Context: an optimization exercise on an open-source flow, tuned for small area, a short achievable clock period and few clock cycles per item. The choices shown serve that exercise and are no tape-out recipe. Function was checked by simulation only, so behaviour that the tests miss may differ from the original. Not every run is shown, and edits may drop behaviour that the tests do not exercise.

## design/flow/constraint.sdc

```tcl
create_clock -name core_clock -period 7.5 [get_ports {clk}]
set_input_delay 1.5000 -clock core_clock [delete_from_list [all_inputs] [get_ports {clk}]]
set_output_delay 1.5000 -clock core_clock [all_outputs]
set_load 0.01 [all_outputs]
```

## design/flow/design.v

```verilog
module sh_reg #(parameter LEN = 32)(clk, rst, clr, shl, shr, ld, d_in, d_out);
    input clk, rst, clr, shl, shr, ld;
    input [LEN-1:0] d_in;
    output reg[LEN-1:0] d_out;
    always @(posedge clk, posedge rst) begin
        if(rst)
            d_out <= {(LEN){1'b0}};
        else if (clr)
            d_out <= {(LEN){1'b0}};
        else if (ld)
            d_out <= d_in;
        else if (shl)
            d_out <= d_out << 1;
        else if (shr)
            d_out <= d_out >> 1;
    end
endmodule
module Counter #(
    parameter integer MAX = 32,  
    parameter integer WIDTH = $clog2(MAX)  
)
(
    input clk, cen, rst, clr,
    output at_max,
    output reg [WIDTH - 1 : 0] count
);
always @(posedge clk, posedge rst) begin
    if (rst) begin
        count <= 0;
    end 
    else if (clr) begin
        count <= 0;
    end 
    else if (cen) begin
        if (at_max) begin
            count <= 0;
        end else if(cen) begin
            count <= count + {{(WIDTH - 1){1'b0}}, 1'b1};
        end
    end
end
assign at_max = (count == (MAX - 1));
endmodule
module ssm_dp #(parameter LEN = 32) (clk, rst, a_in, b_in, n_in, ld_a, ld_b, ld_n, ld_p, clr_dp,
                                     clr_p, src_a, shl_a, shr_b, addr_src1_sel, addr_src2_sel, 
                                     p_src, cen,
                                     n_lt_sel, b_i, co, p_out);
    input clk, rst, ld_a, ld_b, ld_n, ld_p, clr_dp, clr_p, shl_a, shr_b, addr_src1_sel, addr_src2_sel, p_src, cen;
    input [1:0] src_a;
    input [LEN-1:0] a_in, b_in, n_in;
    output b_i, n_lt_sel, co;
    output [LEN-1:0] p_out;
    wire [LEN:0] selected_a, selected_p, adder_out, A, N, B, P;
    wire [LEN:0] selected_src1, selected_src2;
    wire [$clog2(LEN)-1:0] count;
    assign selected_a = (src_a == 2'd2) ? {1'b0, a_in} :
                        (src_a == 2'd1) ? adder_out :
                        A;
    assign selected_src1 = (addr_src1_sel) ? A : P;
    assign selected_src2 = (addr_src2_sel) ? (~{1'b0,N} + 1) : A;
    assign selected_p = (p_src) ? adder_out : P;
    assign adder_out = selected_src1 + selected_src2;
    assign n_lt_sel = (N <= selected_src1) ? 1'b1 : 1'b0;
    assign b_i = B[0];
    assign p_out = P[LEN-1:0];
    sh_reg #(LEN + 1) A_reg (clk, rst, clr_dp, shl_a, 1'b0, ld_a, selected_a, A),
                      B_reg (clk, rst, clr_dp, 1'b0 , shr_b, ld_b, {1'b0, b_in}, B),
                      N_reg (clk, rst, clr_dp, 1'b0 , 1'b0, ld_n, {1'b0, n_in}, N),
                      P_reg (clk, rst, clr_p, 1'b0 , 1'b0, ld_p, selected_p, P);
    Counter #(LEN) cntr (clk, cen, rst, clr_dp, co, count);
endmodule
module ssm_sm(clk, rst, start, co, b_i, n_lt_sel, ready, clr_dp, clr_p,ld_a, ld_b, ld_n, ld_p, 
              p_src, addr_src1_sel, addr_src2_sel, shr_b, shl_a, cen, src_a);
    input clk, rst, start, co, b_i, n_lt_sel;
    output reg ready, clr_dp, ld_a, ld_b, ld_n, ld_p, 
               p_src, addr_src1_sel, addr_src2_sel, shr_b, shl_a, cen, clr_p;
    output reg[1:0] src_a;
    localparam [2:0] S0_idle = 3'd0, S1_ld = 3'd1, S2_Add_c = 3'd2,
                     S3_sub_N = 3'd3, S4_sh_A = 3'd4, S5_Sub_A = 3'd5;
    reg [2:0] ns, ps;
    always @(posedge clk, posedge rst) begin
        if(rst)
            ps <= S0_idle;
        else
            ps <= ns;
    end
    always @(ps, start, co) begin
        case (ps)
            S0_idle:    ns <= (start) ? S1_ld : S0_idle;
            S1_ld  :    ns <= (start) ? S1_ld : S2_Add_c;
            S2_Add_c:   ns <= S3_sub_N;
            S3_sub_N:   ns <= S4_sh_A;
            S4_sh_A :   ns <= S5_Sub_A; 
            S5_Sub_A:   ns <= (co) ? S0_idle : S2_Add_c;
            default:    ns <= S0_idle;
        endcase
    end
    always @(ps, b_i, n_lt_sel) begin
        {ready, clr_dp, ld_a, ld_b, ld_n, ld_p, p_src, 
         addr_src1_sel, addr_src2_sel, shr_b, shl_a, cen, src_a, clr_p} = 15'd0;
        case (ps)
            S0_idle  :    {ready, clr_dp} = 2'b11;
            S1_ld    :    {ld_a, ld_b, ld_n, src_a, clr_p} = {3'b111,2'd2, 1'b1};
            S2_Add_c :    {ld_p, p_src, addr_src1_sel, addr_src2_sel} = {1'b1, b_i, 2'b00};
            S3_sub_N :    {ld_p, p_src, addr_src1_sel, addr_src2_sel} = {1'b1, n_lt_sel, 2'b01};
            S4_sh_A  :    shl_a = 1'b1;
            S5_Sub_A :    {ld_a, shr_b, addr_src1_sel, addr_src2_sel ,src_a, cen} = {4'b1111, (n_lt_sel) ? 2'd1 : 2'd0, 1'b1};
        endcase
    end
endmodule
module ssm #(parameter LEN = 128)(clk, rst, start, a_in, b_in, n_in, ready, p_out);
    input clk, rst, start;
    input [LEN-1:0] a_in, b_in, n_in;
    output ready;
    output[LEN-1:0] p_out;
    wire ready, clr_dp, ld_a, ld_b, ld_n, ld_p, 
         p_src, addr_src1_sel, addr_src2_sel, shr_b, shl_a, cen,
         co, b_i, n_lt_sel, clr_p;
    wire [1:0] src_a;
    ssm_dp #(LEN) dp (clk, rst, a_in, b_in, n_in, ld_a, ld_b, ld_n, ld_p, clr_dp,
                      clr_p, src_a, shl_a, shr_b, addr_src1_sel, addr_src2_sel, 
                      p_src, cen,
                      n_lt_sel, b_i, co, p_out);
    ssm_sm        sm (clk, rst, start, co, b_i, n_lt_sel, ready, clr_dp, clr_p, ld_a, ld_b, ld_n, ld_p, 
                      p_src, addr_src1_sel, addr_src2_sel, shr_b, shl_a, cen, src_a);
endmodule
```

## design/flow/run.sh

```bash
#!/bin/bash
# synth_recipe.tcl (not shown) runs the flow's synth.tcl, then flattens the netlist and writes it again
# the make line also repeats each setting of config.mk as NAME=value (left out here)
make -C /OpenROAD-flow-scripts/flow DESIGN_CONFIG=/design/flow/config.mk WORK_HOME=/design/flow/orfs CLKGATE_MAP_FILE= SYNTH_SCRIPT=/design/flow/synth_recipe.tcl finish
```

## design/flow/config.mk

```make
export PLATFORM = sky130hd
export DESIGN_NAME = ssm
export DESIGN_NICKNAME = ssm
export VERILOG_FILES = /design/flow/design.v
export SDC_FILE = /design/flow/constraint.sdc
export NUM_CORES = 4
export LEC_CHECK = 0
export CAP_MARGIN = 20
export CORE_MARGIN = 2
export CORE_UTILIZATION = 40
export SLEW_MARGIN = 20
```

run_1/hierarchy.png
Other cells in gray.
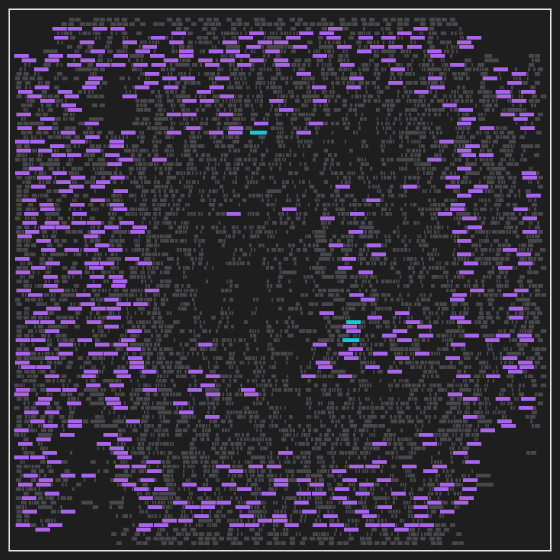
color	scope	placed flops
purple	dp	521
cyan	sm	3

run_1/final_routing.png
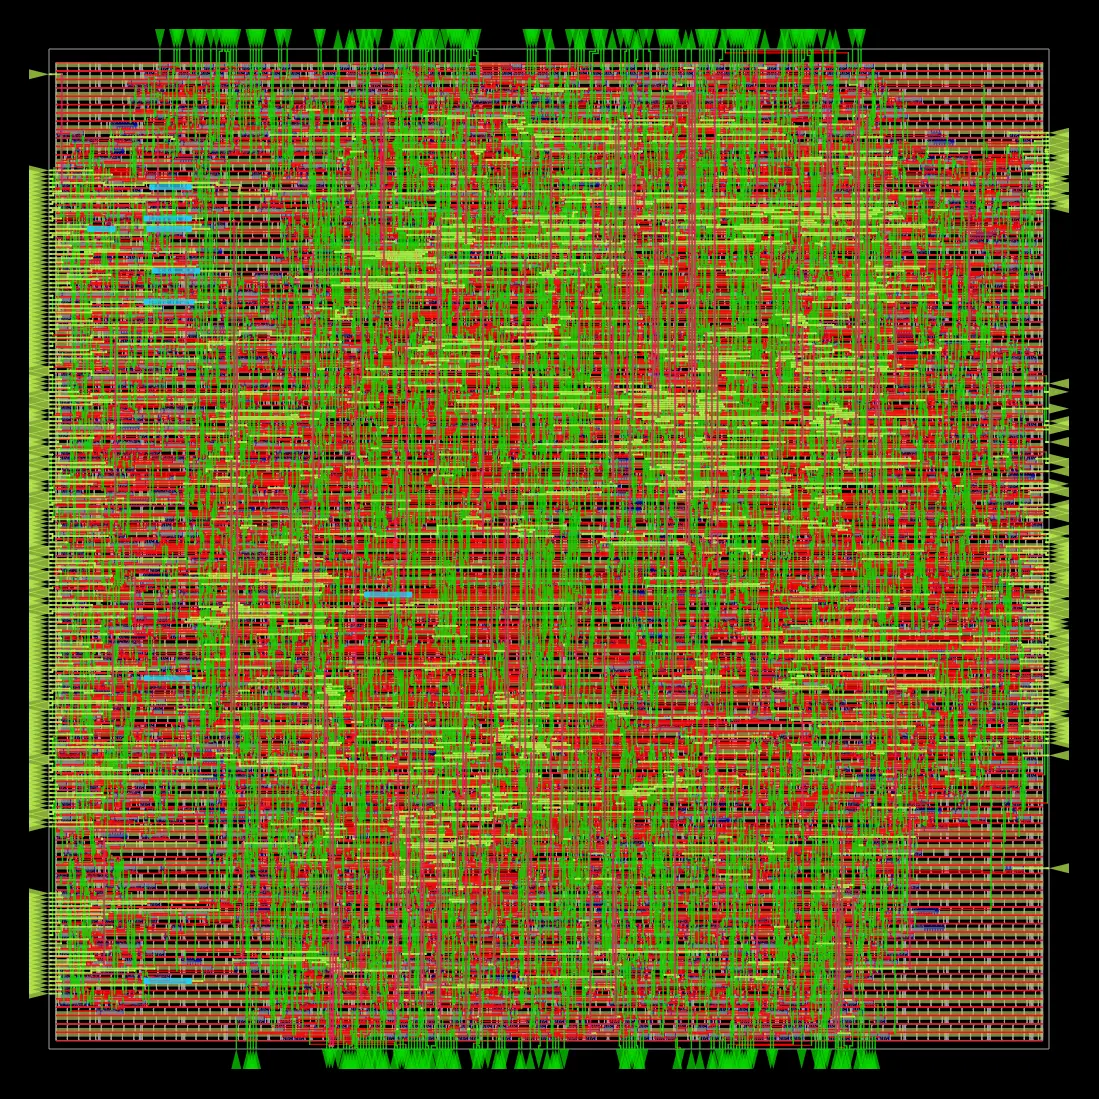
Max Used Layer: met5
met3 wire length: 15,600 µm
GRT Util Overall: 0.322
Routed met2 length: 76,900 µm
Vias: 41,900

run_1/metal_stack.png
The bar under the picture is 100 µm long. Only two layers are drawn.
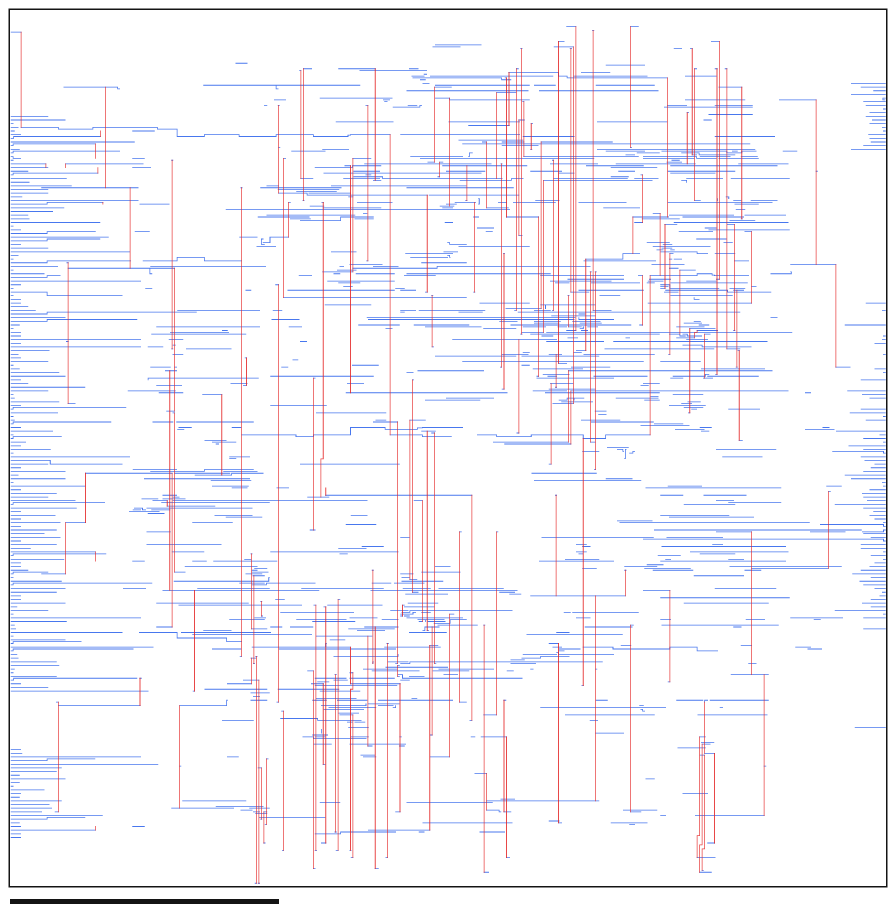
color	layer	wire length
blue	met3	15,600 µm
red	met4	7,490 µm

==> results.ini, run 1 <==
[sta]
rsz0062_at_grt = false

[final_layout]
final_layout_size_suffix_gt1_frac = 0.0515
post-route-cell-area_um2 = 49800
fill_cells = 10200
final_common_cell = nand2_1
seq_cells = 524
multi_input_area_um2 = 25600
final_cell_mix = 1,230 x nand2_1, 522 x dfrtp_1, 515 x clkdlybuf4s50_1, 473 x o21ai_0, 404 x a21oi_1

[synth]
synth_top_cells_by_count = 1,235 x nand2_1, 524 x dfrtp_1, 473 x o21ai_0, 404 x a21oi_1, 292 x nor2_1
synth_largest_area_cell = dfrtp_1
synth.area.top_cells = dfrtp_1 32%, nand2_1 11%, ha_1 7.8%
syn_inst = 5428

[global_route]
grtUsageMet2 = 0.498
grt_use_met3 = 0.0682
antenna_found_initial = 13

[critical_path]
slowest_delay_ns = 0.53
reg2reg_to = dp.A_reg.d_out[127]
startpoint = dp.N_reg.d_out[0]

[outcome]
status = finished clean

[cts]
clk_path_buf_depth = 3

[routing]
vias_per_cell = 5.87

[job]
cap_violations = 0

Testbench counts for the RTL of run 1, summed over its fixed seeds: cycles 131,584, items 256.
run_1/clock_map.png
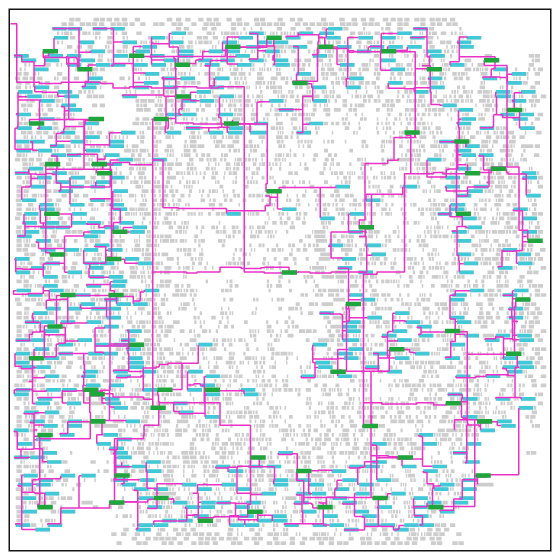

==> run 2: changes to the inputs <==
==> design/flow/design.v (replaced) <==
module ssm #(parameter LEN = 128)(clk, rst, start, a_in, b_in, n_in, ready, p_out);
    input clk, rst, start;
    input [LEN-1:0] a_in, b_in, n_in;
    output reg ready;
    output [LEN-1:0] p_out;
    localparam W = LEN + 3;
    localparam [2:0] ST_IDLE = 3'd0, ST_LOOP = 3'd1, ST_E1 = 3'd2, ST_E2 = 3'd3, ST_E3 = 3'd4;
    reg [W-1:0] S, C;
    reg [2:0] st;
    reg [7:0] cnt;       
    reg bbit;            
    reg fb;              
    reg [1:0] nk;        
    reg fin;             
    reg neg1;            
    assign p_out = S[LEN-1:0];
    wire signed [6:0] est = S[W-1:W-7] + C[W-1:W-7];
    wire signed [6:0] t1 = 7'sd6 + {5'd0, nk};
    wire signed [6:0] t2 = 7'sd15 + {4'd0, nk, 1'b0} + {5'd0, nk};
    wire ge0 = est >= -7'sd2;
    wire ge1 = est >= t1;
    wire ge2 = est >= t2;
    wire q_m1 = ~fb & ~ge0;
    wire q_p1 = ~fb & ge1 & ~ge2;
    wire q_p2 = ~fb & ge2;
    wire qneg = q_p1 | q_p2;
    wire [W-1:0] n2 = {2'b00, n_in, 1'b0};
    wire [W-1:0] n4 = {1'b0, n_in, 2'b00};
    wire [W-1:0] qt = (({W{q_m1 | q_p1}} & n2) | ({W{q_p2}} & n4)) ^ {W{qneg}};
    wire [W-1:0] x1 = {S[W-2:0], 1'b0};
    wire [W-1:0] x2 = {C[W-2:0], 1'b0};
    wire [W-1:0] x3 = {3'b000, a_in & {LEN{bbit}}};
    wire [W-1:0] s1 = x1 ^ x2 ^ x3;
    wire [W-1:0] c1 = (x1 & x2) | (x1 & x3) | (x2 & x3);
    wire [W-1:0] c1s = {c1[W-2:0], 1'b0};
    wire [W-1:0] csa_s = s1 ^ c1s ^ qt;
    wire [W-1:0] c2 = (s1 & c1s) | (s1 & qt) | (c1s & qt);
    wire [W-1:0] csa_c = {c2[W-2:0], qneg};
    wire cin = (st == ST_E2 && !neg1) || st == ST_E3;
    wire [W-1:0] X = S + C + {{(W-1){1'b0}}, cin};
    wire xneg = X[W-1];
    wire [W-1:0] n1 = {3'b000, n_in};
    wire lastbit = cnt[7];
    wire e2_done = neg1 | xneg;
    wire leave = (st == ST_E2 && e2_done) || st == ST_E3;
    wire to_idle = leave && (!fb || fin);
    always @(posedge clk or posedge rst) begin
        if (rst)
            S <= {W{1'b0}};
        else case (st)
            ST_IDLE: if (start) S <= {W{1'b0}};
            ST_LOOP: S <= csa_s;
            ST_E1:   S <= X;
            ST_E2:   if (e2_done ? neg1 : 1'b1) S <= X;
            ST_E3:   if (!xneg) S <= X;
            default: S <= S;
        endcase
    end
    always @(posedge clk) begin
        case (st)
            ST_LOOP: C <= csa_c;
            ST_E1:   C <= xneg ? n1 : ~n1;
            ST_E2:   C <= e2_done ? {W{1'b0}} : ~n1;
            default: C <= {W{1'b0}};
        endcase
    end
    always @(posedge clk or posedge rst) begin
        if (rst) begin
            st <= ST_IDLE;
            ready <= 1'b1;
            cnt <= 8'd0;
            bbit <= 1'b0;
            fb <= 1'b0;
            nk <= 2'd0;
            fin <= 1'b0;
            neg1 <= 1'b0;
        end else begin
            case (st)
                ST_IDLE: if (start) begin
                    st <= ST_LOOP;
                    ready <= 1'b0;
                    cnt <= 8'd126;
                    bbit <= b_in[LEN-1];
                    fb <= ~n_in[LEN-1];
                    nk <= n_in[LEN-2:LEN-3];
                    fin <= 1'b0;
                end
                ST_LOOP: begin
                    if (!lastbit) begin
                        bbit <= b_in[cnt[6:0]];
                        cnt <= cnt - 8'd1;
                    end else
                        fin <= 1'b1;
                    if (fb || lastbit) st <= ST_E1;
                end
                ST_E1: begin
                    neg1 <= xneg;
                    st <= ST_E2;
                end
                ST_E2: if (e2_done) begin
                    st <= to_idle ? ST_IDLE : ST_LOOP;
                    ready <= to_idle;
                end else
                    st <= ST_E3;
                ST_E3: begin
                    st <= to_idle ? ST_IDLE : ST_LOOP;
                    ready <= to_idle;
                end
                default: st <= ST_IDLE;
            endcase
        end
    end
endmodule
run_2/clock_map.png
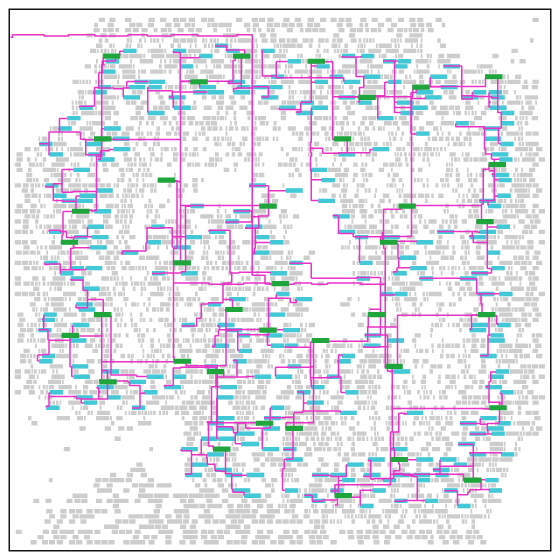
[green] cells driving clock nets | count: 37
[magenta] clock wires | length: 5,230 µm
[cyan] flip-flops | count: 280
routed clock nets	38

run_2/metal_stack.png
The bar under the picture is 100 µm long. Only two layers are drawn.
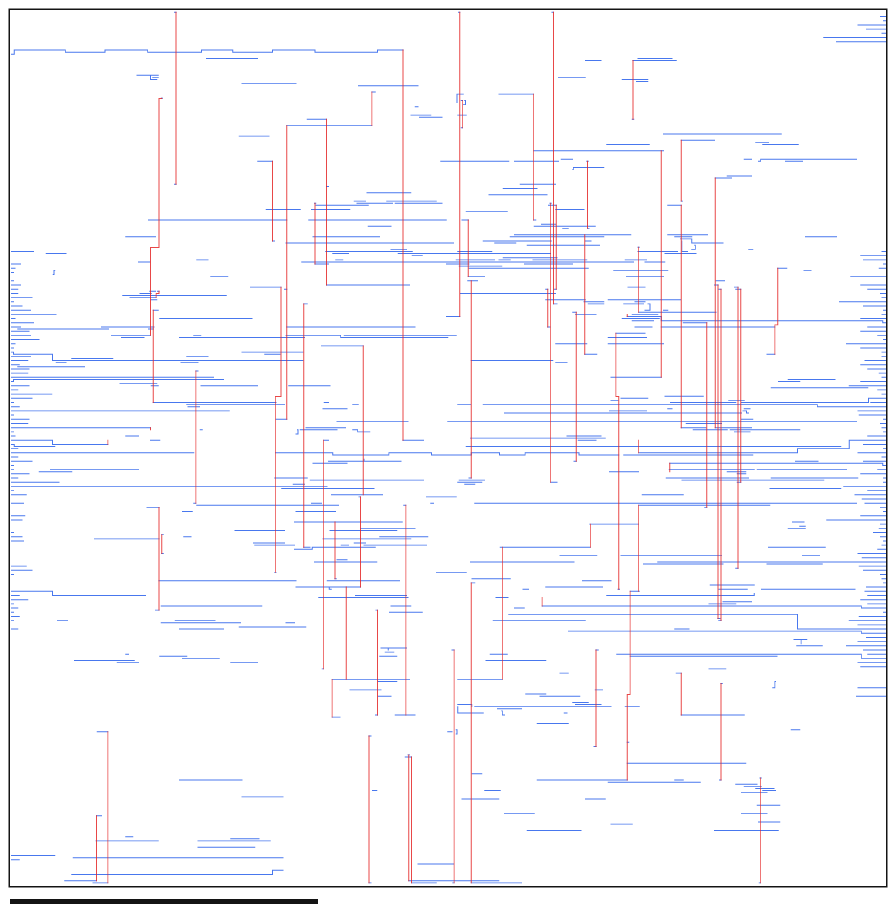
color	layer	wire length
red	met4	3,100 µm
blue	met3	8,210 µm

==> results.ini, run 2 <==
[synth]
synth_top_area_share = 0.166
synth_most_common_cell = nand2_1
syn_inst = 3813  ; -30%
syn_area_per_cell_um2 = 8.22
synth.area.top_cells = fa_1 17%, dfrtp_1 12%, dfxtp_1 8.4%
seq_area_frac_synth = 0.203
synth_largest_area_cell = fa_1
synth_top_cells_by_count = 574 x nand2_1, 375 x o21ai_0, 320 x inv_1, 260 x fa_1, 236 x o221ai_1
syn_nets = 4604

[floorplan]
die_w_um = 284
die_y_um = 284
num_io_pins = 516

[final_layout]
seq_share = 0.170
post-route-cell-area_um2 = 37400  ; -25%
multi_input_area_um2 = 21900  ; -14%
area_growth_syn_to_layout_pct = 19.4
n_all_buffers = 544
final_cell_mix = 574 x nand2_1, 515 x clkdlybuf4s50_1, 374 x o21ai_0, 319 x inv_1, 260 x fa_1
multi_input_cells = 2834
seq_cells = 280  ; -47%
final_layout_size_suffix_gt1_frac = 0.0416  ; -0.00995
final_common_cell = nand2_1
fill_cells = 7501  ; -27%

[routing]
wl_met2_um = 53700  ; -30%
vias_per_cell = 5.66  ; -3.6%
dr_total_vias = 28800  ; -31%
top_layer_used = met5
dr_wl_met3_um = 8210  ; -47%

[sta]
rsz0062_at_grt = false
worst_hold_slack_ns = 0.490
tightestPinTransition_ns = 1.15
layout_setup_ws_ns = 1.47

[cts]
cts_resized = 0
cts_tree = yes
numCtsBuffers = 37
clk_path_buf_depth = 3  ; unchanged
clock-sinks = 280

[job]
cap_violations = 0  ; unchanged

[global_route]
grt_usage = 0.279  ; -0.0429
antenna_found_initial = 15  ; +2
grt_use_met3 = 0.0514  ; -0.0168
grtUsageMet2 = 0.456  ; -0.0426

[critical_path]
path_depth = 18
slowest_delay_ns = 0.82  ; +0.29 ns
reg2reg_depth = 18
cp.required_ns = 7.88
critPathLaunchType = flop
reg2reg_to = C[76]
startpoint = st[2]

[min_path]
hold_depth = 2

[placement]
gp_congestion = 0.962

[outcome]
status = finished clean

Testbench counts for the RTL of run 2, summed over its fixed seeds: cycles 33,620, items 256.
run_2/final_routing.png
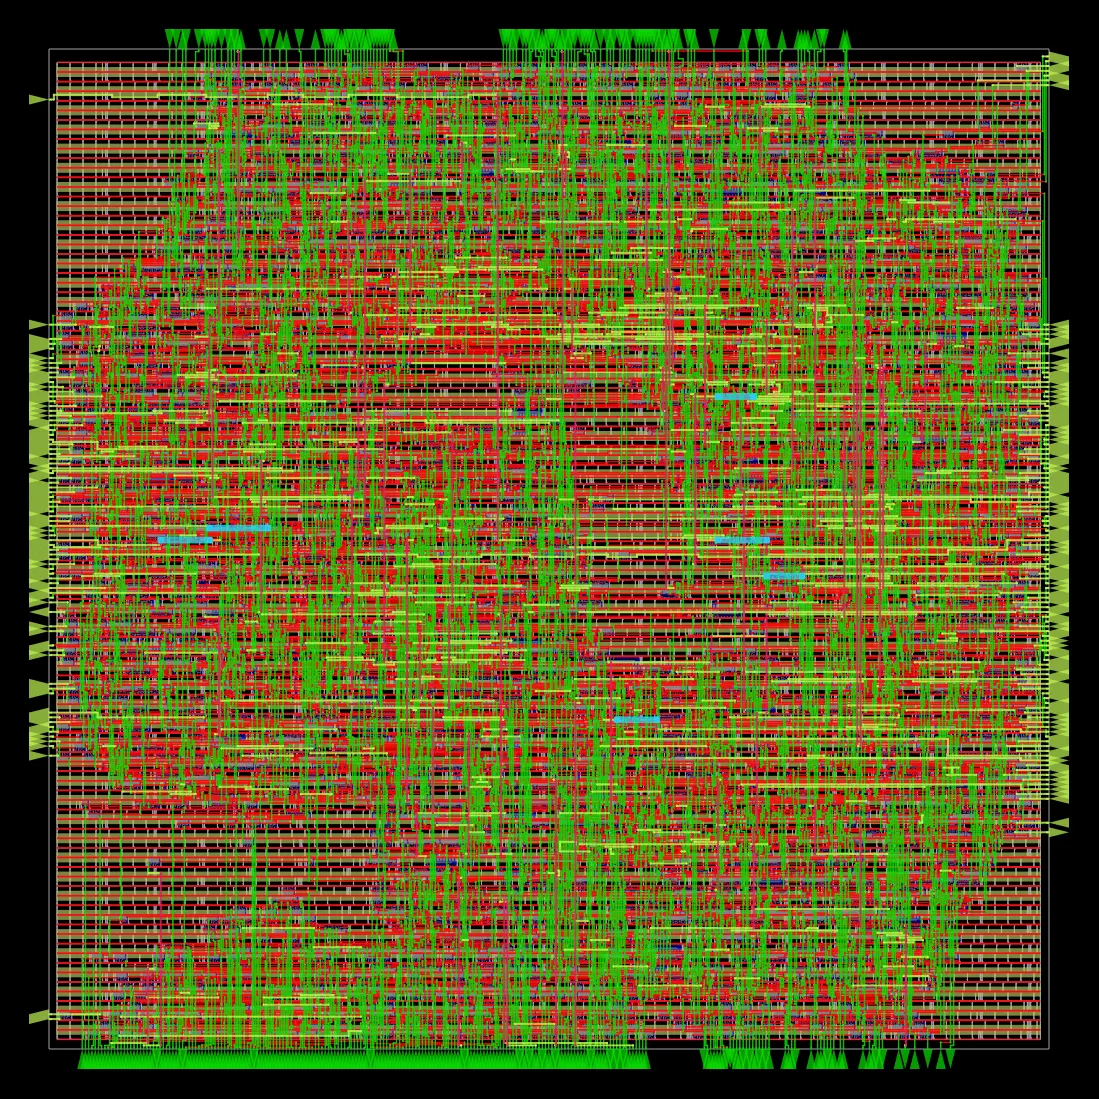

## Run 3: files that changed since run 2, shown whole
==> design/flow/design.v <==
module bk_add #(parameter W = 64) (
    input  [W-1:0] a, b,
    input          ci,
    output [W-1:0] s,
    output         co
);
    localparam N = W + 1;                  
    localparam L = $clog2(N);
    wire [N*(L+1)-1:0] gu, pu, gd;
    assign gu[N-1:0] = {a & b, ci};
    assign pu[N-1:0] = {a ^ b, 1'b0};
    genvar l, i;
    generate for (l = 0; l < L; l = l + 1) begin : up
        for (i = 0; i < N; i = i + 1) begin : b_
            if ((i % (2 << l)) == (2 << l) - 1) begin : c
                assign gu[(l+1)*N+i] = gu[l*N+i] | (pu[l*N+i] & gu[l*N+i-(1<<l)]);
                assign pu[(l+1)*N+i] = pu[l*N+i] & pu[l*N+i-(1<<l)];
            end else begin : n
                assign gu[(l+1)*N+i] = gu[l*N+i];
                assign pu[(l+1)*N+i] = pu[l*N+i];
            end
        end
    end endgenerate
    assign gd[L*N +: N] = gu[L*N +: N];
    generate for (l = L - 1; l >= 0; l = l - 1) begin : dn
        for (i = 0; i < N; i = i + 1) begin : b_
            if (l >= 1 && i >= (3 << (l - 1)) - 1 && ((i + 1 - (3 << (l - 1))) % (2 << (l - 1))) == 0) begin : c
                assign gd[l*N+i] = gd[(l+1)*N+i] | (pu[l*N+i] & gd[(l+1)*N+i-(1<<(l-1))]);
            end else begin : n
                assign gd[l*N+i] = gd[(l+1)*N+i];
            end
        end
    end endgenerate
    assign s = pu[N-1:1] ^ gd[N-2:0];
    assign co = gd[N-1];
endmodule
module ssm #(parameter LEN = 128)(clk, rst, start, a_in, b_in, n_in, ready, p_out);
    input clk, rst, start;
    input [LEN-1:0] a_in, b_in, n_in;
    output reg ready;
    output [LEN-1:0] p_out;
    localparam W = LEN + 3;
    localparam WL = 66;            
    localparam WH = W - WL;
    localparam [1:0] ST_IDLE = 2'd0, ST_LOOP = 2'd1, ST_CONV = 2'd2, ST_LOADC = 2'd3;
    reg [W-1:0] S, C;
    reg [1:0] st;
    reg [7:0] cnt;       
    reg bbit;            
    reg tl;              
    reg ph;              
    reg fb;              
    reg [1:0] nk;        
    reg [1:0] fstep;     
    reg [1:0] lq;        
    reg cinr;            
    assign p_out = S[LEN:1];
    wire signed [6:0] est = S[W-1:W-7] + C[W-1:W-7];
    wire signed [6:0] t1 = 7'sd6 + {5'd0, nk};
    wire signed [6:0] t2 = 7'sd15 + {4'd0, nk, 1'b0} + {5'd0, nk};
    wire ge0 = est >= -7'sd2;
    wire ge1 = est >= t1;
    wire ge2 = est >= t2;
    wire [1:0] eq = fb ? 2'd0 : ~ge0 ? 2'd1 : ~ge1 ? 2'd0 : ~ge2 ? 2'd2 : 2'd3;
    wire [1:0] qs = (st == ST_LOOP) ? eq : lq;
    wire q_n2 = (qs == 2'd1) | (qs == 2'd2);
    wire q_n4 = (qs == 2'd3);
    wire qneg = qs[1];
    wire [W-1:0] n2 = {2'b00, n_in, 1'b0};
    wire [W-1:0] n4 = {1'b0, n_in, 2'b00};
    wire [W-1:0] qt = (({W{q_n2}} & n2) | ({W{q_n4}} & n4)) ^ {W{qneg}};
    wire [W-1:0] x1 = {S[W-2:0], 1'b0};
    wire [W-1:0] x2 = {C[W-2:0], 1'b0};
    wire [W-1:0] x3 = {3'b000, a_in & {LEN{bbit}}};
    wire [W-1:0] s1 = x1 ^ x2 ^ x3;
    wire [W-1:0] c1 = (x1 & x2) | (x1 & x3) | (x2 & x3);
    wire [W-1:0] c1s = {c1[W-2:0], 1'b0};
    wire [W-1:0] csa_s = s1 ^ c1s ^ qt;
    wire [W-1:0] c2 = (s1 & c1s) | (s1 & qt) | (c1s & qt);
    wire [W-1:0] csa_c = {c2[W-2:0], qneg};
    wire [WL-1:0] slo;
    wire [WH-1:0] shi;
    wire co, co_hi;
    bk_add #(WL) add_lo (.a(S[WL-1:0]), .b(C[WL-1:0]), .ci(cinr), .s(slo), .co(co));
    bk_add #(WH) add_hi (.a(S[W-1:WL]), .b(C[W-1:WL]), .ci(1'b0), .s(shi), .co(co_hi));
    wire xneg = shi[WH-1];
    wire conv_done = ~co;
    reg dn, nx;
    reg [1:0] lq_n, fstep_n;
    always @(*) begin
        dn = 1'b0; nx = 1'b0; lq_n = 2'd1; fstep_n = 2'd2;
        if (!fb) begin
            if (fstep == 2'd0 && xneg) begin lq_n = 2'd1; fstep_n = 2'd2; end
            else dn = 1'b1;
        end else if (!ph) begin
            case (fstep)
                2'd0: begin lq_n = 2'd3; fstep_n = 2'd1; end
                2'd1: if (xneg) begin lq_n = 2'd1; fstep_n = 2'd2; end else nx = 1'b1;
                2'd2: if (xneg) begin lq_n = 2'd1; fstep_n = 2'd3; end else nx = 1'b1;
                default: nx = 1'b1;
            endcase
        end else begin
            case (fstep)
                2'd0: begin lq_n = 2'd2; fstep_n = 2'd1; end
                2'd1: if (xneg) begin lq_n = 2'd1; fstep_n = 2'd2; end else dn = 1'b1;
                default: dn = 1'b1;
            endcase
        end
    end
    always @(posedge clk or posedge rst) begin
        if (rst)
            S <= {W{1'b0}};
        else case (st)
            ST_IDLE: if (start) S <= {W{1'b0}};
            ST_LOOP: S <= csa_s;
            ST_CONV: S <= {shi, slo};
            default: S <= S;
        endcase
    end
    always @(posedge clk) begin
        case (st)
            ST_LOOP:  C <= csa_c;
            ST_CONV:  C <= {{(WH-1){1'b0}}, co, {WL{1'b0}}};
            ST_LOADC: C <= qt;
            default:  C <= {W{1'b0}};
        endcase
    end
    always @(posedge clk or posedge rst) begin
        if (rst) begin
            st <= ST_IDLE;
            ready <= 1'b1;
            cnt <= 8'd0;
            bbit <= 1'b0;
            tl <= 1'b0;
            ph <= 1'b0;
            fb <= 1'b0;
            nk <= 2'd0;
            fstep <= 2'd0;
            lq <= 2'd0;
            cinr <= 1'b0;
        end else begin
            case (st)
                ST_IDLE: if (start) begin
                    st <= ST_LOOP;
                    ready <= 1'b0;
                    cnt <= 8'd126;
                    bbit <= b_in[LEN-1];
                    tl <= 1'b0;
                    ph <= 1'b0;
                    fb <= ~n_in[LEN-1];
                    nk <= n_in[LEN-2:LEN-3];
                    fstep <= 2'd0;
                end
                ST_LOOP: begin
                    if (tl) begin
                        ph <= 1'b1;
                        st <= ST_CONV;
                    end else begin
                        if (cnt[7]) begin
                            bbit <= 1'b0;
                            tl <= 1'b1;
                        end else begin
                            bbit <= b_in[cnt[6:0]];
                            cnt <= cnt - 8'd1;
                        end
                        if (fb) st <= ST_CONV;
                    end
                    fstep <= 2'd0;
                end
                ST_CONV: begin
                    cinr <= 1'b0;
                    if (conv_done) begin
                        if (dn) begin
                            st <= ST_IDLE;
                            ready <= 1'b1;
                        end else if (nx)
                            st <= ST_LOOP;
                        else begin
                            st <= ST_LOADC;
                            lq <= lq_n;
                            fstep <= fstep_n;
                        end
                    end
                end
                ST_LOADC: begin
                    cinr <= lq[1];
                    st <= ST_CONV;
                end
            endcase
        end
    end
endmodule
run_3/final_routing.png
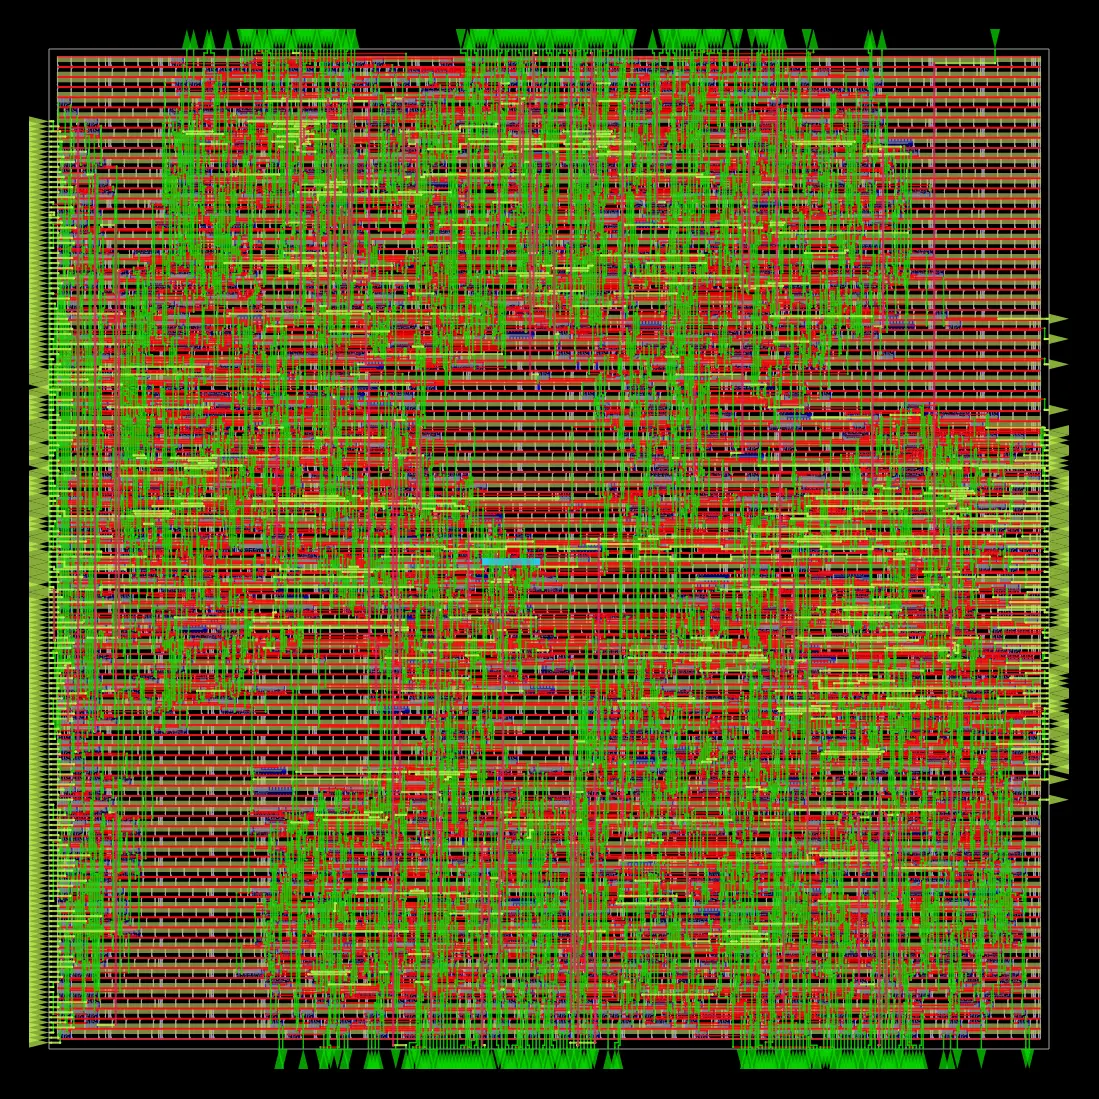
met3 wire length: 6520 µm
DRT Wirelength: 95,300 µm
M1 WL: 38,200 µm
Routed met2 length: 46,900 µm
Vias: 23,200

run_3/metal_stack.png
The bar under the picture is 100 µm long. Only two layers are drawn.
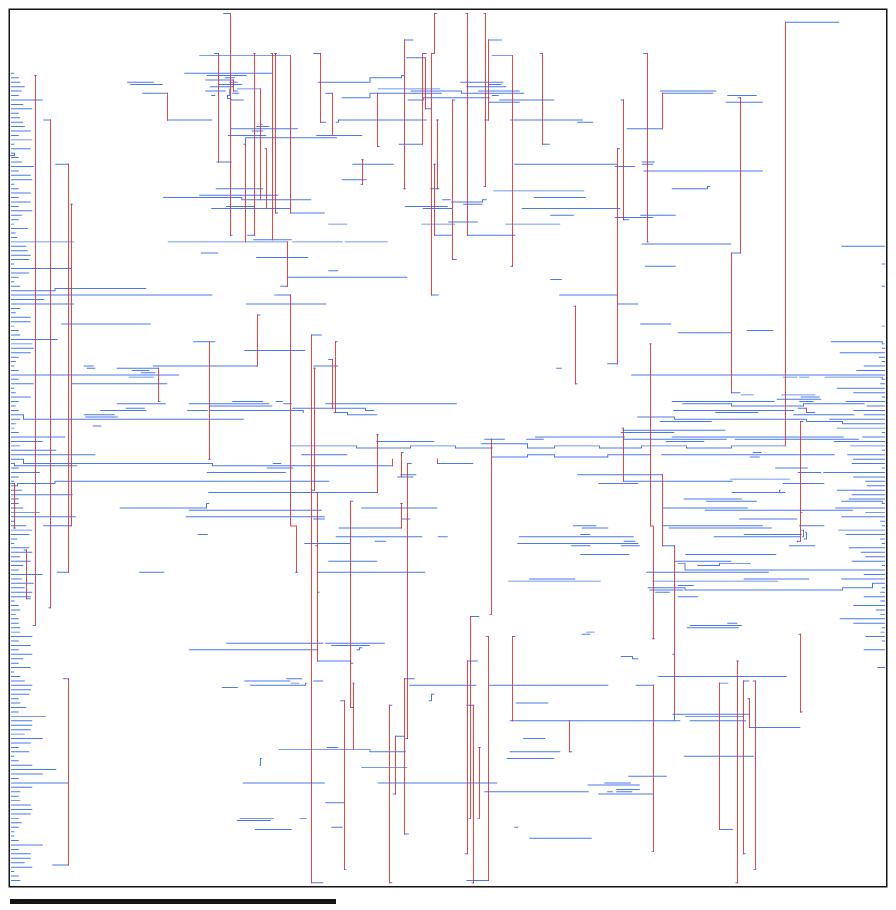
color	layer	wire length
blue	met3	6,520 µm
red	met4	3,730 µm

==> results.ini, run 3 <==
[outcome]
status = finished clean

[floorplan]
num_io_pins = 516  ; unchanged
die_w_um = 269  ; -5.4%

[placement]
pre_cts_ws_ns = 1.69
gp_congestion = 0.923  ; -4.0%

[synth]
synth_most_common_cell = fa_1
seq_area_frac_synth = 0.230  ; +0.0277
synth_largest_area_cell = fa_1
syn_area_per_cell_um2 = 9.64  ; +17%
syn_inst = 2905  ; -24%
syn_nets = 3767  ; -18%
synth_top_area_share = 0.212  ; +0.0455
synth.area.top_cells = fa_1 21%, dfrtp_1 14%, dfxtp_1 9.4%

[final_layout]
seq_cells = 284  ; +1.4%
post-route-cell-area_um2 = 34300  ; -8.5%
final_common_cell = clkdlybuf4s50_1
area_growth_syn_to_layout_pct = 22.3
fill_cells = 6370  ; -15%
final_cell_mix = 515 x clkdlybuf4s50_1, 296 x fa_1, 261 x inv_1, 208 x nand2_1, 176 x ha_1
n_all_buffers = 537  ; -1.3%
final_layout_size_suffix_gt1_frac = 0.0503  ; +0.00871
multi_input_area_um2 = 18900  ; -13%
seq_share = 0.189  ; +0.0187

[critical_path]
reg2reg_depth = 16  ; -2
critPathLaunchType = flop
startpoint = S[2]
slowest_delay_ns = 0.79  ; -0.03 ns
slowest_stage = o311ai_0
criticalPathCategory = reg2reg
reg2reg_to = st[1]
path_depth = 16  ; -2
cp.required_ns = 7.97  ; +0.09 ns

[sta]
rsz0062_at_grt = false
tightestPinTransition_ns = 1.39  ; +0.233 ns
layout_setup_ws_ns = 1.57  ; +0.103 ns
worst_hold_slack_ns = 0.486  ; -0.00435 ns
max_freq_ghz = 0.169

[cts]
clock-sinks = 284  ; +1.4%
numCtsBuffers = 38  ; +2.7%
clk_path_buf_depth = 3  ; unchanged
cts_tree = yes

[global_route]
grtUsageMet2 = 0.457  ; +0.00159
grt_use_met3 = 0.0421  ; -0.00927
antenna_found_initial = 15  ; unchanged
grt_usage = 0.265  ; -0.0141

[routing]
top_layer_used = met5
vias_per_cell = 5.55  ; -2.0%

[min_path]
hold_depth = 1  ; -1
hp-class = reg2reg

Testbench counts for the RTL of run 3, summed over its fixed seeds: cycles 33,799, items 256.
run_3/clock_map.png
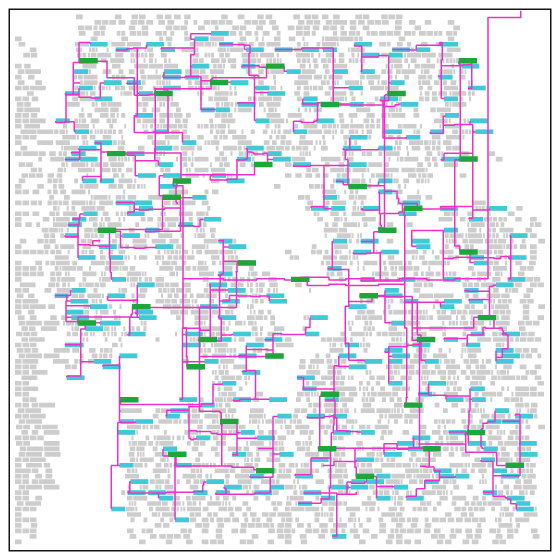

==> run 4: changes to the inputs <==
--- a/design/flow/config.mk
+++ b/design/flow/config.mk
@@ -5,7 +5,9 @@
 export SDC_FILE = /design/flow/constraint.sdc
 export NUM_CORES = 4
 export LEC_CHECK = 0
+export ABC_CLOCK_PERIOD_IN_PS = 3000
 export CAP_MARGIN = 20
 export CORE_MARGIN = 2
 export CORE_UTILIZATION = 40
+export SETUP_SLACK_MARGIN = 4.3
 export SLEW_MARGIN = 20
run_4/clock_map.png
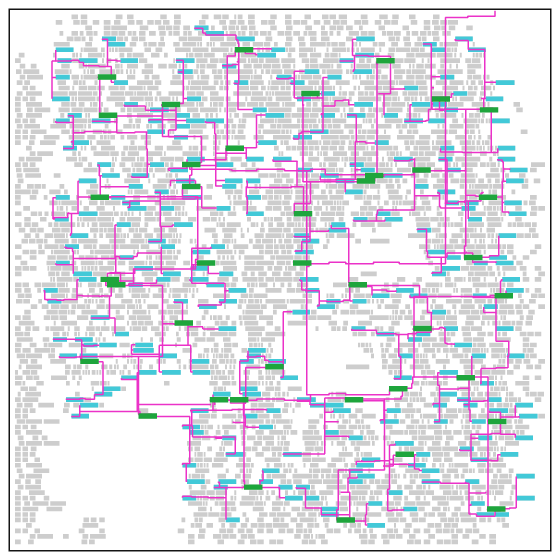
[magenta] clock wires | length: 5,510 µm
[green] cells driving clock nets | count: 39
[cyan] flip-flops | count: 284
flops lie	all over the die

run_4/final_routing.png
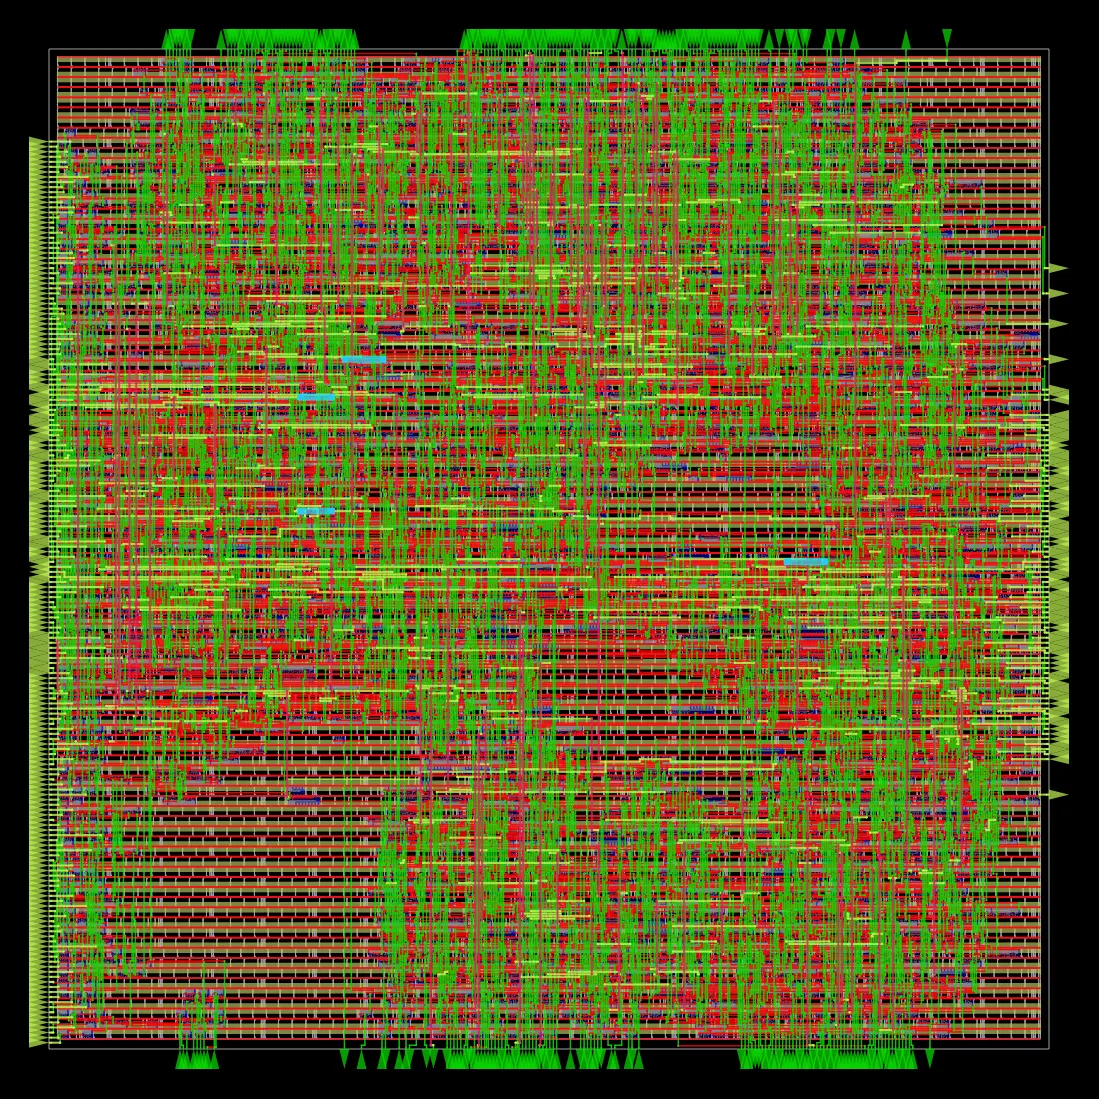
GRT Util Overall: 0.296
Vias: 24,800
DRT Wirelength: 109,000 µm

==> results.ini, run 4 <==
[outcome]
status = finished clean

[synth]
seq_area_frac_synth = 0.230  ; unchanged
synth_top_area_share = 0.212  ; unchanged
synth_most_common_cell = fa_1
synth_largest_area_cell = fa_1
synth_area_um2 = 28000
syn_inst = 2905  ; unchanged
syn_nets = 3767  ; unchanged

[global_route]
antenna_found_initial = 12  ; -3
grtUsageMet2 = 0.502  ; +0.0449
grt_use_met3 = 0.0508  ; +0.00868

[placement]
gp_congestion = 0.868  ; -6.0%
port_buffers = 515

[critical_path]
cp.required_ns = 7.93  ; -0.04 ns
slowest_delay_ns = 0.44  ; -0.35 ns
criticalPathCategory = reg2reg
critPathLaunchType = flop
slowest_stage = dfrtp_2
path_depth = 19  ; +3

[sta]
rsz0062_at_grt = true
max_freq_ghz = 0.216  ; +28%
tightestPinTransition_ns = 1.35  ; -0.0379 ns
worst_hold_slack_ns = 0.500  ; +0.0140 ns
layout_setup_ws_ns = 2.86  ; +1.29 ns

[cts]
clk_path_buf_depth = 3  ; unchanged
clock-sinks = 284  ; unchanged
numCtsBuffers = 39  ; +2.6%

[final_layout]
multi_input_area_um2 = 22100  ; +17%
post-route-cell-area_um2 = 40000  ; +17%
fill_cells = 5900  ; -7.4%
final_cell_mix = 370 x clkdlybuf4s50_1, 255 x inv_1, 204 x nand2_1, 198 x fa_1, 168 x buf_4
seq_cells = 284  ; unchanged
n_all_buffers = 780  ; +45%
final_common_cell = clkdlybuf4s50_1
final_layout_size_suffix_gt1_frac = 0.287  ; +0.236
area_growth_syn_to_layout_pct = 42.6

[routing]
wirelength_met1_um = 42900  ; +12%
wl_met2_um = 54000  ; +15%
top_layer_used = met5
dr_wl_met3_um = 6890  ; +5.7%
vias_per_cell = 5.63  ; +1.4%

[floorplan]
die_w_um = 269  ; unchanged
num_io_pins = 516  ; unchanged

[min_path]
hp-class = reg2reg
hold_depth = 1  ; unchanged

run_4/wire_density.png
27 x 27 tiles, from dark purple (low) to yellow (high), scaled to the fullest tile. Values are wire area over tile area, all layers added.
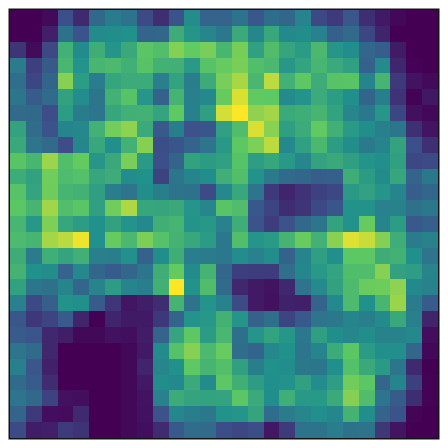

==> run 5: changes to the inputs <==
--- a/design/flow/design.v
+++ b/design/flow/design.v
@@ -50,25 +50,35 @@
     reg tl;              
     reg ph;              
     reg fb;              
-    reg [1:0] nk;        
     reg [1:0] fstep;     
     reg [1:0] lq;        
     reg cinr;            
+    reg [6:0] nt1, nt2;  
+    function cmp_neg(input [6:0] x, input [6:0] y, input [6:0] z);
+        reg [6:0] hs, hc, t;
+        begin
+            hs = x ^ y ^ z;
+            hc = (x & y) | (x & z) | (y & z);
+            t = hs + {hc[5:0], 1'b0};
+            cmp_neg = t[6];
+        end
+    endfunction
     assign p_out = S[LEN:1];
-    wire signed [6:0] est = S[W-1:W-7] + C[W-1:W-7];
-    wire signed [6:0] t1 = 7'sd6 + {5'd0, nk};
-    wire signed [6:0] t2 = 7'sd15 + {4'd0, nk, 1'b0} + {5'd0, nk};
-    wire ge0 = est >= -7'sd2;
-    wire ge1 = est >= t1;
-    wire ge2 = est >= t2;
-    wire [1:0] eq = fb ? 2'd0 : ~ge0 ? 2'd1 : ~ge1 ? 2'd0 : ~ge2 ? 2'd2 : 2'd3;
-    wire [1:0] qs = (st == ST_LOOP) ? eq : lq;
-    wire q_n2 = (qs == 2'd1) | (qs == 2'd2);
-    wire q_n4 = (qs == 2'd3);
-    wire qneg = qs[1];
+    wire [6:0] st_ = S[W-1:W-7], ct_ = C[W-1:W-7];
+    wire lt0 = cmp_neg(st_, ct_, 7'd2);
+    wire lt1 = cmp_neg(st_, ct_, nt1);
+    wire lt2 = cmp_neg(st_, ct_, nt2);
+    wire in_loop = (st == ST_LOOP);
+    wire e_p2 = ~fb & lt0;
+    wire e_m2 = ~fb & ~lt1 & lt2;
+    wire e_m4 = ~fb & ~lt2;
+    wire sel_p2 = in_loop ? e_p2 : (lq == 2'd1);
+    wire sel_m2 = in_loop ? e_m2 : (lq == 2'd2);
+    wire sel_m4 = in_loop ? e_m4 : (lq == 2'd3);
+    wire qneg = sel_m2 | sel_m4;
     wire [W-1:0] n2 = {2'b00, n_in, 1'b0};
     wire [W-1:0] n4 = {1'b0, n_in, 2'b00};
-    wire [W-1:0] qt = (({W{q_n2}} & n2) | ({W{q_n4}} & n4)) ^ {W{qneg}};
+    wire [W-1:0] qt = ({W{sel_p2}} & n2) | ({W{sel_m2}} & ~n2) | ({W{sel_m4}} & ~n4);
     wire [W-1:0] x1 = {S[W-2:0], 1'b0};
     wire [W-1:0] x2 = {C[W-2:0], 1'b0};
     wire [W-1:0] x3 = {3'b000, a_in & {LEN{bbit}}};
@@ -134,7 +144,8 @@
             tl <= 1'b0;
             ph <= 1'b0;
             fb <= 1'b0;
-            nk <= 2'd0;
+            nt1 <= 7'd0;
+            nt2 <= 7'd0;
             fstep <= 2'd0;
             lq <= 2'd0;
             cinr <= 1'b0;
@@ -148,7 +159,8 @@
                     tl <= 1'b0;
                     ph <= 1'b0;
                     fb <= ~n_in[LEN-1];
-                    nk <= n_in[LEN-2:LEN-3];
+                    nt1 <= 7'd0 - (7'd6 + {5'd0, n_in[LEN-2:LEN-3]});
+                    nt2 <= 7'd0 - (7'd15 + {4'd0, n_in[LEN-2:LEN-3], 1'b0} + {5'd0, n_in[LEN-2:LEN-3]});
                     fstep <= 2'd0;
                 end
                 ST_LOOP: begin
==> design/flow/config.mk (replaced) <==
export PLATFORM = sky130hd
export DESIGN_NAME = ssm
export DESIGN_NICKNAME = ssm
export VERILOG_FILES = /design/flow/design.v
export SDC_FILE = /design/flow/constraint.sdc
export NUM_CORES = 4
export LEC_CHECK = 0
export CAP_MARGIN = 20
export CORE_MARGIN = 2
export CORE_UTILIZATION = 40
export SETUP_SLACK_MARGIN = 4.5
export SLEW_MARGIN = 20
run_5/wire_density.png
27 x 27 tiles, from dark purple (low) to yellow (high), scaled to the fullest tile. Values are wire area over tile area, all layers added.
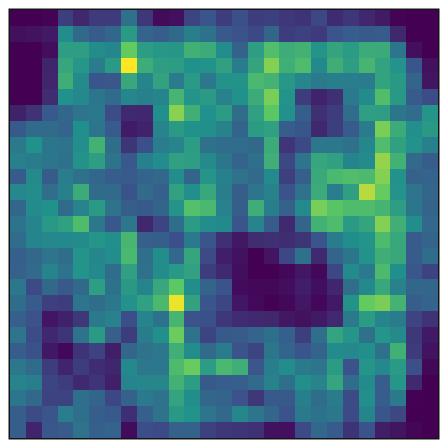
fullest tile	0.63
nearly empty tiles	3.8%
mean over tiles	0.23
tiles over half the peak	24%

==> results.ini, run 5 <==
[final_layout]
final_cell_mix = 370 x nand2_1, 344 x inv_1, 268 x fa_1, 259 x clkdlybuf4s50_1, 135 x and2_1
final_layout_size_suffix_gt1_frac = 0.249  ; -0.0378
fill_cells = 6175  ; +4.7%
post-route-cell-area_um2 = 37600  ; -6.0%
final_common_cell = nand2_1
n_all_buffers = 670  ; -14%
nets = 4244
area_growth_syn_to_layout_pct = 32.9
multi_input_area_um2 = 20800  ; -5.8%

[critical_path]
criticalPathCategory = reg2reg
slowest_delay_ns = 0.48  ; +0.04 ns
cp.required_ns = 7.91  ; -0.02 ns
critPathLaunchType = flop
path_depth = 17  ; -2
slowest_stage = o32a_2

[synth]
synth_most_common_cell = nand2_1
synth_largest_area_cell = fa_1
synth_area_um2 = 28300  ; +0.90%
ys_async_sr_fraction = 0.551
syn_inst = 2949  ; +1.5%
seq_area_frac_synth = 0.235  ; +0.00502
syn_nets = 3823  ; +1.5%

[min_path]
hold_depth = 2  ; +1

[routing]
wl_met2_um = 50500  ; -6.5%
wirelength_met1_um = 42100  ; -2.0%
top_layer_used = met5
dr_wl_met3_um = 6810  ; -1.1%
vias_per_cell = 5.61  ; -0.26%

[global_route]
grt_use_met3 = 0.0463  ; -0.00446
grt_usage = 0.278  ; -0.0179
grtUsageMet2 = 0.474  ; -0.0275

[sta]
worst_hold_slack_ns = 0.503  ; +0.00312 ns
layout_setup_ws_ns = 3.15  ; +0.291 ns
tightestPinTransition_ns = 1.35  ; +0.00141 ns

[floorplan]
num_io_pins = 516  ; unchanged
die_w_um = 270  ; +0.44%

[placement]
gp_congestion = 0.851  ; -1.9%
port_buffers = 515  ; unchanged

[cts]
clk_path_buf_depth = 3  ; unchanged
numCtsBuffers = 39  ; unchanged
clock-sinks = 292  ; +2.8%

[outcome]
status = finished clean

Testbench counts for the RTL of run 5, summed over its fixed seeds: cycles 33,799, items 256.
run_5/metal_stack.png
The bar under the picture is 100 µm long. Only two layers are drawn.
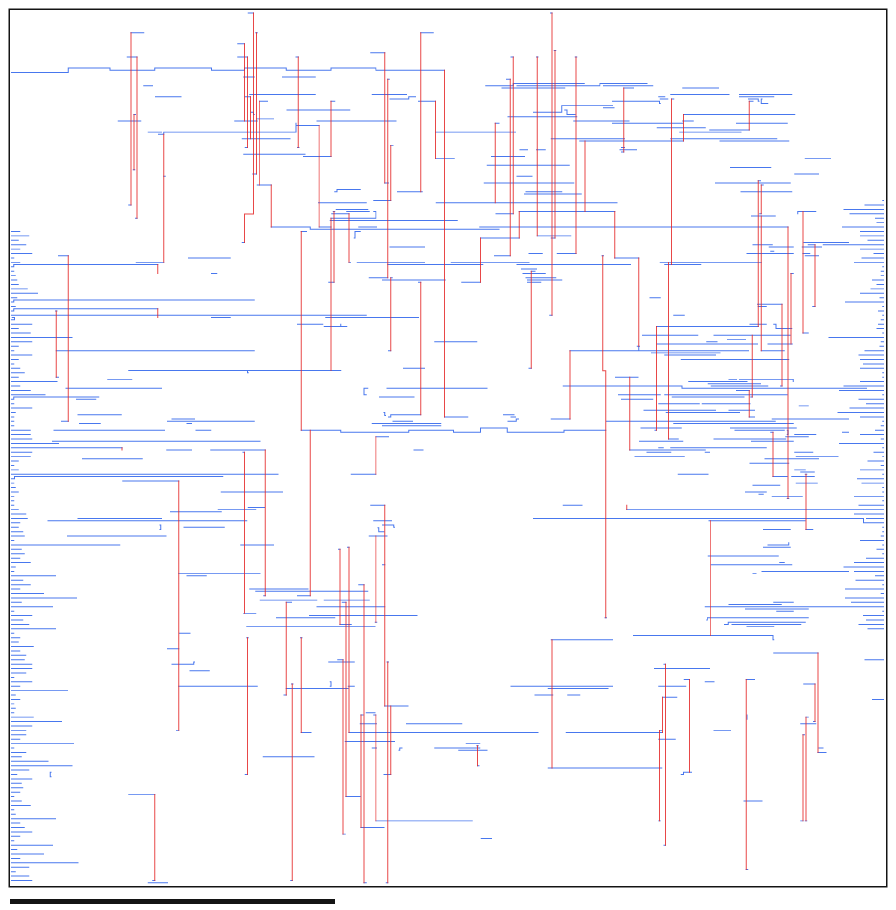
color	layer	wire length
blue	met3	6,810 µm
red	met4	3,530 µm

run_5/clock_map.png
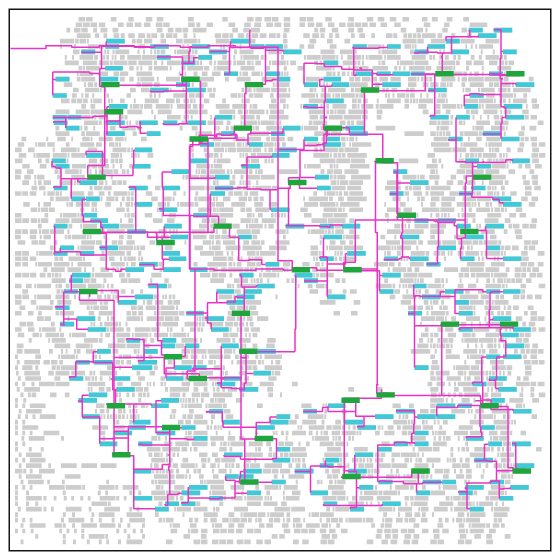

--- run 6 (changed files replaced; the others as in run 5) ---
==> design/flow/design.v <==
module bk_add #(parameter W = 64) (
    input  [W-1:0] a, b,
    input          ci,
    output [W-1:0] s,
    output         co
);
    localparam N = W + 1;                  
    localparam L = $clog2(N);
    wire [N*(L+1)-1:0] gu, pu, gd;
    assign gu[N-1:0] = {a & b, ci};
    assign pu[N-1:0] = {a ^ b, 1'b0};
    genvar l, i;
    generate for (l = 0; l < L; l = l + 1) begin : up
        for (i = 0; i < N; i = i + 1) begin : b_
            if ((i % (2 << l)) == (2 << l) - 1) begin : c
                assign gu[(l+1)*N+i] = gu[l*N+i] | (pu[l*N+i] & gu[l*N+i-(1<<l)]);
                assign pu[(l+1)*N+i] = pu[l*N+i] & pu[l*N+i-(1<<l)];
            end else begin : n
                assign gu[(l+1)*N+i] = gu[l*N+i];
                assign pu[(l+1)*N+i] = pu[l*N+i];
            end
        end
    end endgenerate
    assign gd[L*N +: N] = gu[L*N +: N];
    generate for (l = L - 1; l >= 0; l = l - 1) begin : dn
        for (i = 0; i < N; i = i + 1) begin : b_
            if (l >= 1 && i >= (3 << (l - 1)) - 1 && ((i + 1 - (3 << (l - 1))) % (2 << (l - 1))) == 0) begin : c
                assign gd[l*N+i] = gd[(l+1)*N+i] | (pu[l*N+i] & gd[(l+1)*N+i-(1<<(l-1))]);
            end else begin : n
                assign gd[l*N+i] = gd[(l+1)*N+i];
            end
        end
    end endgenerate
    assign s = pu[N-1:1] ^ gd[N-2:0];
    assign co = gd[N-1];
endmodule
module ssm #(parameter LEN = 128)(clk, rst, start, a_in, b_in, n_in, ready, p_out);
    input clk, rst, start;
    input [LEN-1:0] a_in, b_in, n_in;
    output reg ready;
    output [LEN-1:0] p_out;
    localparam W = LEN + 3;
    localparam NB = 4;             
    localparam WB = 33;            
    localparam [2:0] ST_IDLE = 3'd0, ST_LOOP = 3'd1, ST_CONV = 3'd2, ST_FIN = 3'd3;
    reg [W-1:0] S, C;
    reg [2:0] st;
    reg [7:0] cnt;       
    reg bbit;            
    reg [4:0] ab;        
    reg first;           
    reg tl;              
    reg ph;              
    reg fb;              
    reg [7:0] nt1, nt2;  
    reg [4:0] atop;      
    reg [6:0] ntop;      
    reg qp2, qm2, qm4;   
    reg [1:0] fstep;     
    reg cinr;            
    assign p_out = S[LEN:1];
    function cmp_neg8(input [7:0] x, input [7:0] y, input [7:0] z);
        reg [7:0] hs, hc, u, v, g, p, g1, p1, g2, p2;
        begin
            hs = x ^ y ^ z;
            hc = (x & y) | (x & z) | (y & z);
            u = hs;
            v = {hc[6:0], 1'b0};
            g = u & v;
            p = u ^ v;
            g1 = g | (p & {g[6:0], 1'b0});
            p1 = p & {p[6:0], 1'b0};
            g2 = g1 | (p1 & {g1[5:0], 2'b00});
            p2 = p1 & {p1[5:0], 2'b00};
            cmp_neg8 = p[7] ^ (g2[6] | (p2[6] & g2[2]));
        end
    endfunction
    wire in_loop = (st == ST_LOOP);
    wire in_fin = (st == ST_FIN);
    wire xneg = S[W-1];
    reg dn, nx, ld, d_p2, d_m2, d_m4;
    reg [1:0] fstep_n;
    always @(*) begin
        dn = 1'b0; nx = 1'b0; ld = 1'b0; d_p2 = 1'b0; d_m2 = 1'b0; d_m4 = 1'b0; fstep_n = 2'd2;
        if (!fb) begin
            if (fstep == 2'd0 && xneg) begin ld = 1'b1; d_p2 = 1'b1; fstep_n = 2'd2; end
            else dn = 1'b1;
        end else if (!ph) begin
            case (fstep)
                2'd0: begin ld = 1'b1; d_m4 = 1'b1; fstep_n = 2'd1; end
                2'd1: if (xneg) begin ld = 1'b1; d_p2 = 1'b1; fstep_n = 2'd2; end else nx = 1'b1;
                2'd2: if (xneg) begin ld = 1'b1; d_p2 = 1'b1; fstep_n = 2'd3; end else nx = 1'b1;
                default: nx = 1'b1;
            endcase
        end else begin
            case (fstep)
                2'd0: begin ld = 1'b1; d_m2 = 1'b1; fstep_n = 2'd1; end
                2'd1: if (xneg) begin ld = 1'b1; d_p2 = 1'b1; fstep_n = 2'd2; end else dn = 1'b1;
                default: dn = 1'b1;
            endcase
        end
    end
    wire sel_p2 = (in_loop & qp2) | (in_fin & d_p2);
    wire sel_m2 = (in_loop & qm2) | (in_fin & d_m2);
    wire sel_m4 = (in_loop & qm4) | (in_fin & d_m4);
    wire qneg = sel_m2 | sel_m4;
    wire [W-1:0] n2 = {2'b00, n_in, 1'b0};
    wire [W-1:0] n4 = {1'b0, n_in, 2'b00};
    wire [W-1:0] qt = ({W{sel_p2}} & n2) | ({W{sel_m2}} & ~n2) | ({W{sel_m4}} & ~n4);
    wire [W-1:0] x1 = {S[W-2:0], first};
    wire [W-1:0] x2 = {C[W-2:0], first};
    wire [W-1:0] x3 = {3'b000, a_in & {LEN{bbit}}};
    wire [W-1:0] s1 = x1 ^ x2 ^ x3;
    wire [W-1:0] c1 = (x1 & x2) | (x1 & x3) | (x2 & x3);
    wire [W-1:0] c1s = {c1[W-2:0], 1'b0};
    wire [W-1:0] csa_s = s1 ^ c1s ^ qt;
    wire [W-1:0] c2 = (s1 & c1s) | (s1 & qt) | (c1s & qt);
    wire [W-1:0] csa_c = {c2[W-2:0], qneg};
    wire [7:0] ex1 = S[W-2:W-9];
    wire [7:0] ex2 = C[W-2:W-9];
    wire [7:0] ex3 = {3'b000, ab};
    wire [7:0] en2 = {2'b00, ntop[6:1]};
    wire [7:0] en4 = {1'b0, ntop};
    wire [7:0] ext = ({8{qp2}} & en2) | ({8{qm2}} & ~en2) | ({8{qm4}} & ~en4);
    wire [7:0] es1 = ex1 ^ ex2 ^ ex3;
    wire [7:0] ec1 = {((ex1 & ex2) | (ex1 & ex3) | (ex2 & ex3)), 1'b0} ;
    wire [7:0] es2 = es1 ^ ec1 ^ ext;
    wire [7:0] ec2 = {((es1 & ec1) | (es1 & ext) | (ec1 & ext)), 1'b0};
    wire g0 = ~cmp_neg8(es2, ec2, 8'd6);
    wire g1 = ~cmp_neg8(es2, ec2, nt1);
    wire g2 = ~cmp_neg8(es2, ec2, nt2);
    wire [W-1:0] sum;
    wire [NB-1:0] bco;
    genvar gb;
    generate for (gb = 0; gb < NB; gb = gb + 1) begin : blk
        localparam LO = gb * WB;
        localparam WD = (gb == NB - 1) ? W - LO : WB;
        bk_add #(WD) add (.a(S[LO+WD-1:LO]), .b(C[LO+WD-1:LO]), .ci(gb == 0 ? cinr : 1'b0),
                          .s(sum[LO+WD-1:LO]), .co(bco[gb]));
    end endgenerate
    reg [W-1:0] cc;      
    integer ib;
    always @(*) begin
        cc = {W{1'b0}};
        for (ib = 0; ib < NB - 1; ib = ib + 1)
            cc[(ib + 1) * WB] = bco[ib];
    end
    wire conv_done = ~|bco[NB-2:0];
    always @(posedge clk or posedge rst) begin
        if (rst)
            S <= {W{1'b0}};
        else case (st)
            ST_LOOP: S <= csa_s;
            ST_CONV: S <= sum;
            default: S <= S;
        endcase
    end
    always @(posedge clk) begin
        case (st)
            ST_IDLE: C <= ~S;
            ST_LOOP: C <= csa_c;
            ST_CONV: C <= cc;
            default: C <= qt;
        endcase
    end
    always @(posedge clk or posedge rst) begin
        if (rst) begin
            st <= ST_IDLE;
            ready <= 1'b1;
            cnt <= 8'd0;
            bbit <= 1'b0;
            ab <= 5'd0;
            first <= 1'b0;
            tl <= 1'b0;
            ph <= 1'b0;
            fb <= 1'b0;
            nt1 <= 8'd0;
            nt2 <= 8'd0;
            atop <= 5'd0;
            ntop <= 7'd0;
            qp2 <= 1'b0;
            qm2 <= 1'b0;
            qm4 <= 1'b0;
            fstep <= 2'd0;
            cinr <= 1'b0;
        end else begin
            case (st)
                ST_IDLE: if (start) begin
                    st <= ST_LOOP;
                    ready <= 1'b0;
                    cnt <= 8'd126;
                    bbit <= b_in[LEN-1];
                    ab <= a_in[LEN-1:LEN-5] & {5{b_in[LEN-1]}};
                    first <= 1'b1;
                    tl <= 1'b0;
                    ph <= 1'b0;
                    fb <= ~n_in[LEN-1];
                    nt1 <= 8'd0 - (8'd12 + {5'd0, n_in[LEN-2:LEN-4]});
                    nt2 <= 8'd0 - (8'd27 + {4'd0, n_in[LEN-2:LEN-4], 1'b0} + {5'd0, n_in[LEN-2:LEN-4]});
                    atop <= a_in[LEN-1:LEN-5];
                    ntop <= n_in[LEN-1:LEN-7];
                    qp2 <= 1'b0;
                    qm2 <= 1'b0;
                    qm4 <= 1'b0;
                    fstep <= 2'd0;
                end
                ST_LOOP: begin
                    first <= 1'b0;
                    qp2 <= ~fb & ~g0;
                    qm2 <= ~fb & g1 & ~g2;
                    qm4 <= ~fb & g2;
                    if (tl) begin
                        ph <= 1'b1;
                        st <= ST_CONV;
                    end else begin
                        if (cnt[7]) begin
                            bbit <= 1'b0;
                            ab <= 5'd0;
                            tl <= 1'b1;
                        end else begin
                            bbit <= b_in[cnt[6:0]];
                            ab <= atop & {5{b_in[cnt[6:0]]}};
                            cnt <= cnt - 8'd1;
                        end
                        if (fb) st <= ST_CONV;
                    end
                    fstep <= 2'd0;
                end
                ST_CONV: begin
                    cinr <= 1'b0;
                    if (conv_done) st <= ST_FIN;
                end
                ST_FIN: begin
                    qp2 <= 1'b0;
                    qm2 <= 1'b0;
                    qm4 <= 1'b0;
                    if (dn) begin
                        st <= ST_IDLE;
                        ready <= 1'b1;
                    end else if (nx)
                        st <= ST_LOOP;
                    else begin
                        st <= ST_CONV;
                        cinr <= qneg;
                        fstep <= fstep_n;
                    end
                end
                default: st <= ST_IDLE;
            endcase
        end
    end
endmodule
run_6/clock_map.png
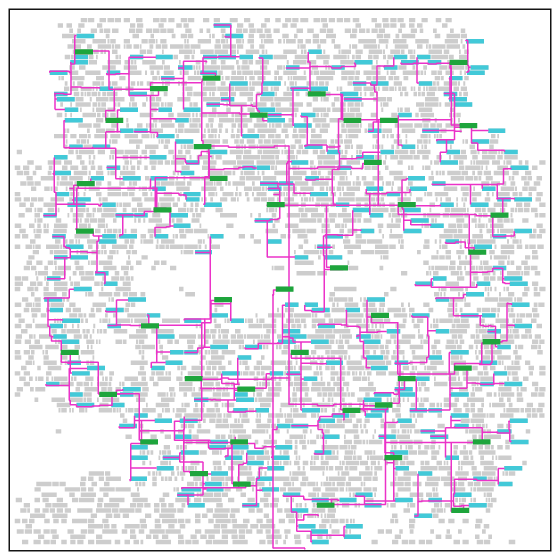
[cyan] flip-flops | count: 311
[magenta] clock wires | length: 5,770 µm
[green] cells driving clock nets | count: 43
flops lie	all over the die
routed clock nets	44

==> results.ini, run 6 <==
[outcome]
status = finished clean

[critical_path]
cp.required_ns = 7.99  ; +0.08 ns
critPathLaunchType = flop
criticalPathCategory = reg2reg
reg2reg_slack_ns = 4.03
slowest_delay_ns = 0.52  ; +0.04 ns
path_depth = 14  ; -3
slowest_stage = fa_1

[routing]
dr_wl_met3_um = 7850  ; +15%
top_layer_used = met5
vias_per_cell = 5.71  ; +1.8%
wirelength_met1_um = 49200  ; +17%
wl_met2_um = 54600  ; +8.2%

[min_path]
hold_depth = 2  ; unchanged
hold_end = nt2[3]

[cts]
clock-sinks = 311  ; +6.5%
clk_path_buf_depth = 3  ; unchanged
numCtsBuffers = 43  ; +10%

[placement]
port_buffers = 515  ; unchanged
gp_congestion = 0.861  ; +1.2%
dpl.cell_count = 4279

[final_layout]
final_cell_mix = 310 x fa_1, 297 x nand2_1, 247 x clkdlybuf4s50_1, 214 x nor2_1, 168 x dlygate4sd2_1
multi_input_area_um2 = 22200  ; +6.7%
fill_cells = 6686  ; +8.3%
n_all_buffers = 720  ; +7.5%
nets = 4431  ; +4.4%
area_growth_syn_to_layout_pct = 32.7
post-route-cell-area_um2 = 40000  ; +6.5%
final_layout_size_suffix_gt1_frac = 0.208  ; -0.0409
n_antenna_cell = 5

[global_route]
grt_use_met3 = 0.0480  ; +0.00170
grt_usage = 0.285  ; +0.00675
antenna_found_initial = 9

[synth]
syn_nets = 3981  ; +4.1%
synth_area_um2 = 30200  ; +6.7%
ys_async_sr_fraction = 0.579  ; +0.0274
syn_area_per_cell_um2 = 9.78
synth_most_common_cell = fa_1
ys.warnings.count = 1
seq_area_frac_synth = 0.236  ; +0.00101

[floorplan]
num_io_pins = 516  ; unchanged
die_w_um = 279  ; +3.2%

[sta]
worst_hold_slack_ns = 0.476  ; -0.0276 ns
layout_setup_ws_ns = 4.03  ; +0.876 ns
tightestPinTransition_ns = 1.09  ; -0.261 ns

Testbench counts for the RTL of run 6, summed over its fixed seeds: cycles 34,168, items 256.
run_6/pins.png
Pins as bars across the die edge, other pins in gray.
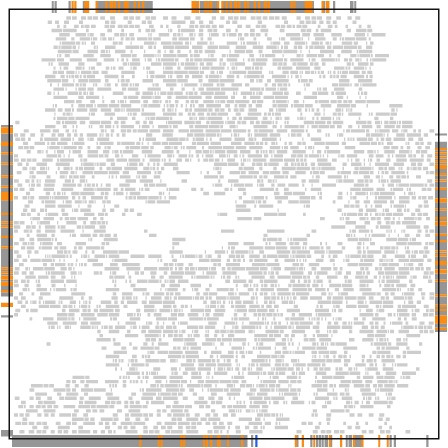
color	port	pins	direction	edge
blue	ready	1	output	bottom
orange	a_in	128	input	48 top, 32 right, 27 left, 21 bottom

run_6/final_routing.png
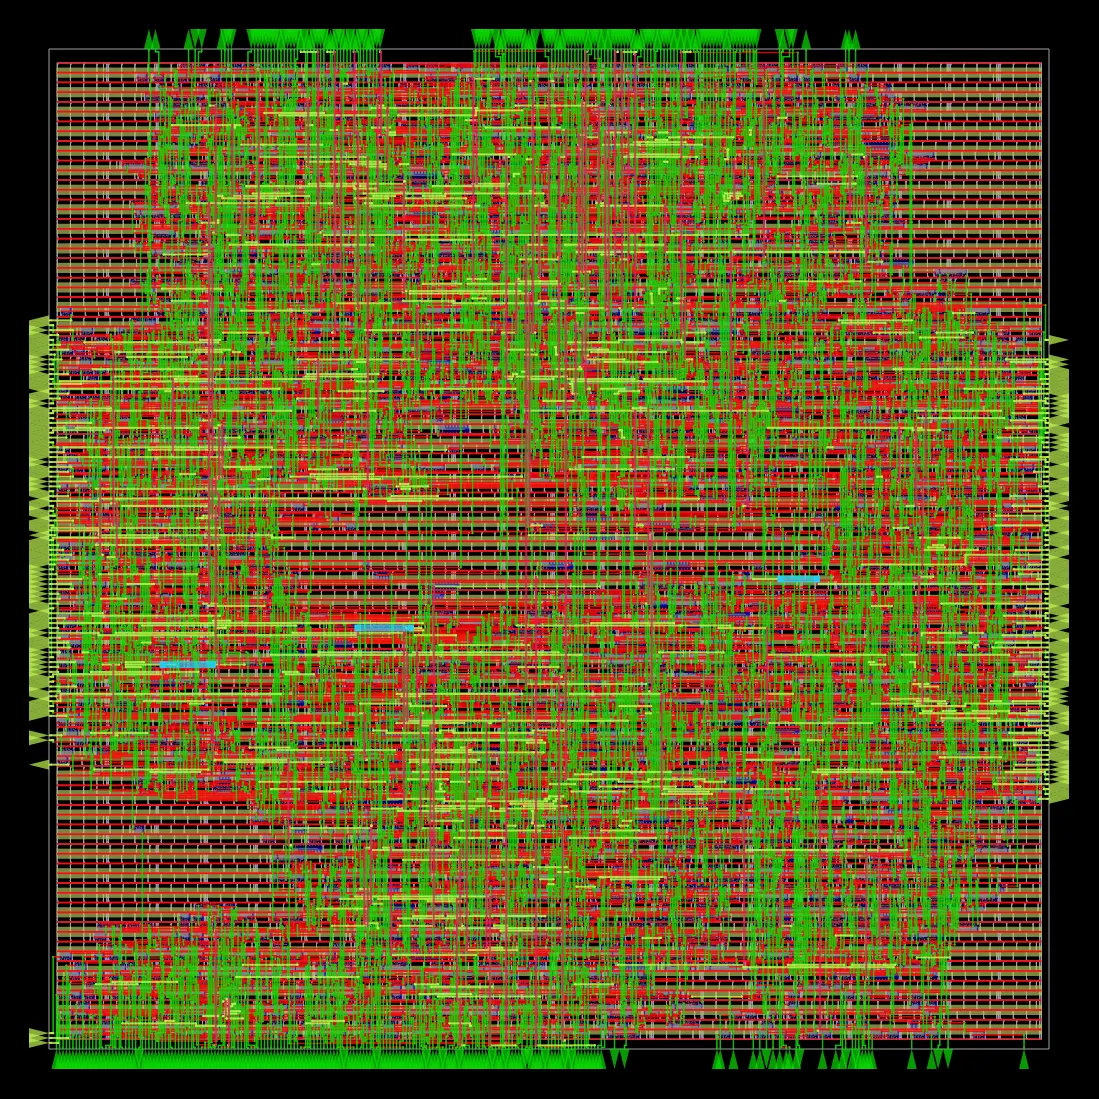

==> run 7: changes to the inputs <==
==> design/flow/flow/run.sh (new file) <==
#!/bin/bash
# The standard layout (standard.sh, standard synthesis included), with the
# ports buffered by the smallest buffer cell instead of the one buffer_ports picks.
set -euo pipefail
export BUFFER_PORTS_ARGS="-buffer_cell sky130_fd_sc_hd__buf_1"
bash standard.sh finish > standard_flow.log 2>&1
==> design/flow/standard.sh (new file) <==
#!/bin/bash
# synth_recipe.tcl (not shown) runs the flow's synth.tcl, then flattens the netlist and writes it again
# the make line also repeats each setting of config.mk as NAME=value (left out here)
make -C /OpenROAD-flow-scripts/flow DESIGN_CONFIG=/design/flow/config.mk WORK_HOME=/design/flow/orfs CLKGATE_MAP_FILE= SYNTH_SCRIPT=/design/flow/synth_recipe.tcl "${@:-finish}"
removed: design/flow/run.sh
run_7/final_routing.png
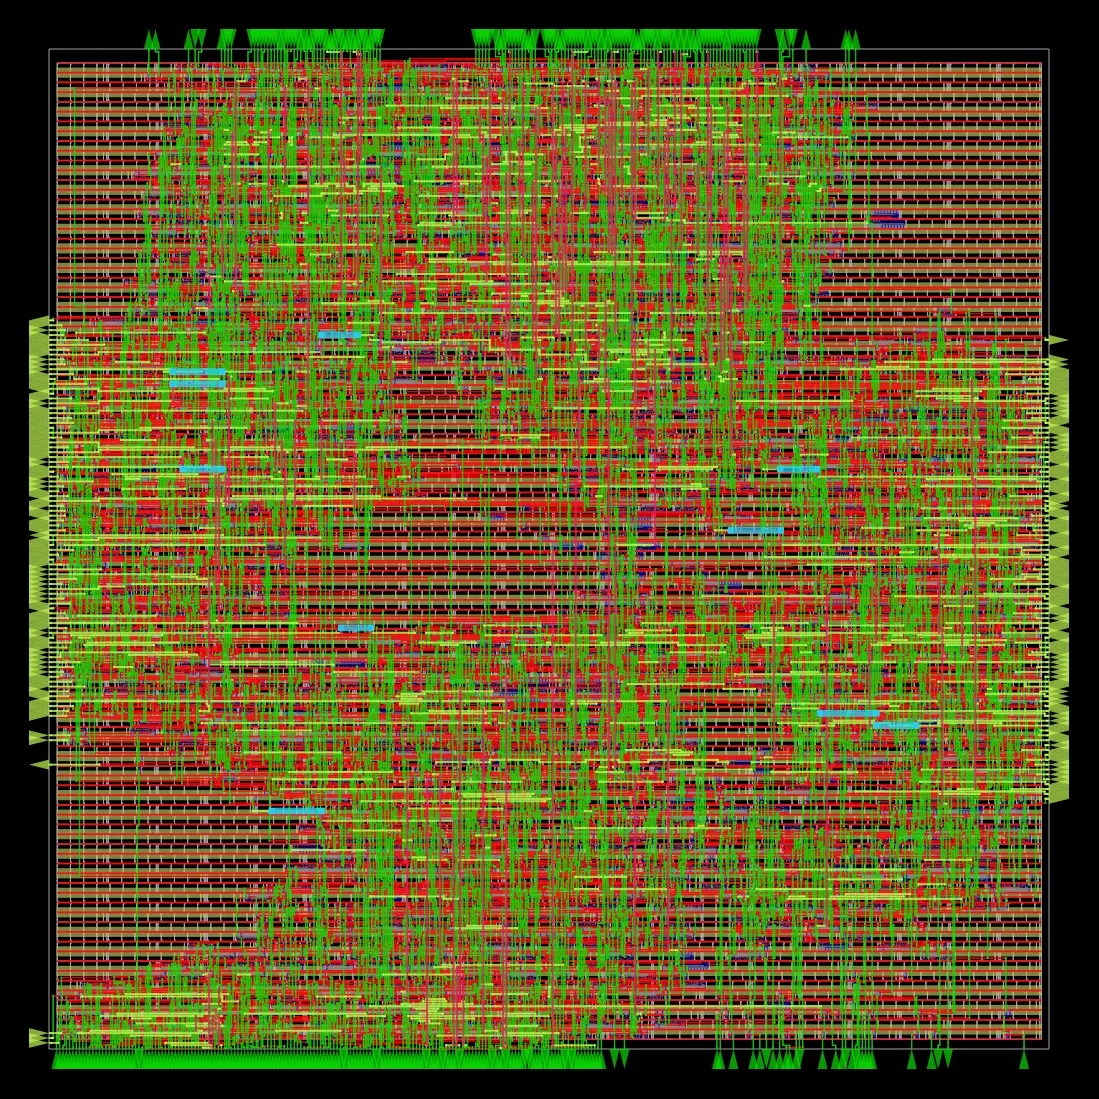
met3 wire length: 8820 µm
DRT Wirelength: 114,000 µm
M1 WL: 47,800 µm

run_7/pins.png
Pins as bars across the die edge, other pins in gray.
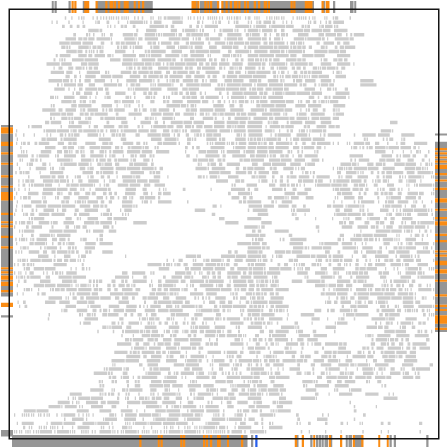
color	port	pins	direction	edge
orange	a_in	128	input	48 top, 32 right, 27 left, 21 bottom
blue	ready	1	output	bottom
all pins by edge	196 bottom, 140 top, 92 right, 88 left

==> results.ini, run 7 <==
[synth]
synth_most_common_cell = fa_1
syn_nets = 3981  ; unchanged
synth_area_um2 = 30200  ; unchanged
ys_async_sr_fraction = 0.579  ; unchanged
ys.warnings.count = 1  ; unchanged

[critical_path]
slowest_delay_ns = 0.55  ; +0.03 ns
critPathLaunchType = flop
slowest_stage = fa_1
path_depth = 14  ; unchanged
criticalPathCategory = reg2reg
reg2reg_slack_ns = 3.99  ; -0.04 ns

[final_layout]
area_growth_syn_to_layout_pct = 23.2
nets = 4428  ; -0.068%
n_all_buffers = 716  ; -0.56%
n_antenna_cell = 6  ; +1
multi_input_area_um2 = 22500  ; +1.5%
post-route-cell-area_um2 = 37200  ; -7.1%

[min_path]
hold_depth = 2  ; unchanged
hold_end = ready

[sta]
tightestPinTransition_ns = 1.15  ; +0.0582 ns
worst_hold_slack_ns = 0.476  ; +0.0000320 ns
layout_setup_ws_ns = 3.99  ; -0.0419 ns

[global_route]
grt_usage = 0.275  ; -0.0100
antenna_found_initial = 17  ; +8
grt_use_met3 = 0.0514  ; +0.00336

[cts]
clk_path_buf_depth = 3  ; unchanged
numCtsBuffers = 42  ; -2.3%
clock-sinks = 311  ; unchanged

[routing]
wl_met2_um = 52200  ; -4.4%
top_layer_used = met5

[outcome]
status = finished clean

[placement]
dpl.cell_count = 4280  ; +0.023%
port_buffers = 515  ; unchanged
gp_congestion = 0.877  ; +1.9%

run_7/clock_map.png
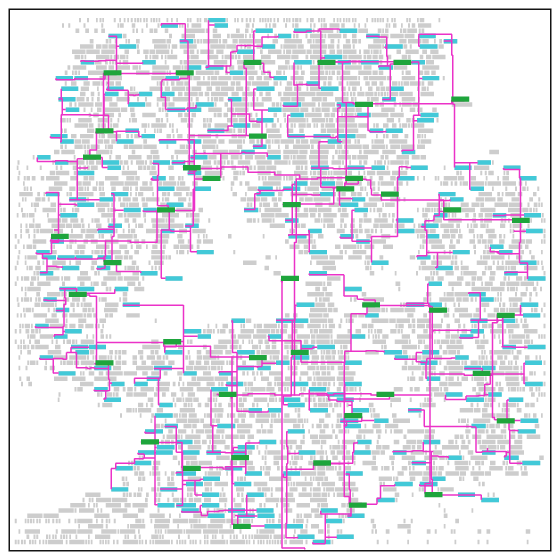

==> run 8: a larger rewrite; changed files in full <==
==> design/flow/design.v <==
module bk_add #(parameter W = 64) (
    input  [W-1:0] a, b,
    input          ci,
    output [W-1:0] s,
    output         co
);
    localparam N = W + 1;                  
    localparam L = $clog2(N);
    wire [N*(L+1)-1:0] gu, pu, gd;
    assign gu[N-1:0] = {a & b, ci};
    assign pu[N-1:0] = {a ^ b, 1'b0};
    genvar l, i;
    generate for (l = 0; l < L; l = l + 1) begin : up
        for (i = 0; i < N; i = i + 1) begin : b_
            if ((i % (2 << l)) == (2 << l) - 1) begin : c
                assign gu[(l+1)*N+i] = gu[l*N+i] | (pu[l*N+i] & gu[l*N+i-(1<<l)]);
                assign pu[(l+1)*N+i] = pu[l*N+i] & pu[l*N+i-(1<<l)];
            end else begin : n
                assign gu[(l+1)*N+i] = gu[l*N+i];
                assign pu[(l+1)*N+i] = pu[l*N+i];
            end
        end
    end endgenerate
    assign gd[L*N +: N] = gu[L*N +: N];
    generate for (l = L - 1; l >= 0; l = l - 1) begin : dn
        for (i = 0; i < N; i = i + 1) begin : b_
            if (l >= 1 && i >= (3 << (l - 1)) - 1 && ((i + 1 - (3 << (l - 1))) % (2 << (l - 1))) == 0) begin : c
                assign gd[l*N+i] = gd[(l+1)*N+i] | (pu[l*N+i] & gd[(l+1)*N+i-(1<<(l-1))]);
            end else begin : n
                assign gd[l*N+i] = gd[(l+1)*N+i];
            end
        end
    end endgenerate
    assign s = pu[N-1:1] ^ gd[N-2:0];
    assign co = gd[N-1];
endmodule
module sk_add #(parameter W = 64) (
    input  [W-1:0] a, b,
    input          ci,
    output [W-1:0] s,
    output         co
);
    localparam N = W + 1;                  
    localparam L = $clog2(N);
    wire [N*(L+1)-1:0] g, p;
    assign g[N-1:0] = {a & b, ci};
    assign p[N-1:0] = {a ^ b, 1'b0};
    genvar l, i;
    generate for (l = 0; l < L; l = l + 1) begin : lv
        for (i = 0; i < N; i = i + 1) begin : b_
            if ((i >> l) % 2 == 1) begin : c
                localparam J = ((i >> l) << l) - 1;
                assign g[(l+1)*N+i] = g[l*N+i] | (p[l*N+i] & g[l*N+J]);
                assign p[(l+1)*N+i] = p[l*N+i] & p[l*N+J];
            end else begin : n
                assign g[(l+1)*N+i] = g[l*N+i];
                assign p[(l+1)*N+i] = p[l*N+i];
            end
        end
    end endgenerate
    assign s = p[N-1:1] ^ g[L*N +: N-1];
    assign co = g[L*N+N-1];
endmodule
module ssm #(parameter LEN = 128)(clk, rst, start, a_in, b_in, n_in, ready, p_out);
    input clk, rst, start;
    input [LEN-1:0] a_in, b_in, n_in;
    output reg ready;
    output [LEN-1:0] p_out;
    localparam W = LEN + 3;
    localparam NB = 4;             
    localparam WB = 33;            
    localparam [2:0] ST_IDLE = 3'd0, ST_LOOP = 3'd1, ST_CONV = 3'd2, ST_FIN = 3'd3;
    reg [W-1:0] S, C;
    reg [2:0] st;
    reg [7:0] cnt;       
    reg bbit;            
    reg bnx;             
    reg [7:0] w0, w1, w2;  
    reg first;           
    reg tl;              
    reg ph;              
    reg fb;              
    reg [7:0] nt1, nt2;  
    reg [4:0] atop;      
    reg [6:0] ntop;      
    reg qp2, qm2, qm4;   
    reg [1:0] fstep;     
    reg cinr;            
    assign p_out = S[LEN:1];
    function cmp_neg8(input [7:0] x, input [7:0] y, input [7:0] z);
        reg [7:0] hs, hc, u, v, g, p, g1, p1, g2, p2;
        begin
            hs = x ^ y ^ z;
            hc = (x & y) | (x & z) | (y & z);
            u = hs;
            v = {hc[6:0], 1'b0};
            g = u & v;
            p = u ^ v;
            g1 = g | (p & {g[6:0], 1'b0});
            p1 = p & {p[6:0], 1'b0};
            g2 = g1 | (p1 & {g1[5:0], 2'b00});
            p2 = p1 & {p1[5:0], 2'b00};
            cmp_neg8 = p[7] ^ (g2[6] | (p2[6] & g2[2]));
        end
    endfunction
    wire in_loop = (st == ST_LOOP);
    wire in_fin = (st == ST_FIN);
    wire xneg = S[W-1];
    reg dn, nx, ld, d_p2, d_m2, d_m4;
    reg [1:0] fstep_n;
    always @(*) begin
        dn = 1'b0; nx = 1'b0; ld = 1'b0; d_p2 = 1'b0; d_m2 = 1'b0; d_m4 = 1'b0; fstep_n = 2'd2;
        if (!fb) begin
            if (fstep == 2'd0 && xneg) begin ld = 1'b1; d_p2 = 1'b1; fstep_n = 2'd2; end
            else dn = 1'b1;
        end else if (!ph) begin
            case (fstep)
                2'd0: begin ld = 1'b1; d_m4 = 1'b1; fstep_n = 2'd1; end
                2'd1: if (xneg) begin ld = 1'b1; d_p2 = 1'b1; fstep_n = 2'd2; end else nx = 1'b1;
                2'd2: if (xneg) begin ld = 1'b1; d_p2 = 1'b1; fstep_n = 2'd3; end else nx = 1'b1;
                default: nx = 1'b1;
            endcase
        end else begin
            case (fstep)
                2'd0: begin ld = 1'b1; d_m2 = 1'b1; fstep_n = 2'd1; end
                2'd1: if (xneg) begin ld = 1'b1; d_p2 = 1'b1; fstep_n = 2'd2; end else dn = 1'b1;
                default: dn = 1'b1;
            endcase
        end
    end
    wire sel_p2 = (in_loop & qp2) | (in_fin & d_p2);
    wire sel_m2 = (in_loop & qm2) | (in_fin & d_m2);
    wire sel_m4 = (in_loop & qm4) | (in_fin & d_m4);
    wire qneg = sel_m2 | sel_m4;
    wire [W-1:0] n2 = {2'b00, n_in, 1'b0};
    wire [W-1:0] n4 = {1'b0, n_in, 2'b00};
    wire [W-1:0] qt = ({W{sel_p2}} & n2) | ({W{sel_m2}} & ~n2) | ({W{sel_m4}} & ~n4);
    wire [W-1:0] x1 = {S[W-2:0], first};
    wire [W-1:0] x2 = {C[W-2:0], first};
    wire [W-1:0] x3 = {3'b000, a_in & {LEN{bbit}}};
    wire [W-1:0] s1 = x1 ^ x2 ^ x3;
    wire [W-1:0] c1 = (x1 & x2) | (x1 & x3) | (x2 & x3);
    wire [W-1:0] c1s = {c1[W-2:0], 1'b0};
    wire [W-1:0] csa_s = s1 ^ c1s ^ qt;
    wire [W-1:0] c2 = (s1 & c1s) | (s1 & qt) | (c1s & qt);
    wire [W-1:0] csa_c = {c2[W-2:0], qneg};
    wire [7:0] ex1 = S[W-2:W-9];
    wire [7:0] ex2 = C[W-2:W-9];
    wire [7:0] en2 = {2'b00, ntop[6:1]};
    wire [7:0] en4 = {1'b0, ntop};
    wire [7:0] ext = ({8{qp2}} & en2) | ({8{qm2}} & ~en2) | ({8{qm4}} & ~en4);
    wire [7:0] es1 = ex1 ^ ex2 ^ ext;
    wire [7:0] ec1 = {((ex1 & ex2) | (ex1 & ext) | (ex2 & ext)), 1'b0};
    wire g0 = ~cmp_neg8(es1, ec1, w0);
    wire g1 = ~cmp_neg8(es1, ec1, w1);
    wire g2 = ~cmp_neg8(es1, ec1, w2);
    wire [7:0] at8 = {3'b000, atop};
    wire [7:0] wa0 = at8 + 8'd6, wa1 = at8 + nt1, wa2 = at8 + nt2;
    wire [2:0] kin = n_in[LEN-2:LEN-4];
    wire [7:0] nt1_in = 8'd0 - (8'd12 + {5'd0, kin});
    wire [7:0] nt2_in = 8'd0 - (8'd27 + {4'd0, kin, 1'b0} + {5'd0, kin});
    wire [7:0] at_in = b_in[LEN-1] ? {3'b000, a_in[LEN-1:LEN-5]} : 8'd0;
    wire [W-1:0] sum;
    wire [NB-1:0] bco;
    genvar gb;
    generate for (gb = 0; gb < NB; gb = gb + 1) begin : blk
        localparam LO = gb * WB;
        localparam WD = (gb == NB - 1) ? W - LO : WB;
        sk_add #(WD) add (.a(S[LO+WD-1:LO]), .b(C[LO+WD-1:LO]), .ci(gb == 0 ? cinr : 1'b0),
                          .s(sum[LO+WD-1:LO]), .co(bco[gb]));
    end endgenerate
    reg [W-1:0] cc;      
    integer ib;
    always @(*) begin
        cc = {W{1'b0}};
        for (ib = 0; ib < NB - 1; ib = ib + 1)
            cc[(ib + 1) * WB] = bco[ib];
    end
    wire conv_done = ~|bco[NB-2:0];
    always @(posedge clk or posedge rst) begin
        if (rst)
            S <= {W{1'b0}};
        else case (st)
            ST_LOOP: S <= csa_s;
            ST_CONV: S <= sum;
            default: S <= S;
        endcase
    end
    always @(posedge clk) begin
        case (st)
            ST_IDLE: C <= ~S;
            ST_LOOP: C <= csa_c;
            ST_CONV: C <= cc;
            default: C <= qt;
        endcase
    end
    always @(posedge clk or posedge rst) begin
        if (rst) begin
            st <= ST_IDLE;
            ready <= 1'b1;
        end else begin
            case (st)
                ST_IDLE: if (start) begin
                    st <= ST_LOOP;
                    ready <= 1'b0;
                end
                ST_LOOP: if (tl || fb) st <= ST_CONV;
                ST_CONV: if (conv_done) st <= ST_FIN;
                ST_FIN: begin
                    if (dn) begin
                        st <= ST_IDLE;
                        ready <= 1'b1;
                    end else if (nx)
                        st <= ST_LOOP;
                    else
                        st <= ST_CONV;
                end
                default: st <= ST_IDLE;
            endcase
        end
    end
    always @(posedge clk) begin
        case (st)
            ST_IDLE: if (start) begin
                cnt <= 8'd125;
                bbit <= b_in[LEN-1];
                bnx <= b_in[LEN-2];
                w0 <= at_in + 8'd6;
                w1 <= at_in + nt1_in;
                w2 <= at_in + nt2_in;
                first <= 1'b1;
                tl <= 1'b0;
                ph <= 1'b0;
                fb <= ~n_in[LEN-1];
                nt1 <= nt1_in;
                nt2 <= nt2_in;
                atop <= a_in[LEN-1:LEN-5];
                ntop <= n_in[LEN-1:LEN-7];
                qp2 <= 1'b0;
                qm2 <= 1'b0;
                qm4 <= 1'b0;
                fstep <= 2'd0;
                cinr <= 1'b0;
            end
            ST_LOOP: begin
                first <= 1'b0;
                qp2 <= ~fb & ~g0;
                qm2 <= ~fb & g1 & ~g2;
                qm4 <= ~fb & g2;
                if (tl)
                    ph <= 1'b1;
                else begin
                    bbit <= bnx;
                    bnx <= cnt[7] ? 1'b0 : b_in[cnt[6:0]];
                    w0 <= bnx ? wa0 : 8'd6;
                    w1 <= bnx ? wa1 : nt1;
                    w2 <= bnx ? wa2 : nt2;
                    cnt <= cnt - 8'd1;
                    if (cnt == 8'hfe) tl <= 1'b1;
                end
                fstep <= 2'd0;
            end
            ST_CONV: cinr <= 1'b0;
            ST_FIN: begin
                qp2 <= 1'b0;
                qm2 <= 1'b0;
                qm4 <= 1'b0;
                if (!dn && !nx) begin
                    cinr <= qneg;
                    fstep <= fstep_n;
                end
            end
            default: ;
        endcase
    end
endmodule
run_8/clock_map.png
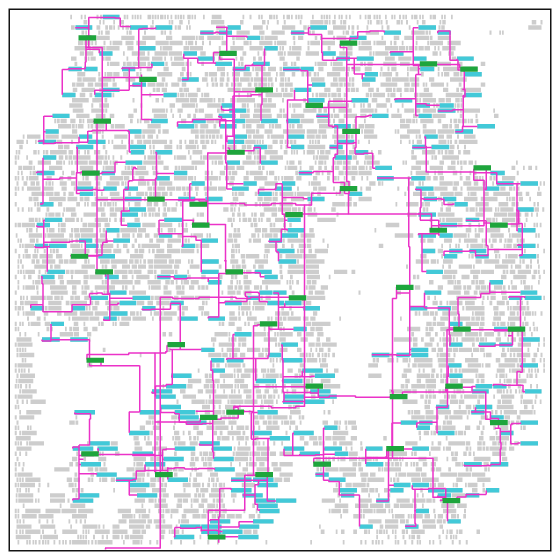
[magenta] clock wires | length: 6,100 µm
[cyan] flip-flops | count: 328
[green] cells driving clock nets | count: 43
flops lie	all over the die
routed clock nets	44

run_8/wire_density.png
28 x 28 tiles, from dark purple (low) to yellow (high), scaled to the fullest tile. Values are wire area over tile area, all layers added.
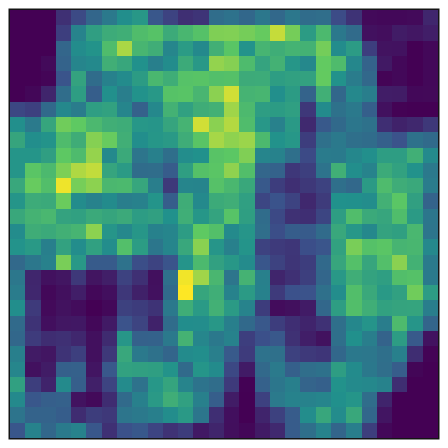
nearly empty tiles	5.4%
mean over tiles	0.25
fullest tile	0.61
densest ninth of the die	top middle

==> results.ini, run 8 <==
[outcome]
status = finished clean

[cts]
clock-sinks = 328  ; +5.5%
cts_resized = 211

[global_route]
antenna_found_initial = 22  ; +5
grtUsageMet2 = 0.453
grt_usage = 0.282  ; +0.00705
grt_use_met3 = 0.0506  ; -0.000745

[routing]
wirelength_met1_um = 48200  ; +0.78%
wl_met2_um = 55100  ; +5.5%
drt_wl_total_um = 118000  ; +3.7%
dr_wl_met3_um = 10200  ; +15%
top_layer_used = met5

[critical_path]
slowest_delay_ns = 0.44  ; -0.11 ns
slowest_stage = edfxtp_1
reg2reg_slack_ns = 4.06  ; +0.07 ns
critPathLaunchType = flop
path_depth = 16  ; +2
criticalPathCategory = reg2reg

[synth]
synth_area_um2 = 31000  ; +2.9%
syn_nets = 4101  ; +3.0%
ys.warnings.count = 1  ; unchanged
synth_top_cells_by_count = 305 x fa_1, 296 x nand2_1, 246 x a21oi_1, 236 x nor2_1, 192 x o21ai_0
ys_async_sr_fraction = 0.409  ; -0.170
synth.area.top_cells = fa_1 20%, dfrtp_1 11%, dfxtp_1 8.5%

[sta]
layout_setup_ws_ns = 4.06  ; +0.0725 ns
worst_hold_slack_ns = 0.535  ; +0.0595 ns
fin_tns_setup_ns = 0

[placement]
port_buffers = 515  ; unchanged
gp_congestion = 0.864  ; -1.5%
dpl.cell_count = 4492  ; +5.0%

[final_layout]
post-route-cell-area_um2 = 38000  ; +2.3%
n_all_inverters = 147
clock_cell_area_share = 0.0370
nets = 4510  ; +1.9%
area_growth_syn_to_layout_pct = 22.5
n_all_buffers = 672  ; -6.1%
multi_input_area_um2 = 22900  ; +1.5%

[min_path]
hold_end = ready
hold_depth = 2  ; unchanged

[floorplan]
start_util = 0.402

Testbench counts for the RTL of run 8, summed over its fixed seeds: cycles 34,168, items 256.
run_8/pins.png
Pins as bars across the die edge, other pins in gray.
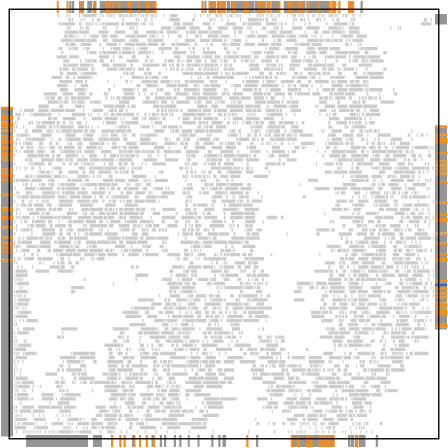

==> run 9: changes to the inputs <==
--- a/design/flow/config.mk
+++ b/design/flow/config.mk
@@ -7,6 +7,6 @@
 export LEC_CHECK = 0
 export CAP_MARGIN = 20
 export CORE_MARGIN = 2
-export CORE_UTILIZATION = 40
+export CORE_UTILIZATION = 60
 export SETUP_SLACK_MARGIN = 4.5
 export SLEW_MARGIN = 20
run_9/pins.png
Pins as bars across the die edge, other pins in gray.
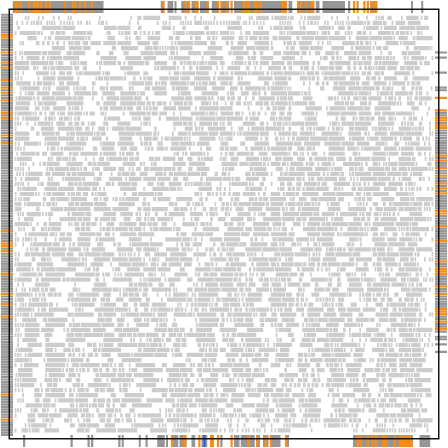
color	port	pins	direction	edge
blue	ready	1	output	bottom
orange	a_in	128	input	47 top, 30 bottom, 28 right, 23 left

run_9/metal_stack.png
The bar under the picture is 50 µm long. Only two layers are drawn.
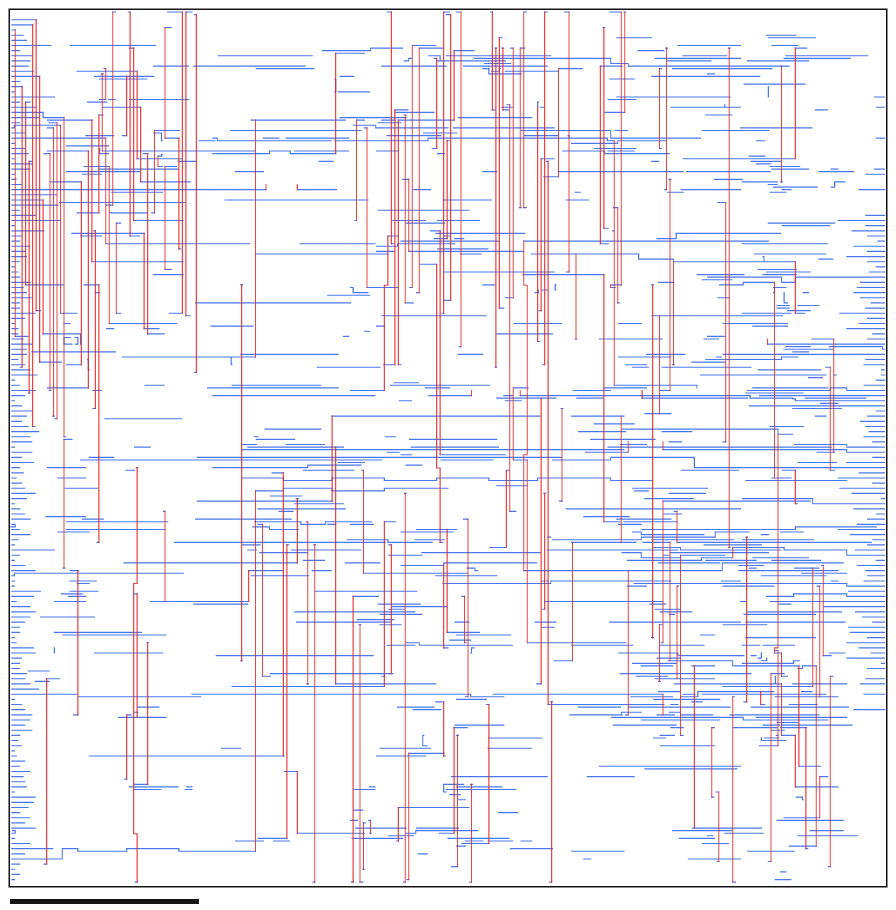
color	layer	wire length
red	met4	7,810 µm
blue	met3	10,900 µm

==> results.ini, run 9 <==
[outcome]
status = finished clean

[final_layout]
ff_latch_area_um2 = 7910
area_growth_syn_to_layout_pct = 20.1
final_core_util = 0.728
multi_input_area_um2 = 22800  ; -0.31%
n_all_inverters = 147  ; unchanged
post-route-cell-area_um2 = 37300  ; -1.9%
n_all_buffers = 658  ; -2.1%
clock_cell_area_share = 0.0376  ; +0.000566
buf_share = 0.0989
nets = 4492  ; -0.40%

[synth]
synth.area.top_cells = fa_1 20%, dfrtp_1 11%, dfxtp_1 8.5%
ys.warnings.count = 1  ; unchanged
syn_nets = 4101  ; unchanged
synth_top_cells_by_count = 305 x fa_1, 296 x nand2_1, 246 x a21oi_1, 236 x nor2_1, 192 x o21ai_0
synth_area_um2 = 31000  ; unchanged

[critical_path]
reg2reg_slack_ns = 4.10  ; +0.04 ns
reg2reg_to = qm2
slowest_stage = fa_1
critPathLaunchType = flop
criticalPathCategory = reg2reg

[global_route]
grtUsageMet2 = 0.654  ; +0.201
antenna_found_initial = 18  ; -18%
grt_usage = 0.405  ; +0.123
grt_use_met3 = 0.0840  ; +0.0334

[placement]
port_buffers = 515  ; unchanged
dpl.cell_count = 4127  ; -8.1%

[cts]
clock-sinks = 328  ; unchanged
cts_setup_buffers = 59
clkLatencyLatePin_ns = 0.59
cts_resized = 204  ; -3.3%

[routing]
dr_wl_met3_um = 10900  ; +7.1%
drt_wl_total_um = 114000  ; -3.2%
wl_met2_um = 53100  ; -3.6%
wirelength_met1_um = 42200  ; -13%
top_layer_used = met5

[min_path]
hold_depth = 2  ; unchanged
hold_end = ready

[floorplan]
start_util = 0.606  ; +0.203

[sta]
worst_hold_slack_ns = 0.531  ; -0.00462 ns
fin_tns_setup_ns = 0  ; unchanged

run_9/final_routing.png
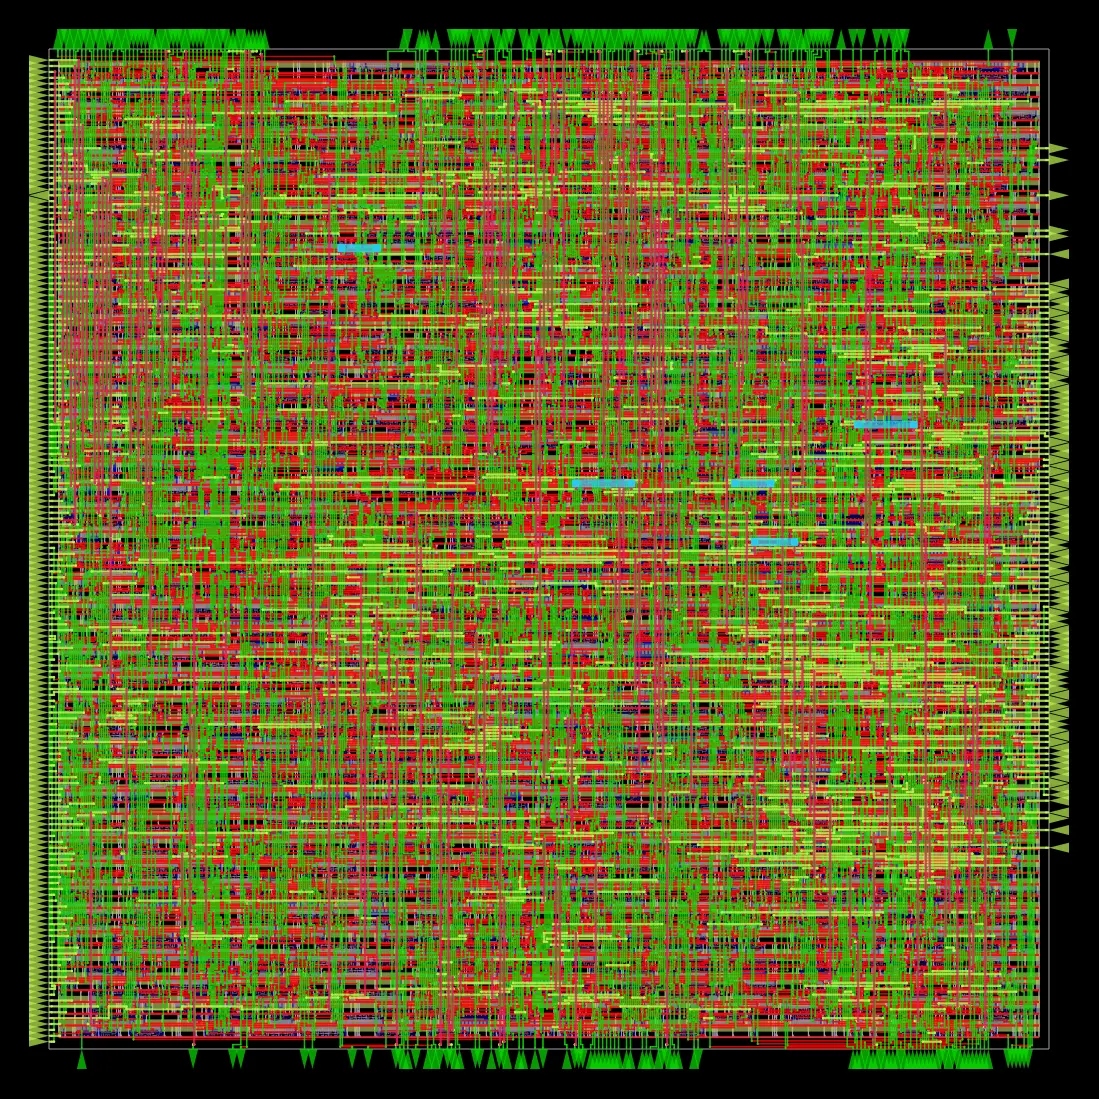

==> run 10: changes to the inputs <==
--- a/design/flow/design.v
+++ b/design/flow/design.v
@@ -67,14 +67,18 @@
     output reg ready;
     output [LEN-1:0] p_out;
     localparam W = LEN + 3;
-    localparam NB = 4;             
-    localparam WB = 33;            
+    localparam NB = 5;             
+    localparam WB = 27;            
     localparam [2:0] ST_IDLE = 3'd0, ST_LOOP = 3'd1, ST_CONV = 3'd2, ST_FIN = 3'd3;
     reg [W-1:0] S, C;
     reg [2:0] st;
     reg [7:0] cnt;       
     reg bbit;            
     reg bnx;             
+    reg [7:0] es;        
+    reg [7:0] ahi;       
+    reg [7:0] rab;       
+    reg [8:0] nhi;       
     reg [7:0] w0, w1, w2;  
     reg first;           
     reg tl;              
@@ -144,13 +148,11 @@
     wire [W-1:0] csa_s = s1 ^ c1s ^ qt;
     wire [W-1:0] c2 = (s1 & c1s) | (s1 & qt) | (c1s & qt);
     wire [W-1:0] csa_c = {c2[W-2:0], qneg};
-    wire [7:0] ex1 = S[W-2:W-9];
-    wire [7:0] ex2 = C[W-2:W-9];
     wire [7:0] en2 = {2'b00, ntop[6:1]};
     wire [7:0] en4 = {1'b0, ntop};
     wire [7:0] ext = ({8{qp2}} & en2) | ({8{qm2}} & ~en2) | ({8{qm4}} & ~en4);
-    wire [7:0] es1 = ex1 ^ ex2 ^ ext;
-    wire [7:0] ec1 = {((ex1 & ex2) | (ex1 & ext) | (ex2 & ext)), 1'b0};
+    wire [7:0] es1 = es;
+    wire [7:0] ec1 = ext;
     wire g0 = ~cmp_neg8(es1, ec1, w0);
     wire g1 = ~cmp_neg8(es1, ec1, w1);
     wire g2 = ~cmp_neg8(es1, ec1, w2);
@@ -159,7 +161,19 @@
     wire [2:0] kin = n_in[LEN-2:LEN-4];
     wire [7:0] nt1_in = 8'd0 - (8'd12 + {5'd0, kin});
     wire [7:0] nt2_in = 8'd0 - (8'd27 + {4'd0, kin, 1'b0} + {5'd0, kin});
-    wire [7:0] at_in = b_in[LEN-1] ? {3'b000, a_in[LEN-1:LEN-5]} : 8'd0;
+    wire [9:0] rx1 = S[W-3:W-12];                           
+    wire [9:0] rx2 = C[W-3:W-12];
+    wire [9:0] rx3 = {2'b00, rab};                          
+    wire [9:0] rs1 = rx1 ^ rx2 ^ rx3;
+    wire [9:0] rc1 = (rx1 & rx2) | (rx1 & rx3) | (rx2 & rx3);
+    wire [8:0] rn2 = {1'b0, nhi[8:1]};                      
+    wire [8:0] rn4 = nhi;                                   
+    wire [8:0] rqt = ({9{qp2}} & rn2) | ({9{qm2}} & ~rn2) | ({9{qm4}} & ~rn4);
+    wire [8:0] ra = rs1[9:1];                               
+    wire [8:0] rb = rc1[8:0];                               
+    wire [8:0] rs2 = ra ^ rb ^ rqt;
+    wire [8:0] rc2 = (ra & rb) | (ra & rqt) | (rb & rqt);
+    wire [7:0] es_nx = rs2[8:1] + rc2[7:0];                
     wire [W-1:0] sum;
     wire [NB-1:0] bco;
     genvar gb;
@@ -225,32 +239,38 @@
                 cnt <= 8'd125;
                 bbit <= b_in[LEN-1];
                 bnx <= b_in[LEN-2];
-                w0 <= at_in + 8'd6;
-                w1 <= at_in + nt1_in;
-                w2 <= at_in + nt2_in;
                 first <= 1'b1;
                 tl <= 1'b0;
                 ph <= 1'b0;
                 fb <= ~n_in[LEN-1];
+                w0 <= 8'd6;
+                w1 <= nt1_in;
+                w2 <= nt2_in;
                 nt1 <= nt1_in;
                 nt2 <= nt2_in;
                 atop <= a_in[LEN-1:LEN-5];
+                ahi <= a_in[LEN-1:LEN-8];
+                rab <= a_in[LEN-1:LEN-8] & {8{b_in[LEN-1]}};
+                nhi <= n_in[LEN-1:LEN-9];
                 ntop <= n_in[LEN-1:LEN-7];
                 qp2 <= 1'b0;
                 qm2 <= 1'b0;
                 qm4 <= 1'b0;
                 fstep <= 2'd0;
                 cinr <= 1'b0;
+                es <= 8'hff;
             end
             ST_LOOP: begin
                 first <= 1'b0;
-                qp2 <= ~fb & ~g0;
-                qm2 <= ~fb & g1 & ~g2;
-                qm4 <= ~fb & g2;
+                es <= es_nx;
+                qp2 <= ~fb & ~first & ~g0;
+                qm2 <= ~fb & ~first & g1 & ~g2;
+                qm4 <= ~fb & ~first & g2;
                 if (tl)
                     ph <= 1'b1;
                 else begin
                     bbit <= bnx;
+                    rab <= ahi & {8{bnx}};
                     bnx <= cnt[7] ? 1'b0 : b_in[cnt[6:0]];
                     w0 <= bnx ? wa0 : 8'd6;
                     w1 <= bnx ? wa1 : nt1;
run_10/final_routing.png
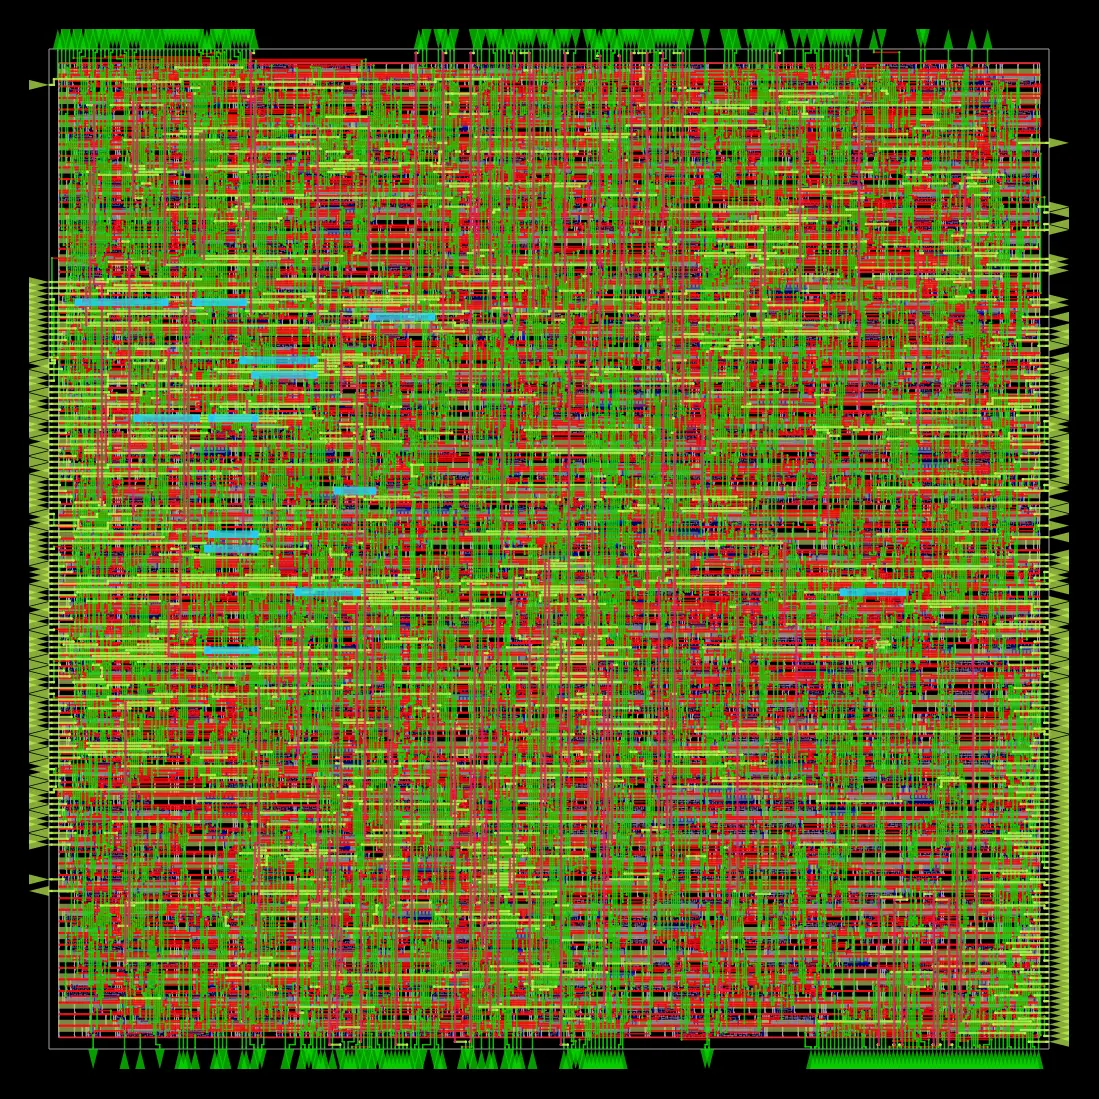
DR WL/cell: 25.1 µm
Routed met2 length: 51,600 µm

==> results.ini, run 10 <==
[synth]
synth_area_um2 = 31900  ; +2.8%
synth_top_cells_by_count = 320 x nand2_1, 313 x fa_1, 209 x o21ai_0, 199 x a21oi_1, 196 x nor2_1
synth.area.top_cells = fa_1 20%, dfrtp_1 10%, dfxtp_1 8.2%
syn_nets = 4145  ; +1.1%

[critical_path]
slowest_stage = edfxtp_1
critPathLaunchType = flop
reg2reg_to = qm4
criticalPathCategory = reg2reg
reg2reg_slack_ns = 4.41  ; +0.32 ns

[final_layout]
ff_latch_area_um2 = 8510  ; +7.6%
clock_cell_area_share = 0.0405  ; +0.00298
post-route-cell-area_um2 = 36700  ; -1.6%
n_all_inverters = 176  ; +20%

[cts]
cts_setup_buffers = 43  ; -27%
clkLatencyLatePin_ns = 0.59  ; about the same

[min_path]
hold_depth = 1  ; -1
hold_end = rab[2]

[placement]
port_buffers = 515  ; unchanged

[outcome]
status = finished clean

[global_route]
grtUsageMet2 = 0.627  ; -0.0270
antenna_found_initial = 23  ; +5
grt_usage = 0.383  ; -0.0222

[sta]
worst_hold_slack_ns = 0.536  ; +0.00512 ns
fin_tns_setup_ns = 0  ; unchanged

[routing]
dr_wl_met3_um = 10300  ; -5.4%
wirelength_met1_um = 41800  ; -0.79%
top_layer_used = met5

[floorplan]
start_util = 0.607  ; +0.000713

Testbench counts for the RTL of run 10, summed over its fixed seeds: cycles 34,177, items 256.
run_10/pins.png
Pins as bars across the die edge, other pins in gray.
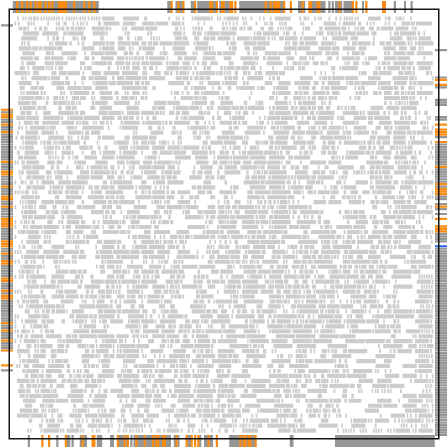
color	port	pins	direction	edge
blue	ready	1	output	right
orange	a_in	128	input	50 top, 32 left, 29 bottom, 17 right


==> notes/layouts.md <==
Pictures saved along the way, in no particular order.

Routed metal, one color a layer.
panel A
The bar under the picture is 100 µm long. Only two layers are drawn.
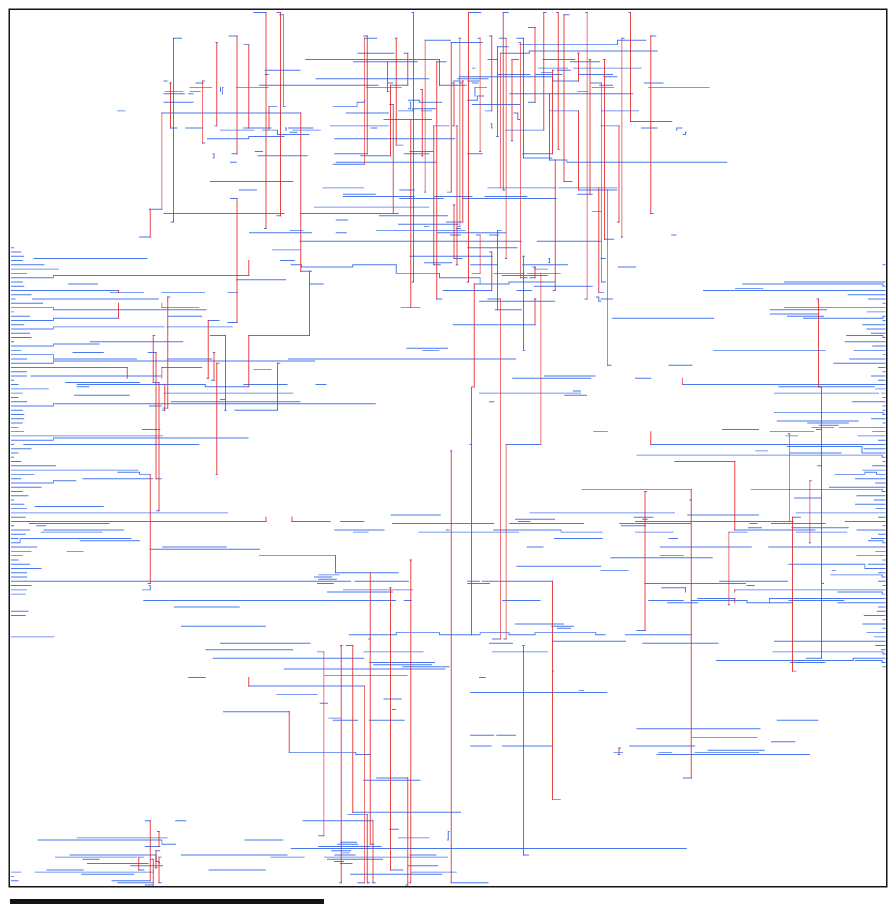
panel B
The bar under the picture is 100 µm long. Only two layers are drawn.
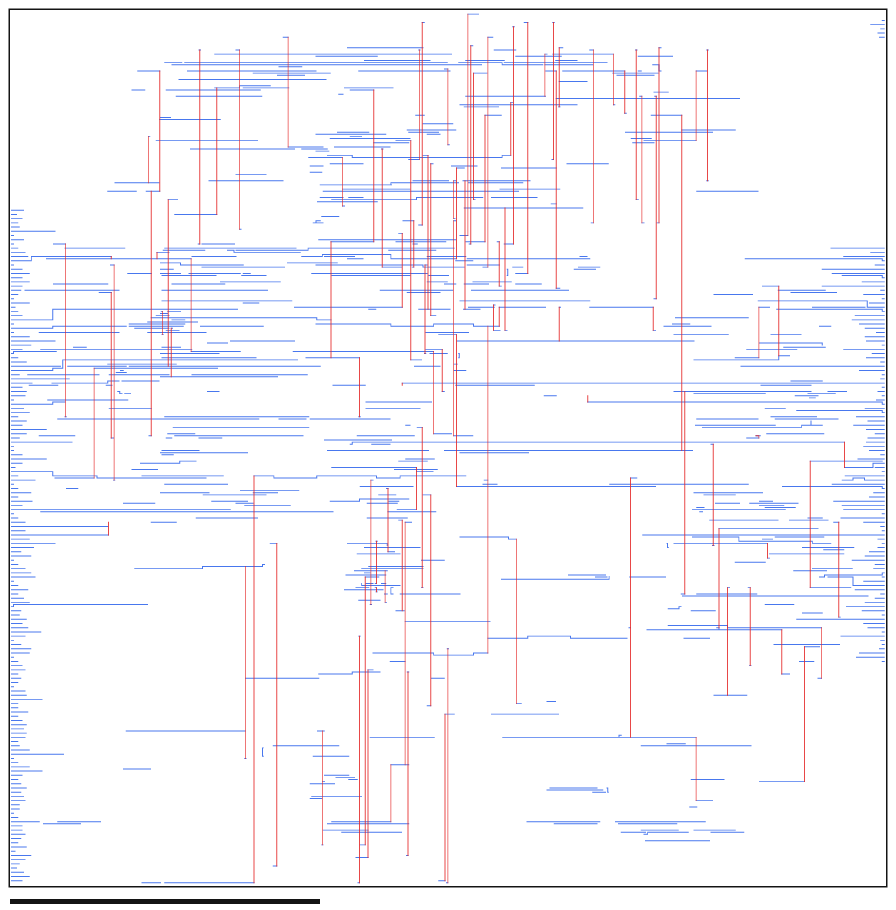
panel C
The bar under the picture is 100 µm long. Only two layers are drawn.
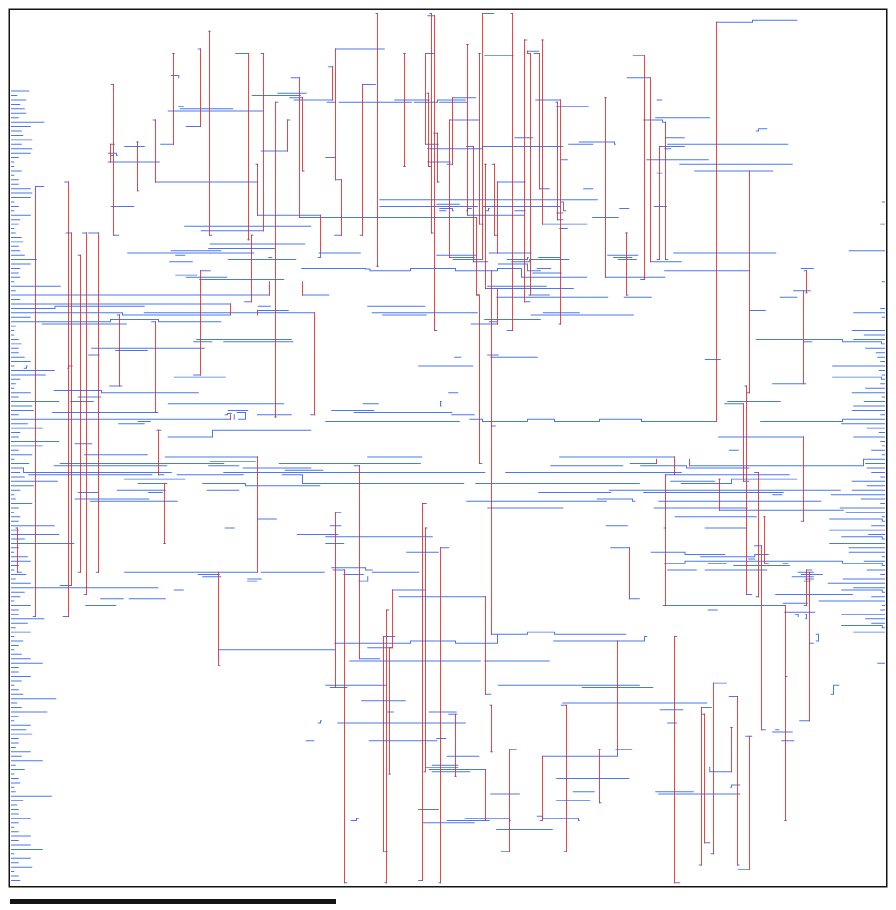
panel D
The bar under the picture is 50 µm long. Only two layers are drawn.
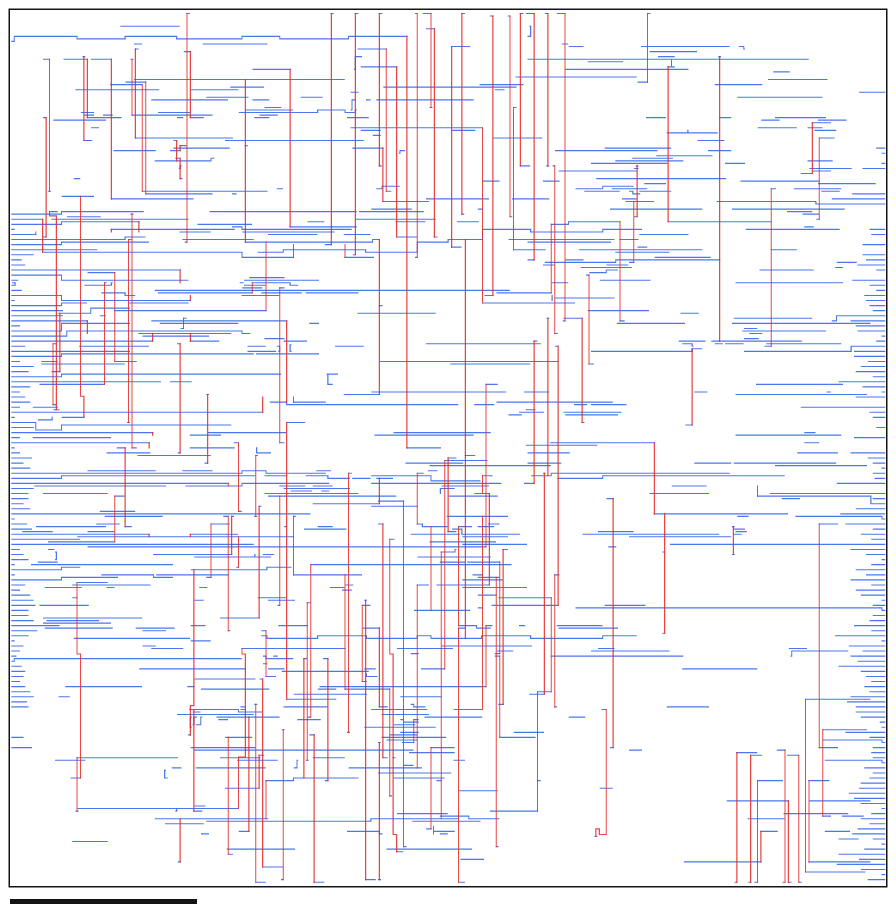
- run 7 = panel A
- run 10 = panel D
- run 8 = panel B
- run 4 = panel C
The one with the smallest die is panel D.

Key to panel D:
color	layer	wire length
blue	met3	10,300 µm
red	met4	5,420 µm


==> screenshots <==
Signal metal coverage by tile.
(a)
33 x 33 tiles, from dark purple (low) to yellow (high), scaled to the fullest tile. Values are wire area over tile area, all layers added.
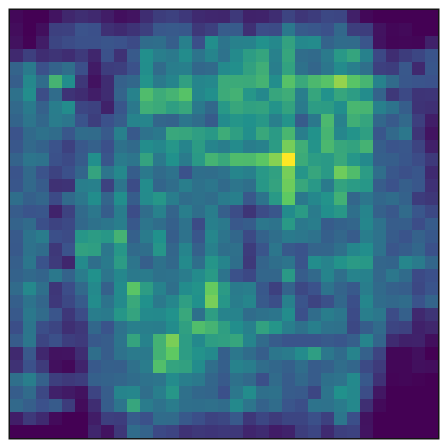
(b)
23 x 23 tiles, from dark purple (low) to yellow (high), scaled to the fullest tile. Values are wire area over tile area, all layers added.
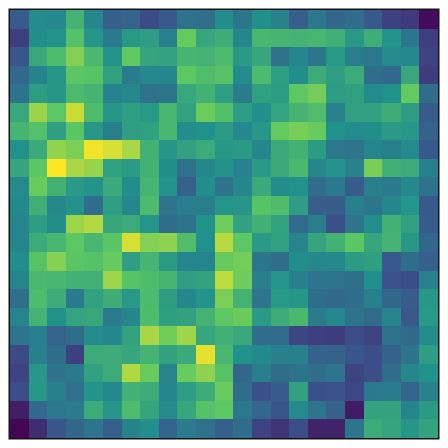
(c)
28 x 28 tiles, from dark purple (low) to yellow (high), scaled to the fullest tile. Values are wire area over tile area, all layers added.
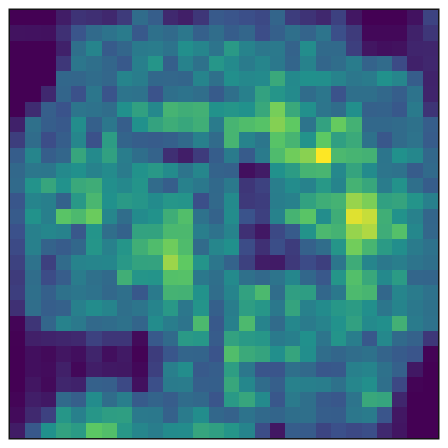
(d)
27 x 27 tiles, from dark purple (low) to yellow (high), scaled to the fullest tile. Values are wire area over tile area, all layers added.
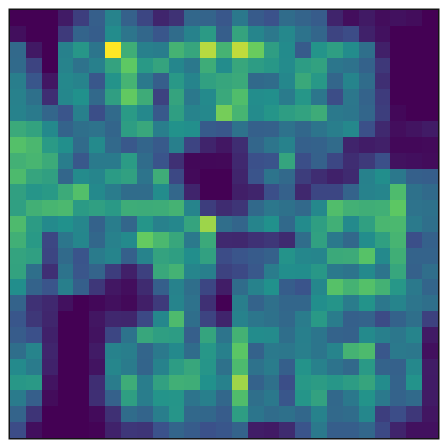
- (d) = run 3
- (c) = run 2
- (a) = run 1
- (b) = run 10

-- separate check: timing with driven ports --
How much do the figures lean on ideal ports? The routed layouts below were timed once more, with nothing changed but the port constraints. Step 1: set_driving_cell puts a clkbuf_16 on clk and a buf_2 on each other input, an assumption about the parent block. Step 2 also shifts input and output timing later by t, the mid clock arrival at the registers, as if the neighbouring blocks saw the same clock. Three values: no drivers, after step 1, after step 2; two values: the first two.
run	t (ns)	slack for setup (ns)	worst setup path at the end	worst data-port slew with drivers (ns)	cell pins on the clock port's net
run 1	0.736	0.623 / 0.623 / 0.623	register to register	0.23	1
run 2	0.623	1.465 / 1.465 / 1.465	register to register	0.15	1
run 3	0.615	1.568 / 1.568 / 1.568	register to register	0.16	1
run 4	0.610	2.862 / 2.862 / 2.862	register to register	0.13	1
run 5	0.627	3.153 / 3.153 / 2.918	input to register	0.11	1
run 6	0.629	4.030 / 4.030 / 3.848	input to register	0.14	1
run 7	0.621	3.988 / 3.988 / 3.925	input to register	0.15	1
run 8	0.653	4.060 / 4.060 / 3.620	input to register	0.20	1
run 9	0.645	4.100 / 4.100 / 3.614	input to register	0.15	1
run 10	0.643	4.415 / 4.415 / 3.875	input to register	0.12	1
After both steps setup and hold are still met in every run listed. For run 10, which loses most, drivers alone change the setup slack by 0.000 ns; drivers and shift together by -0.540 ns.
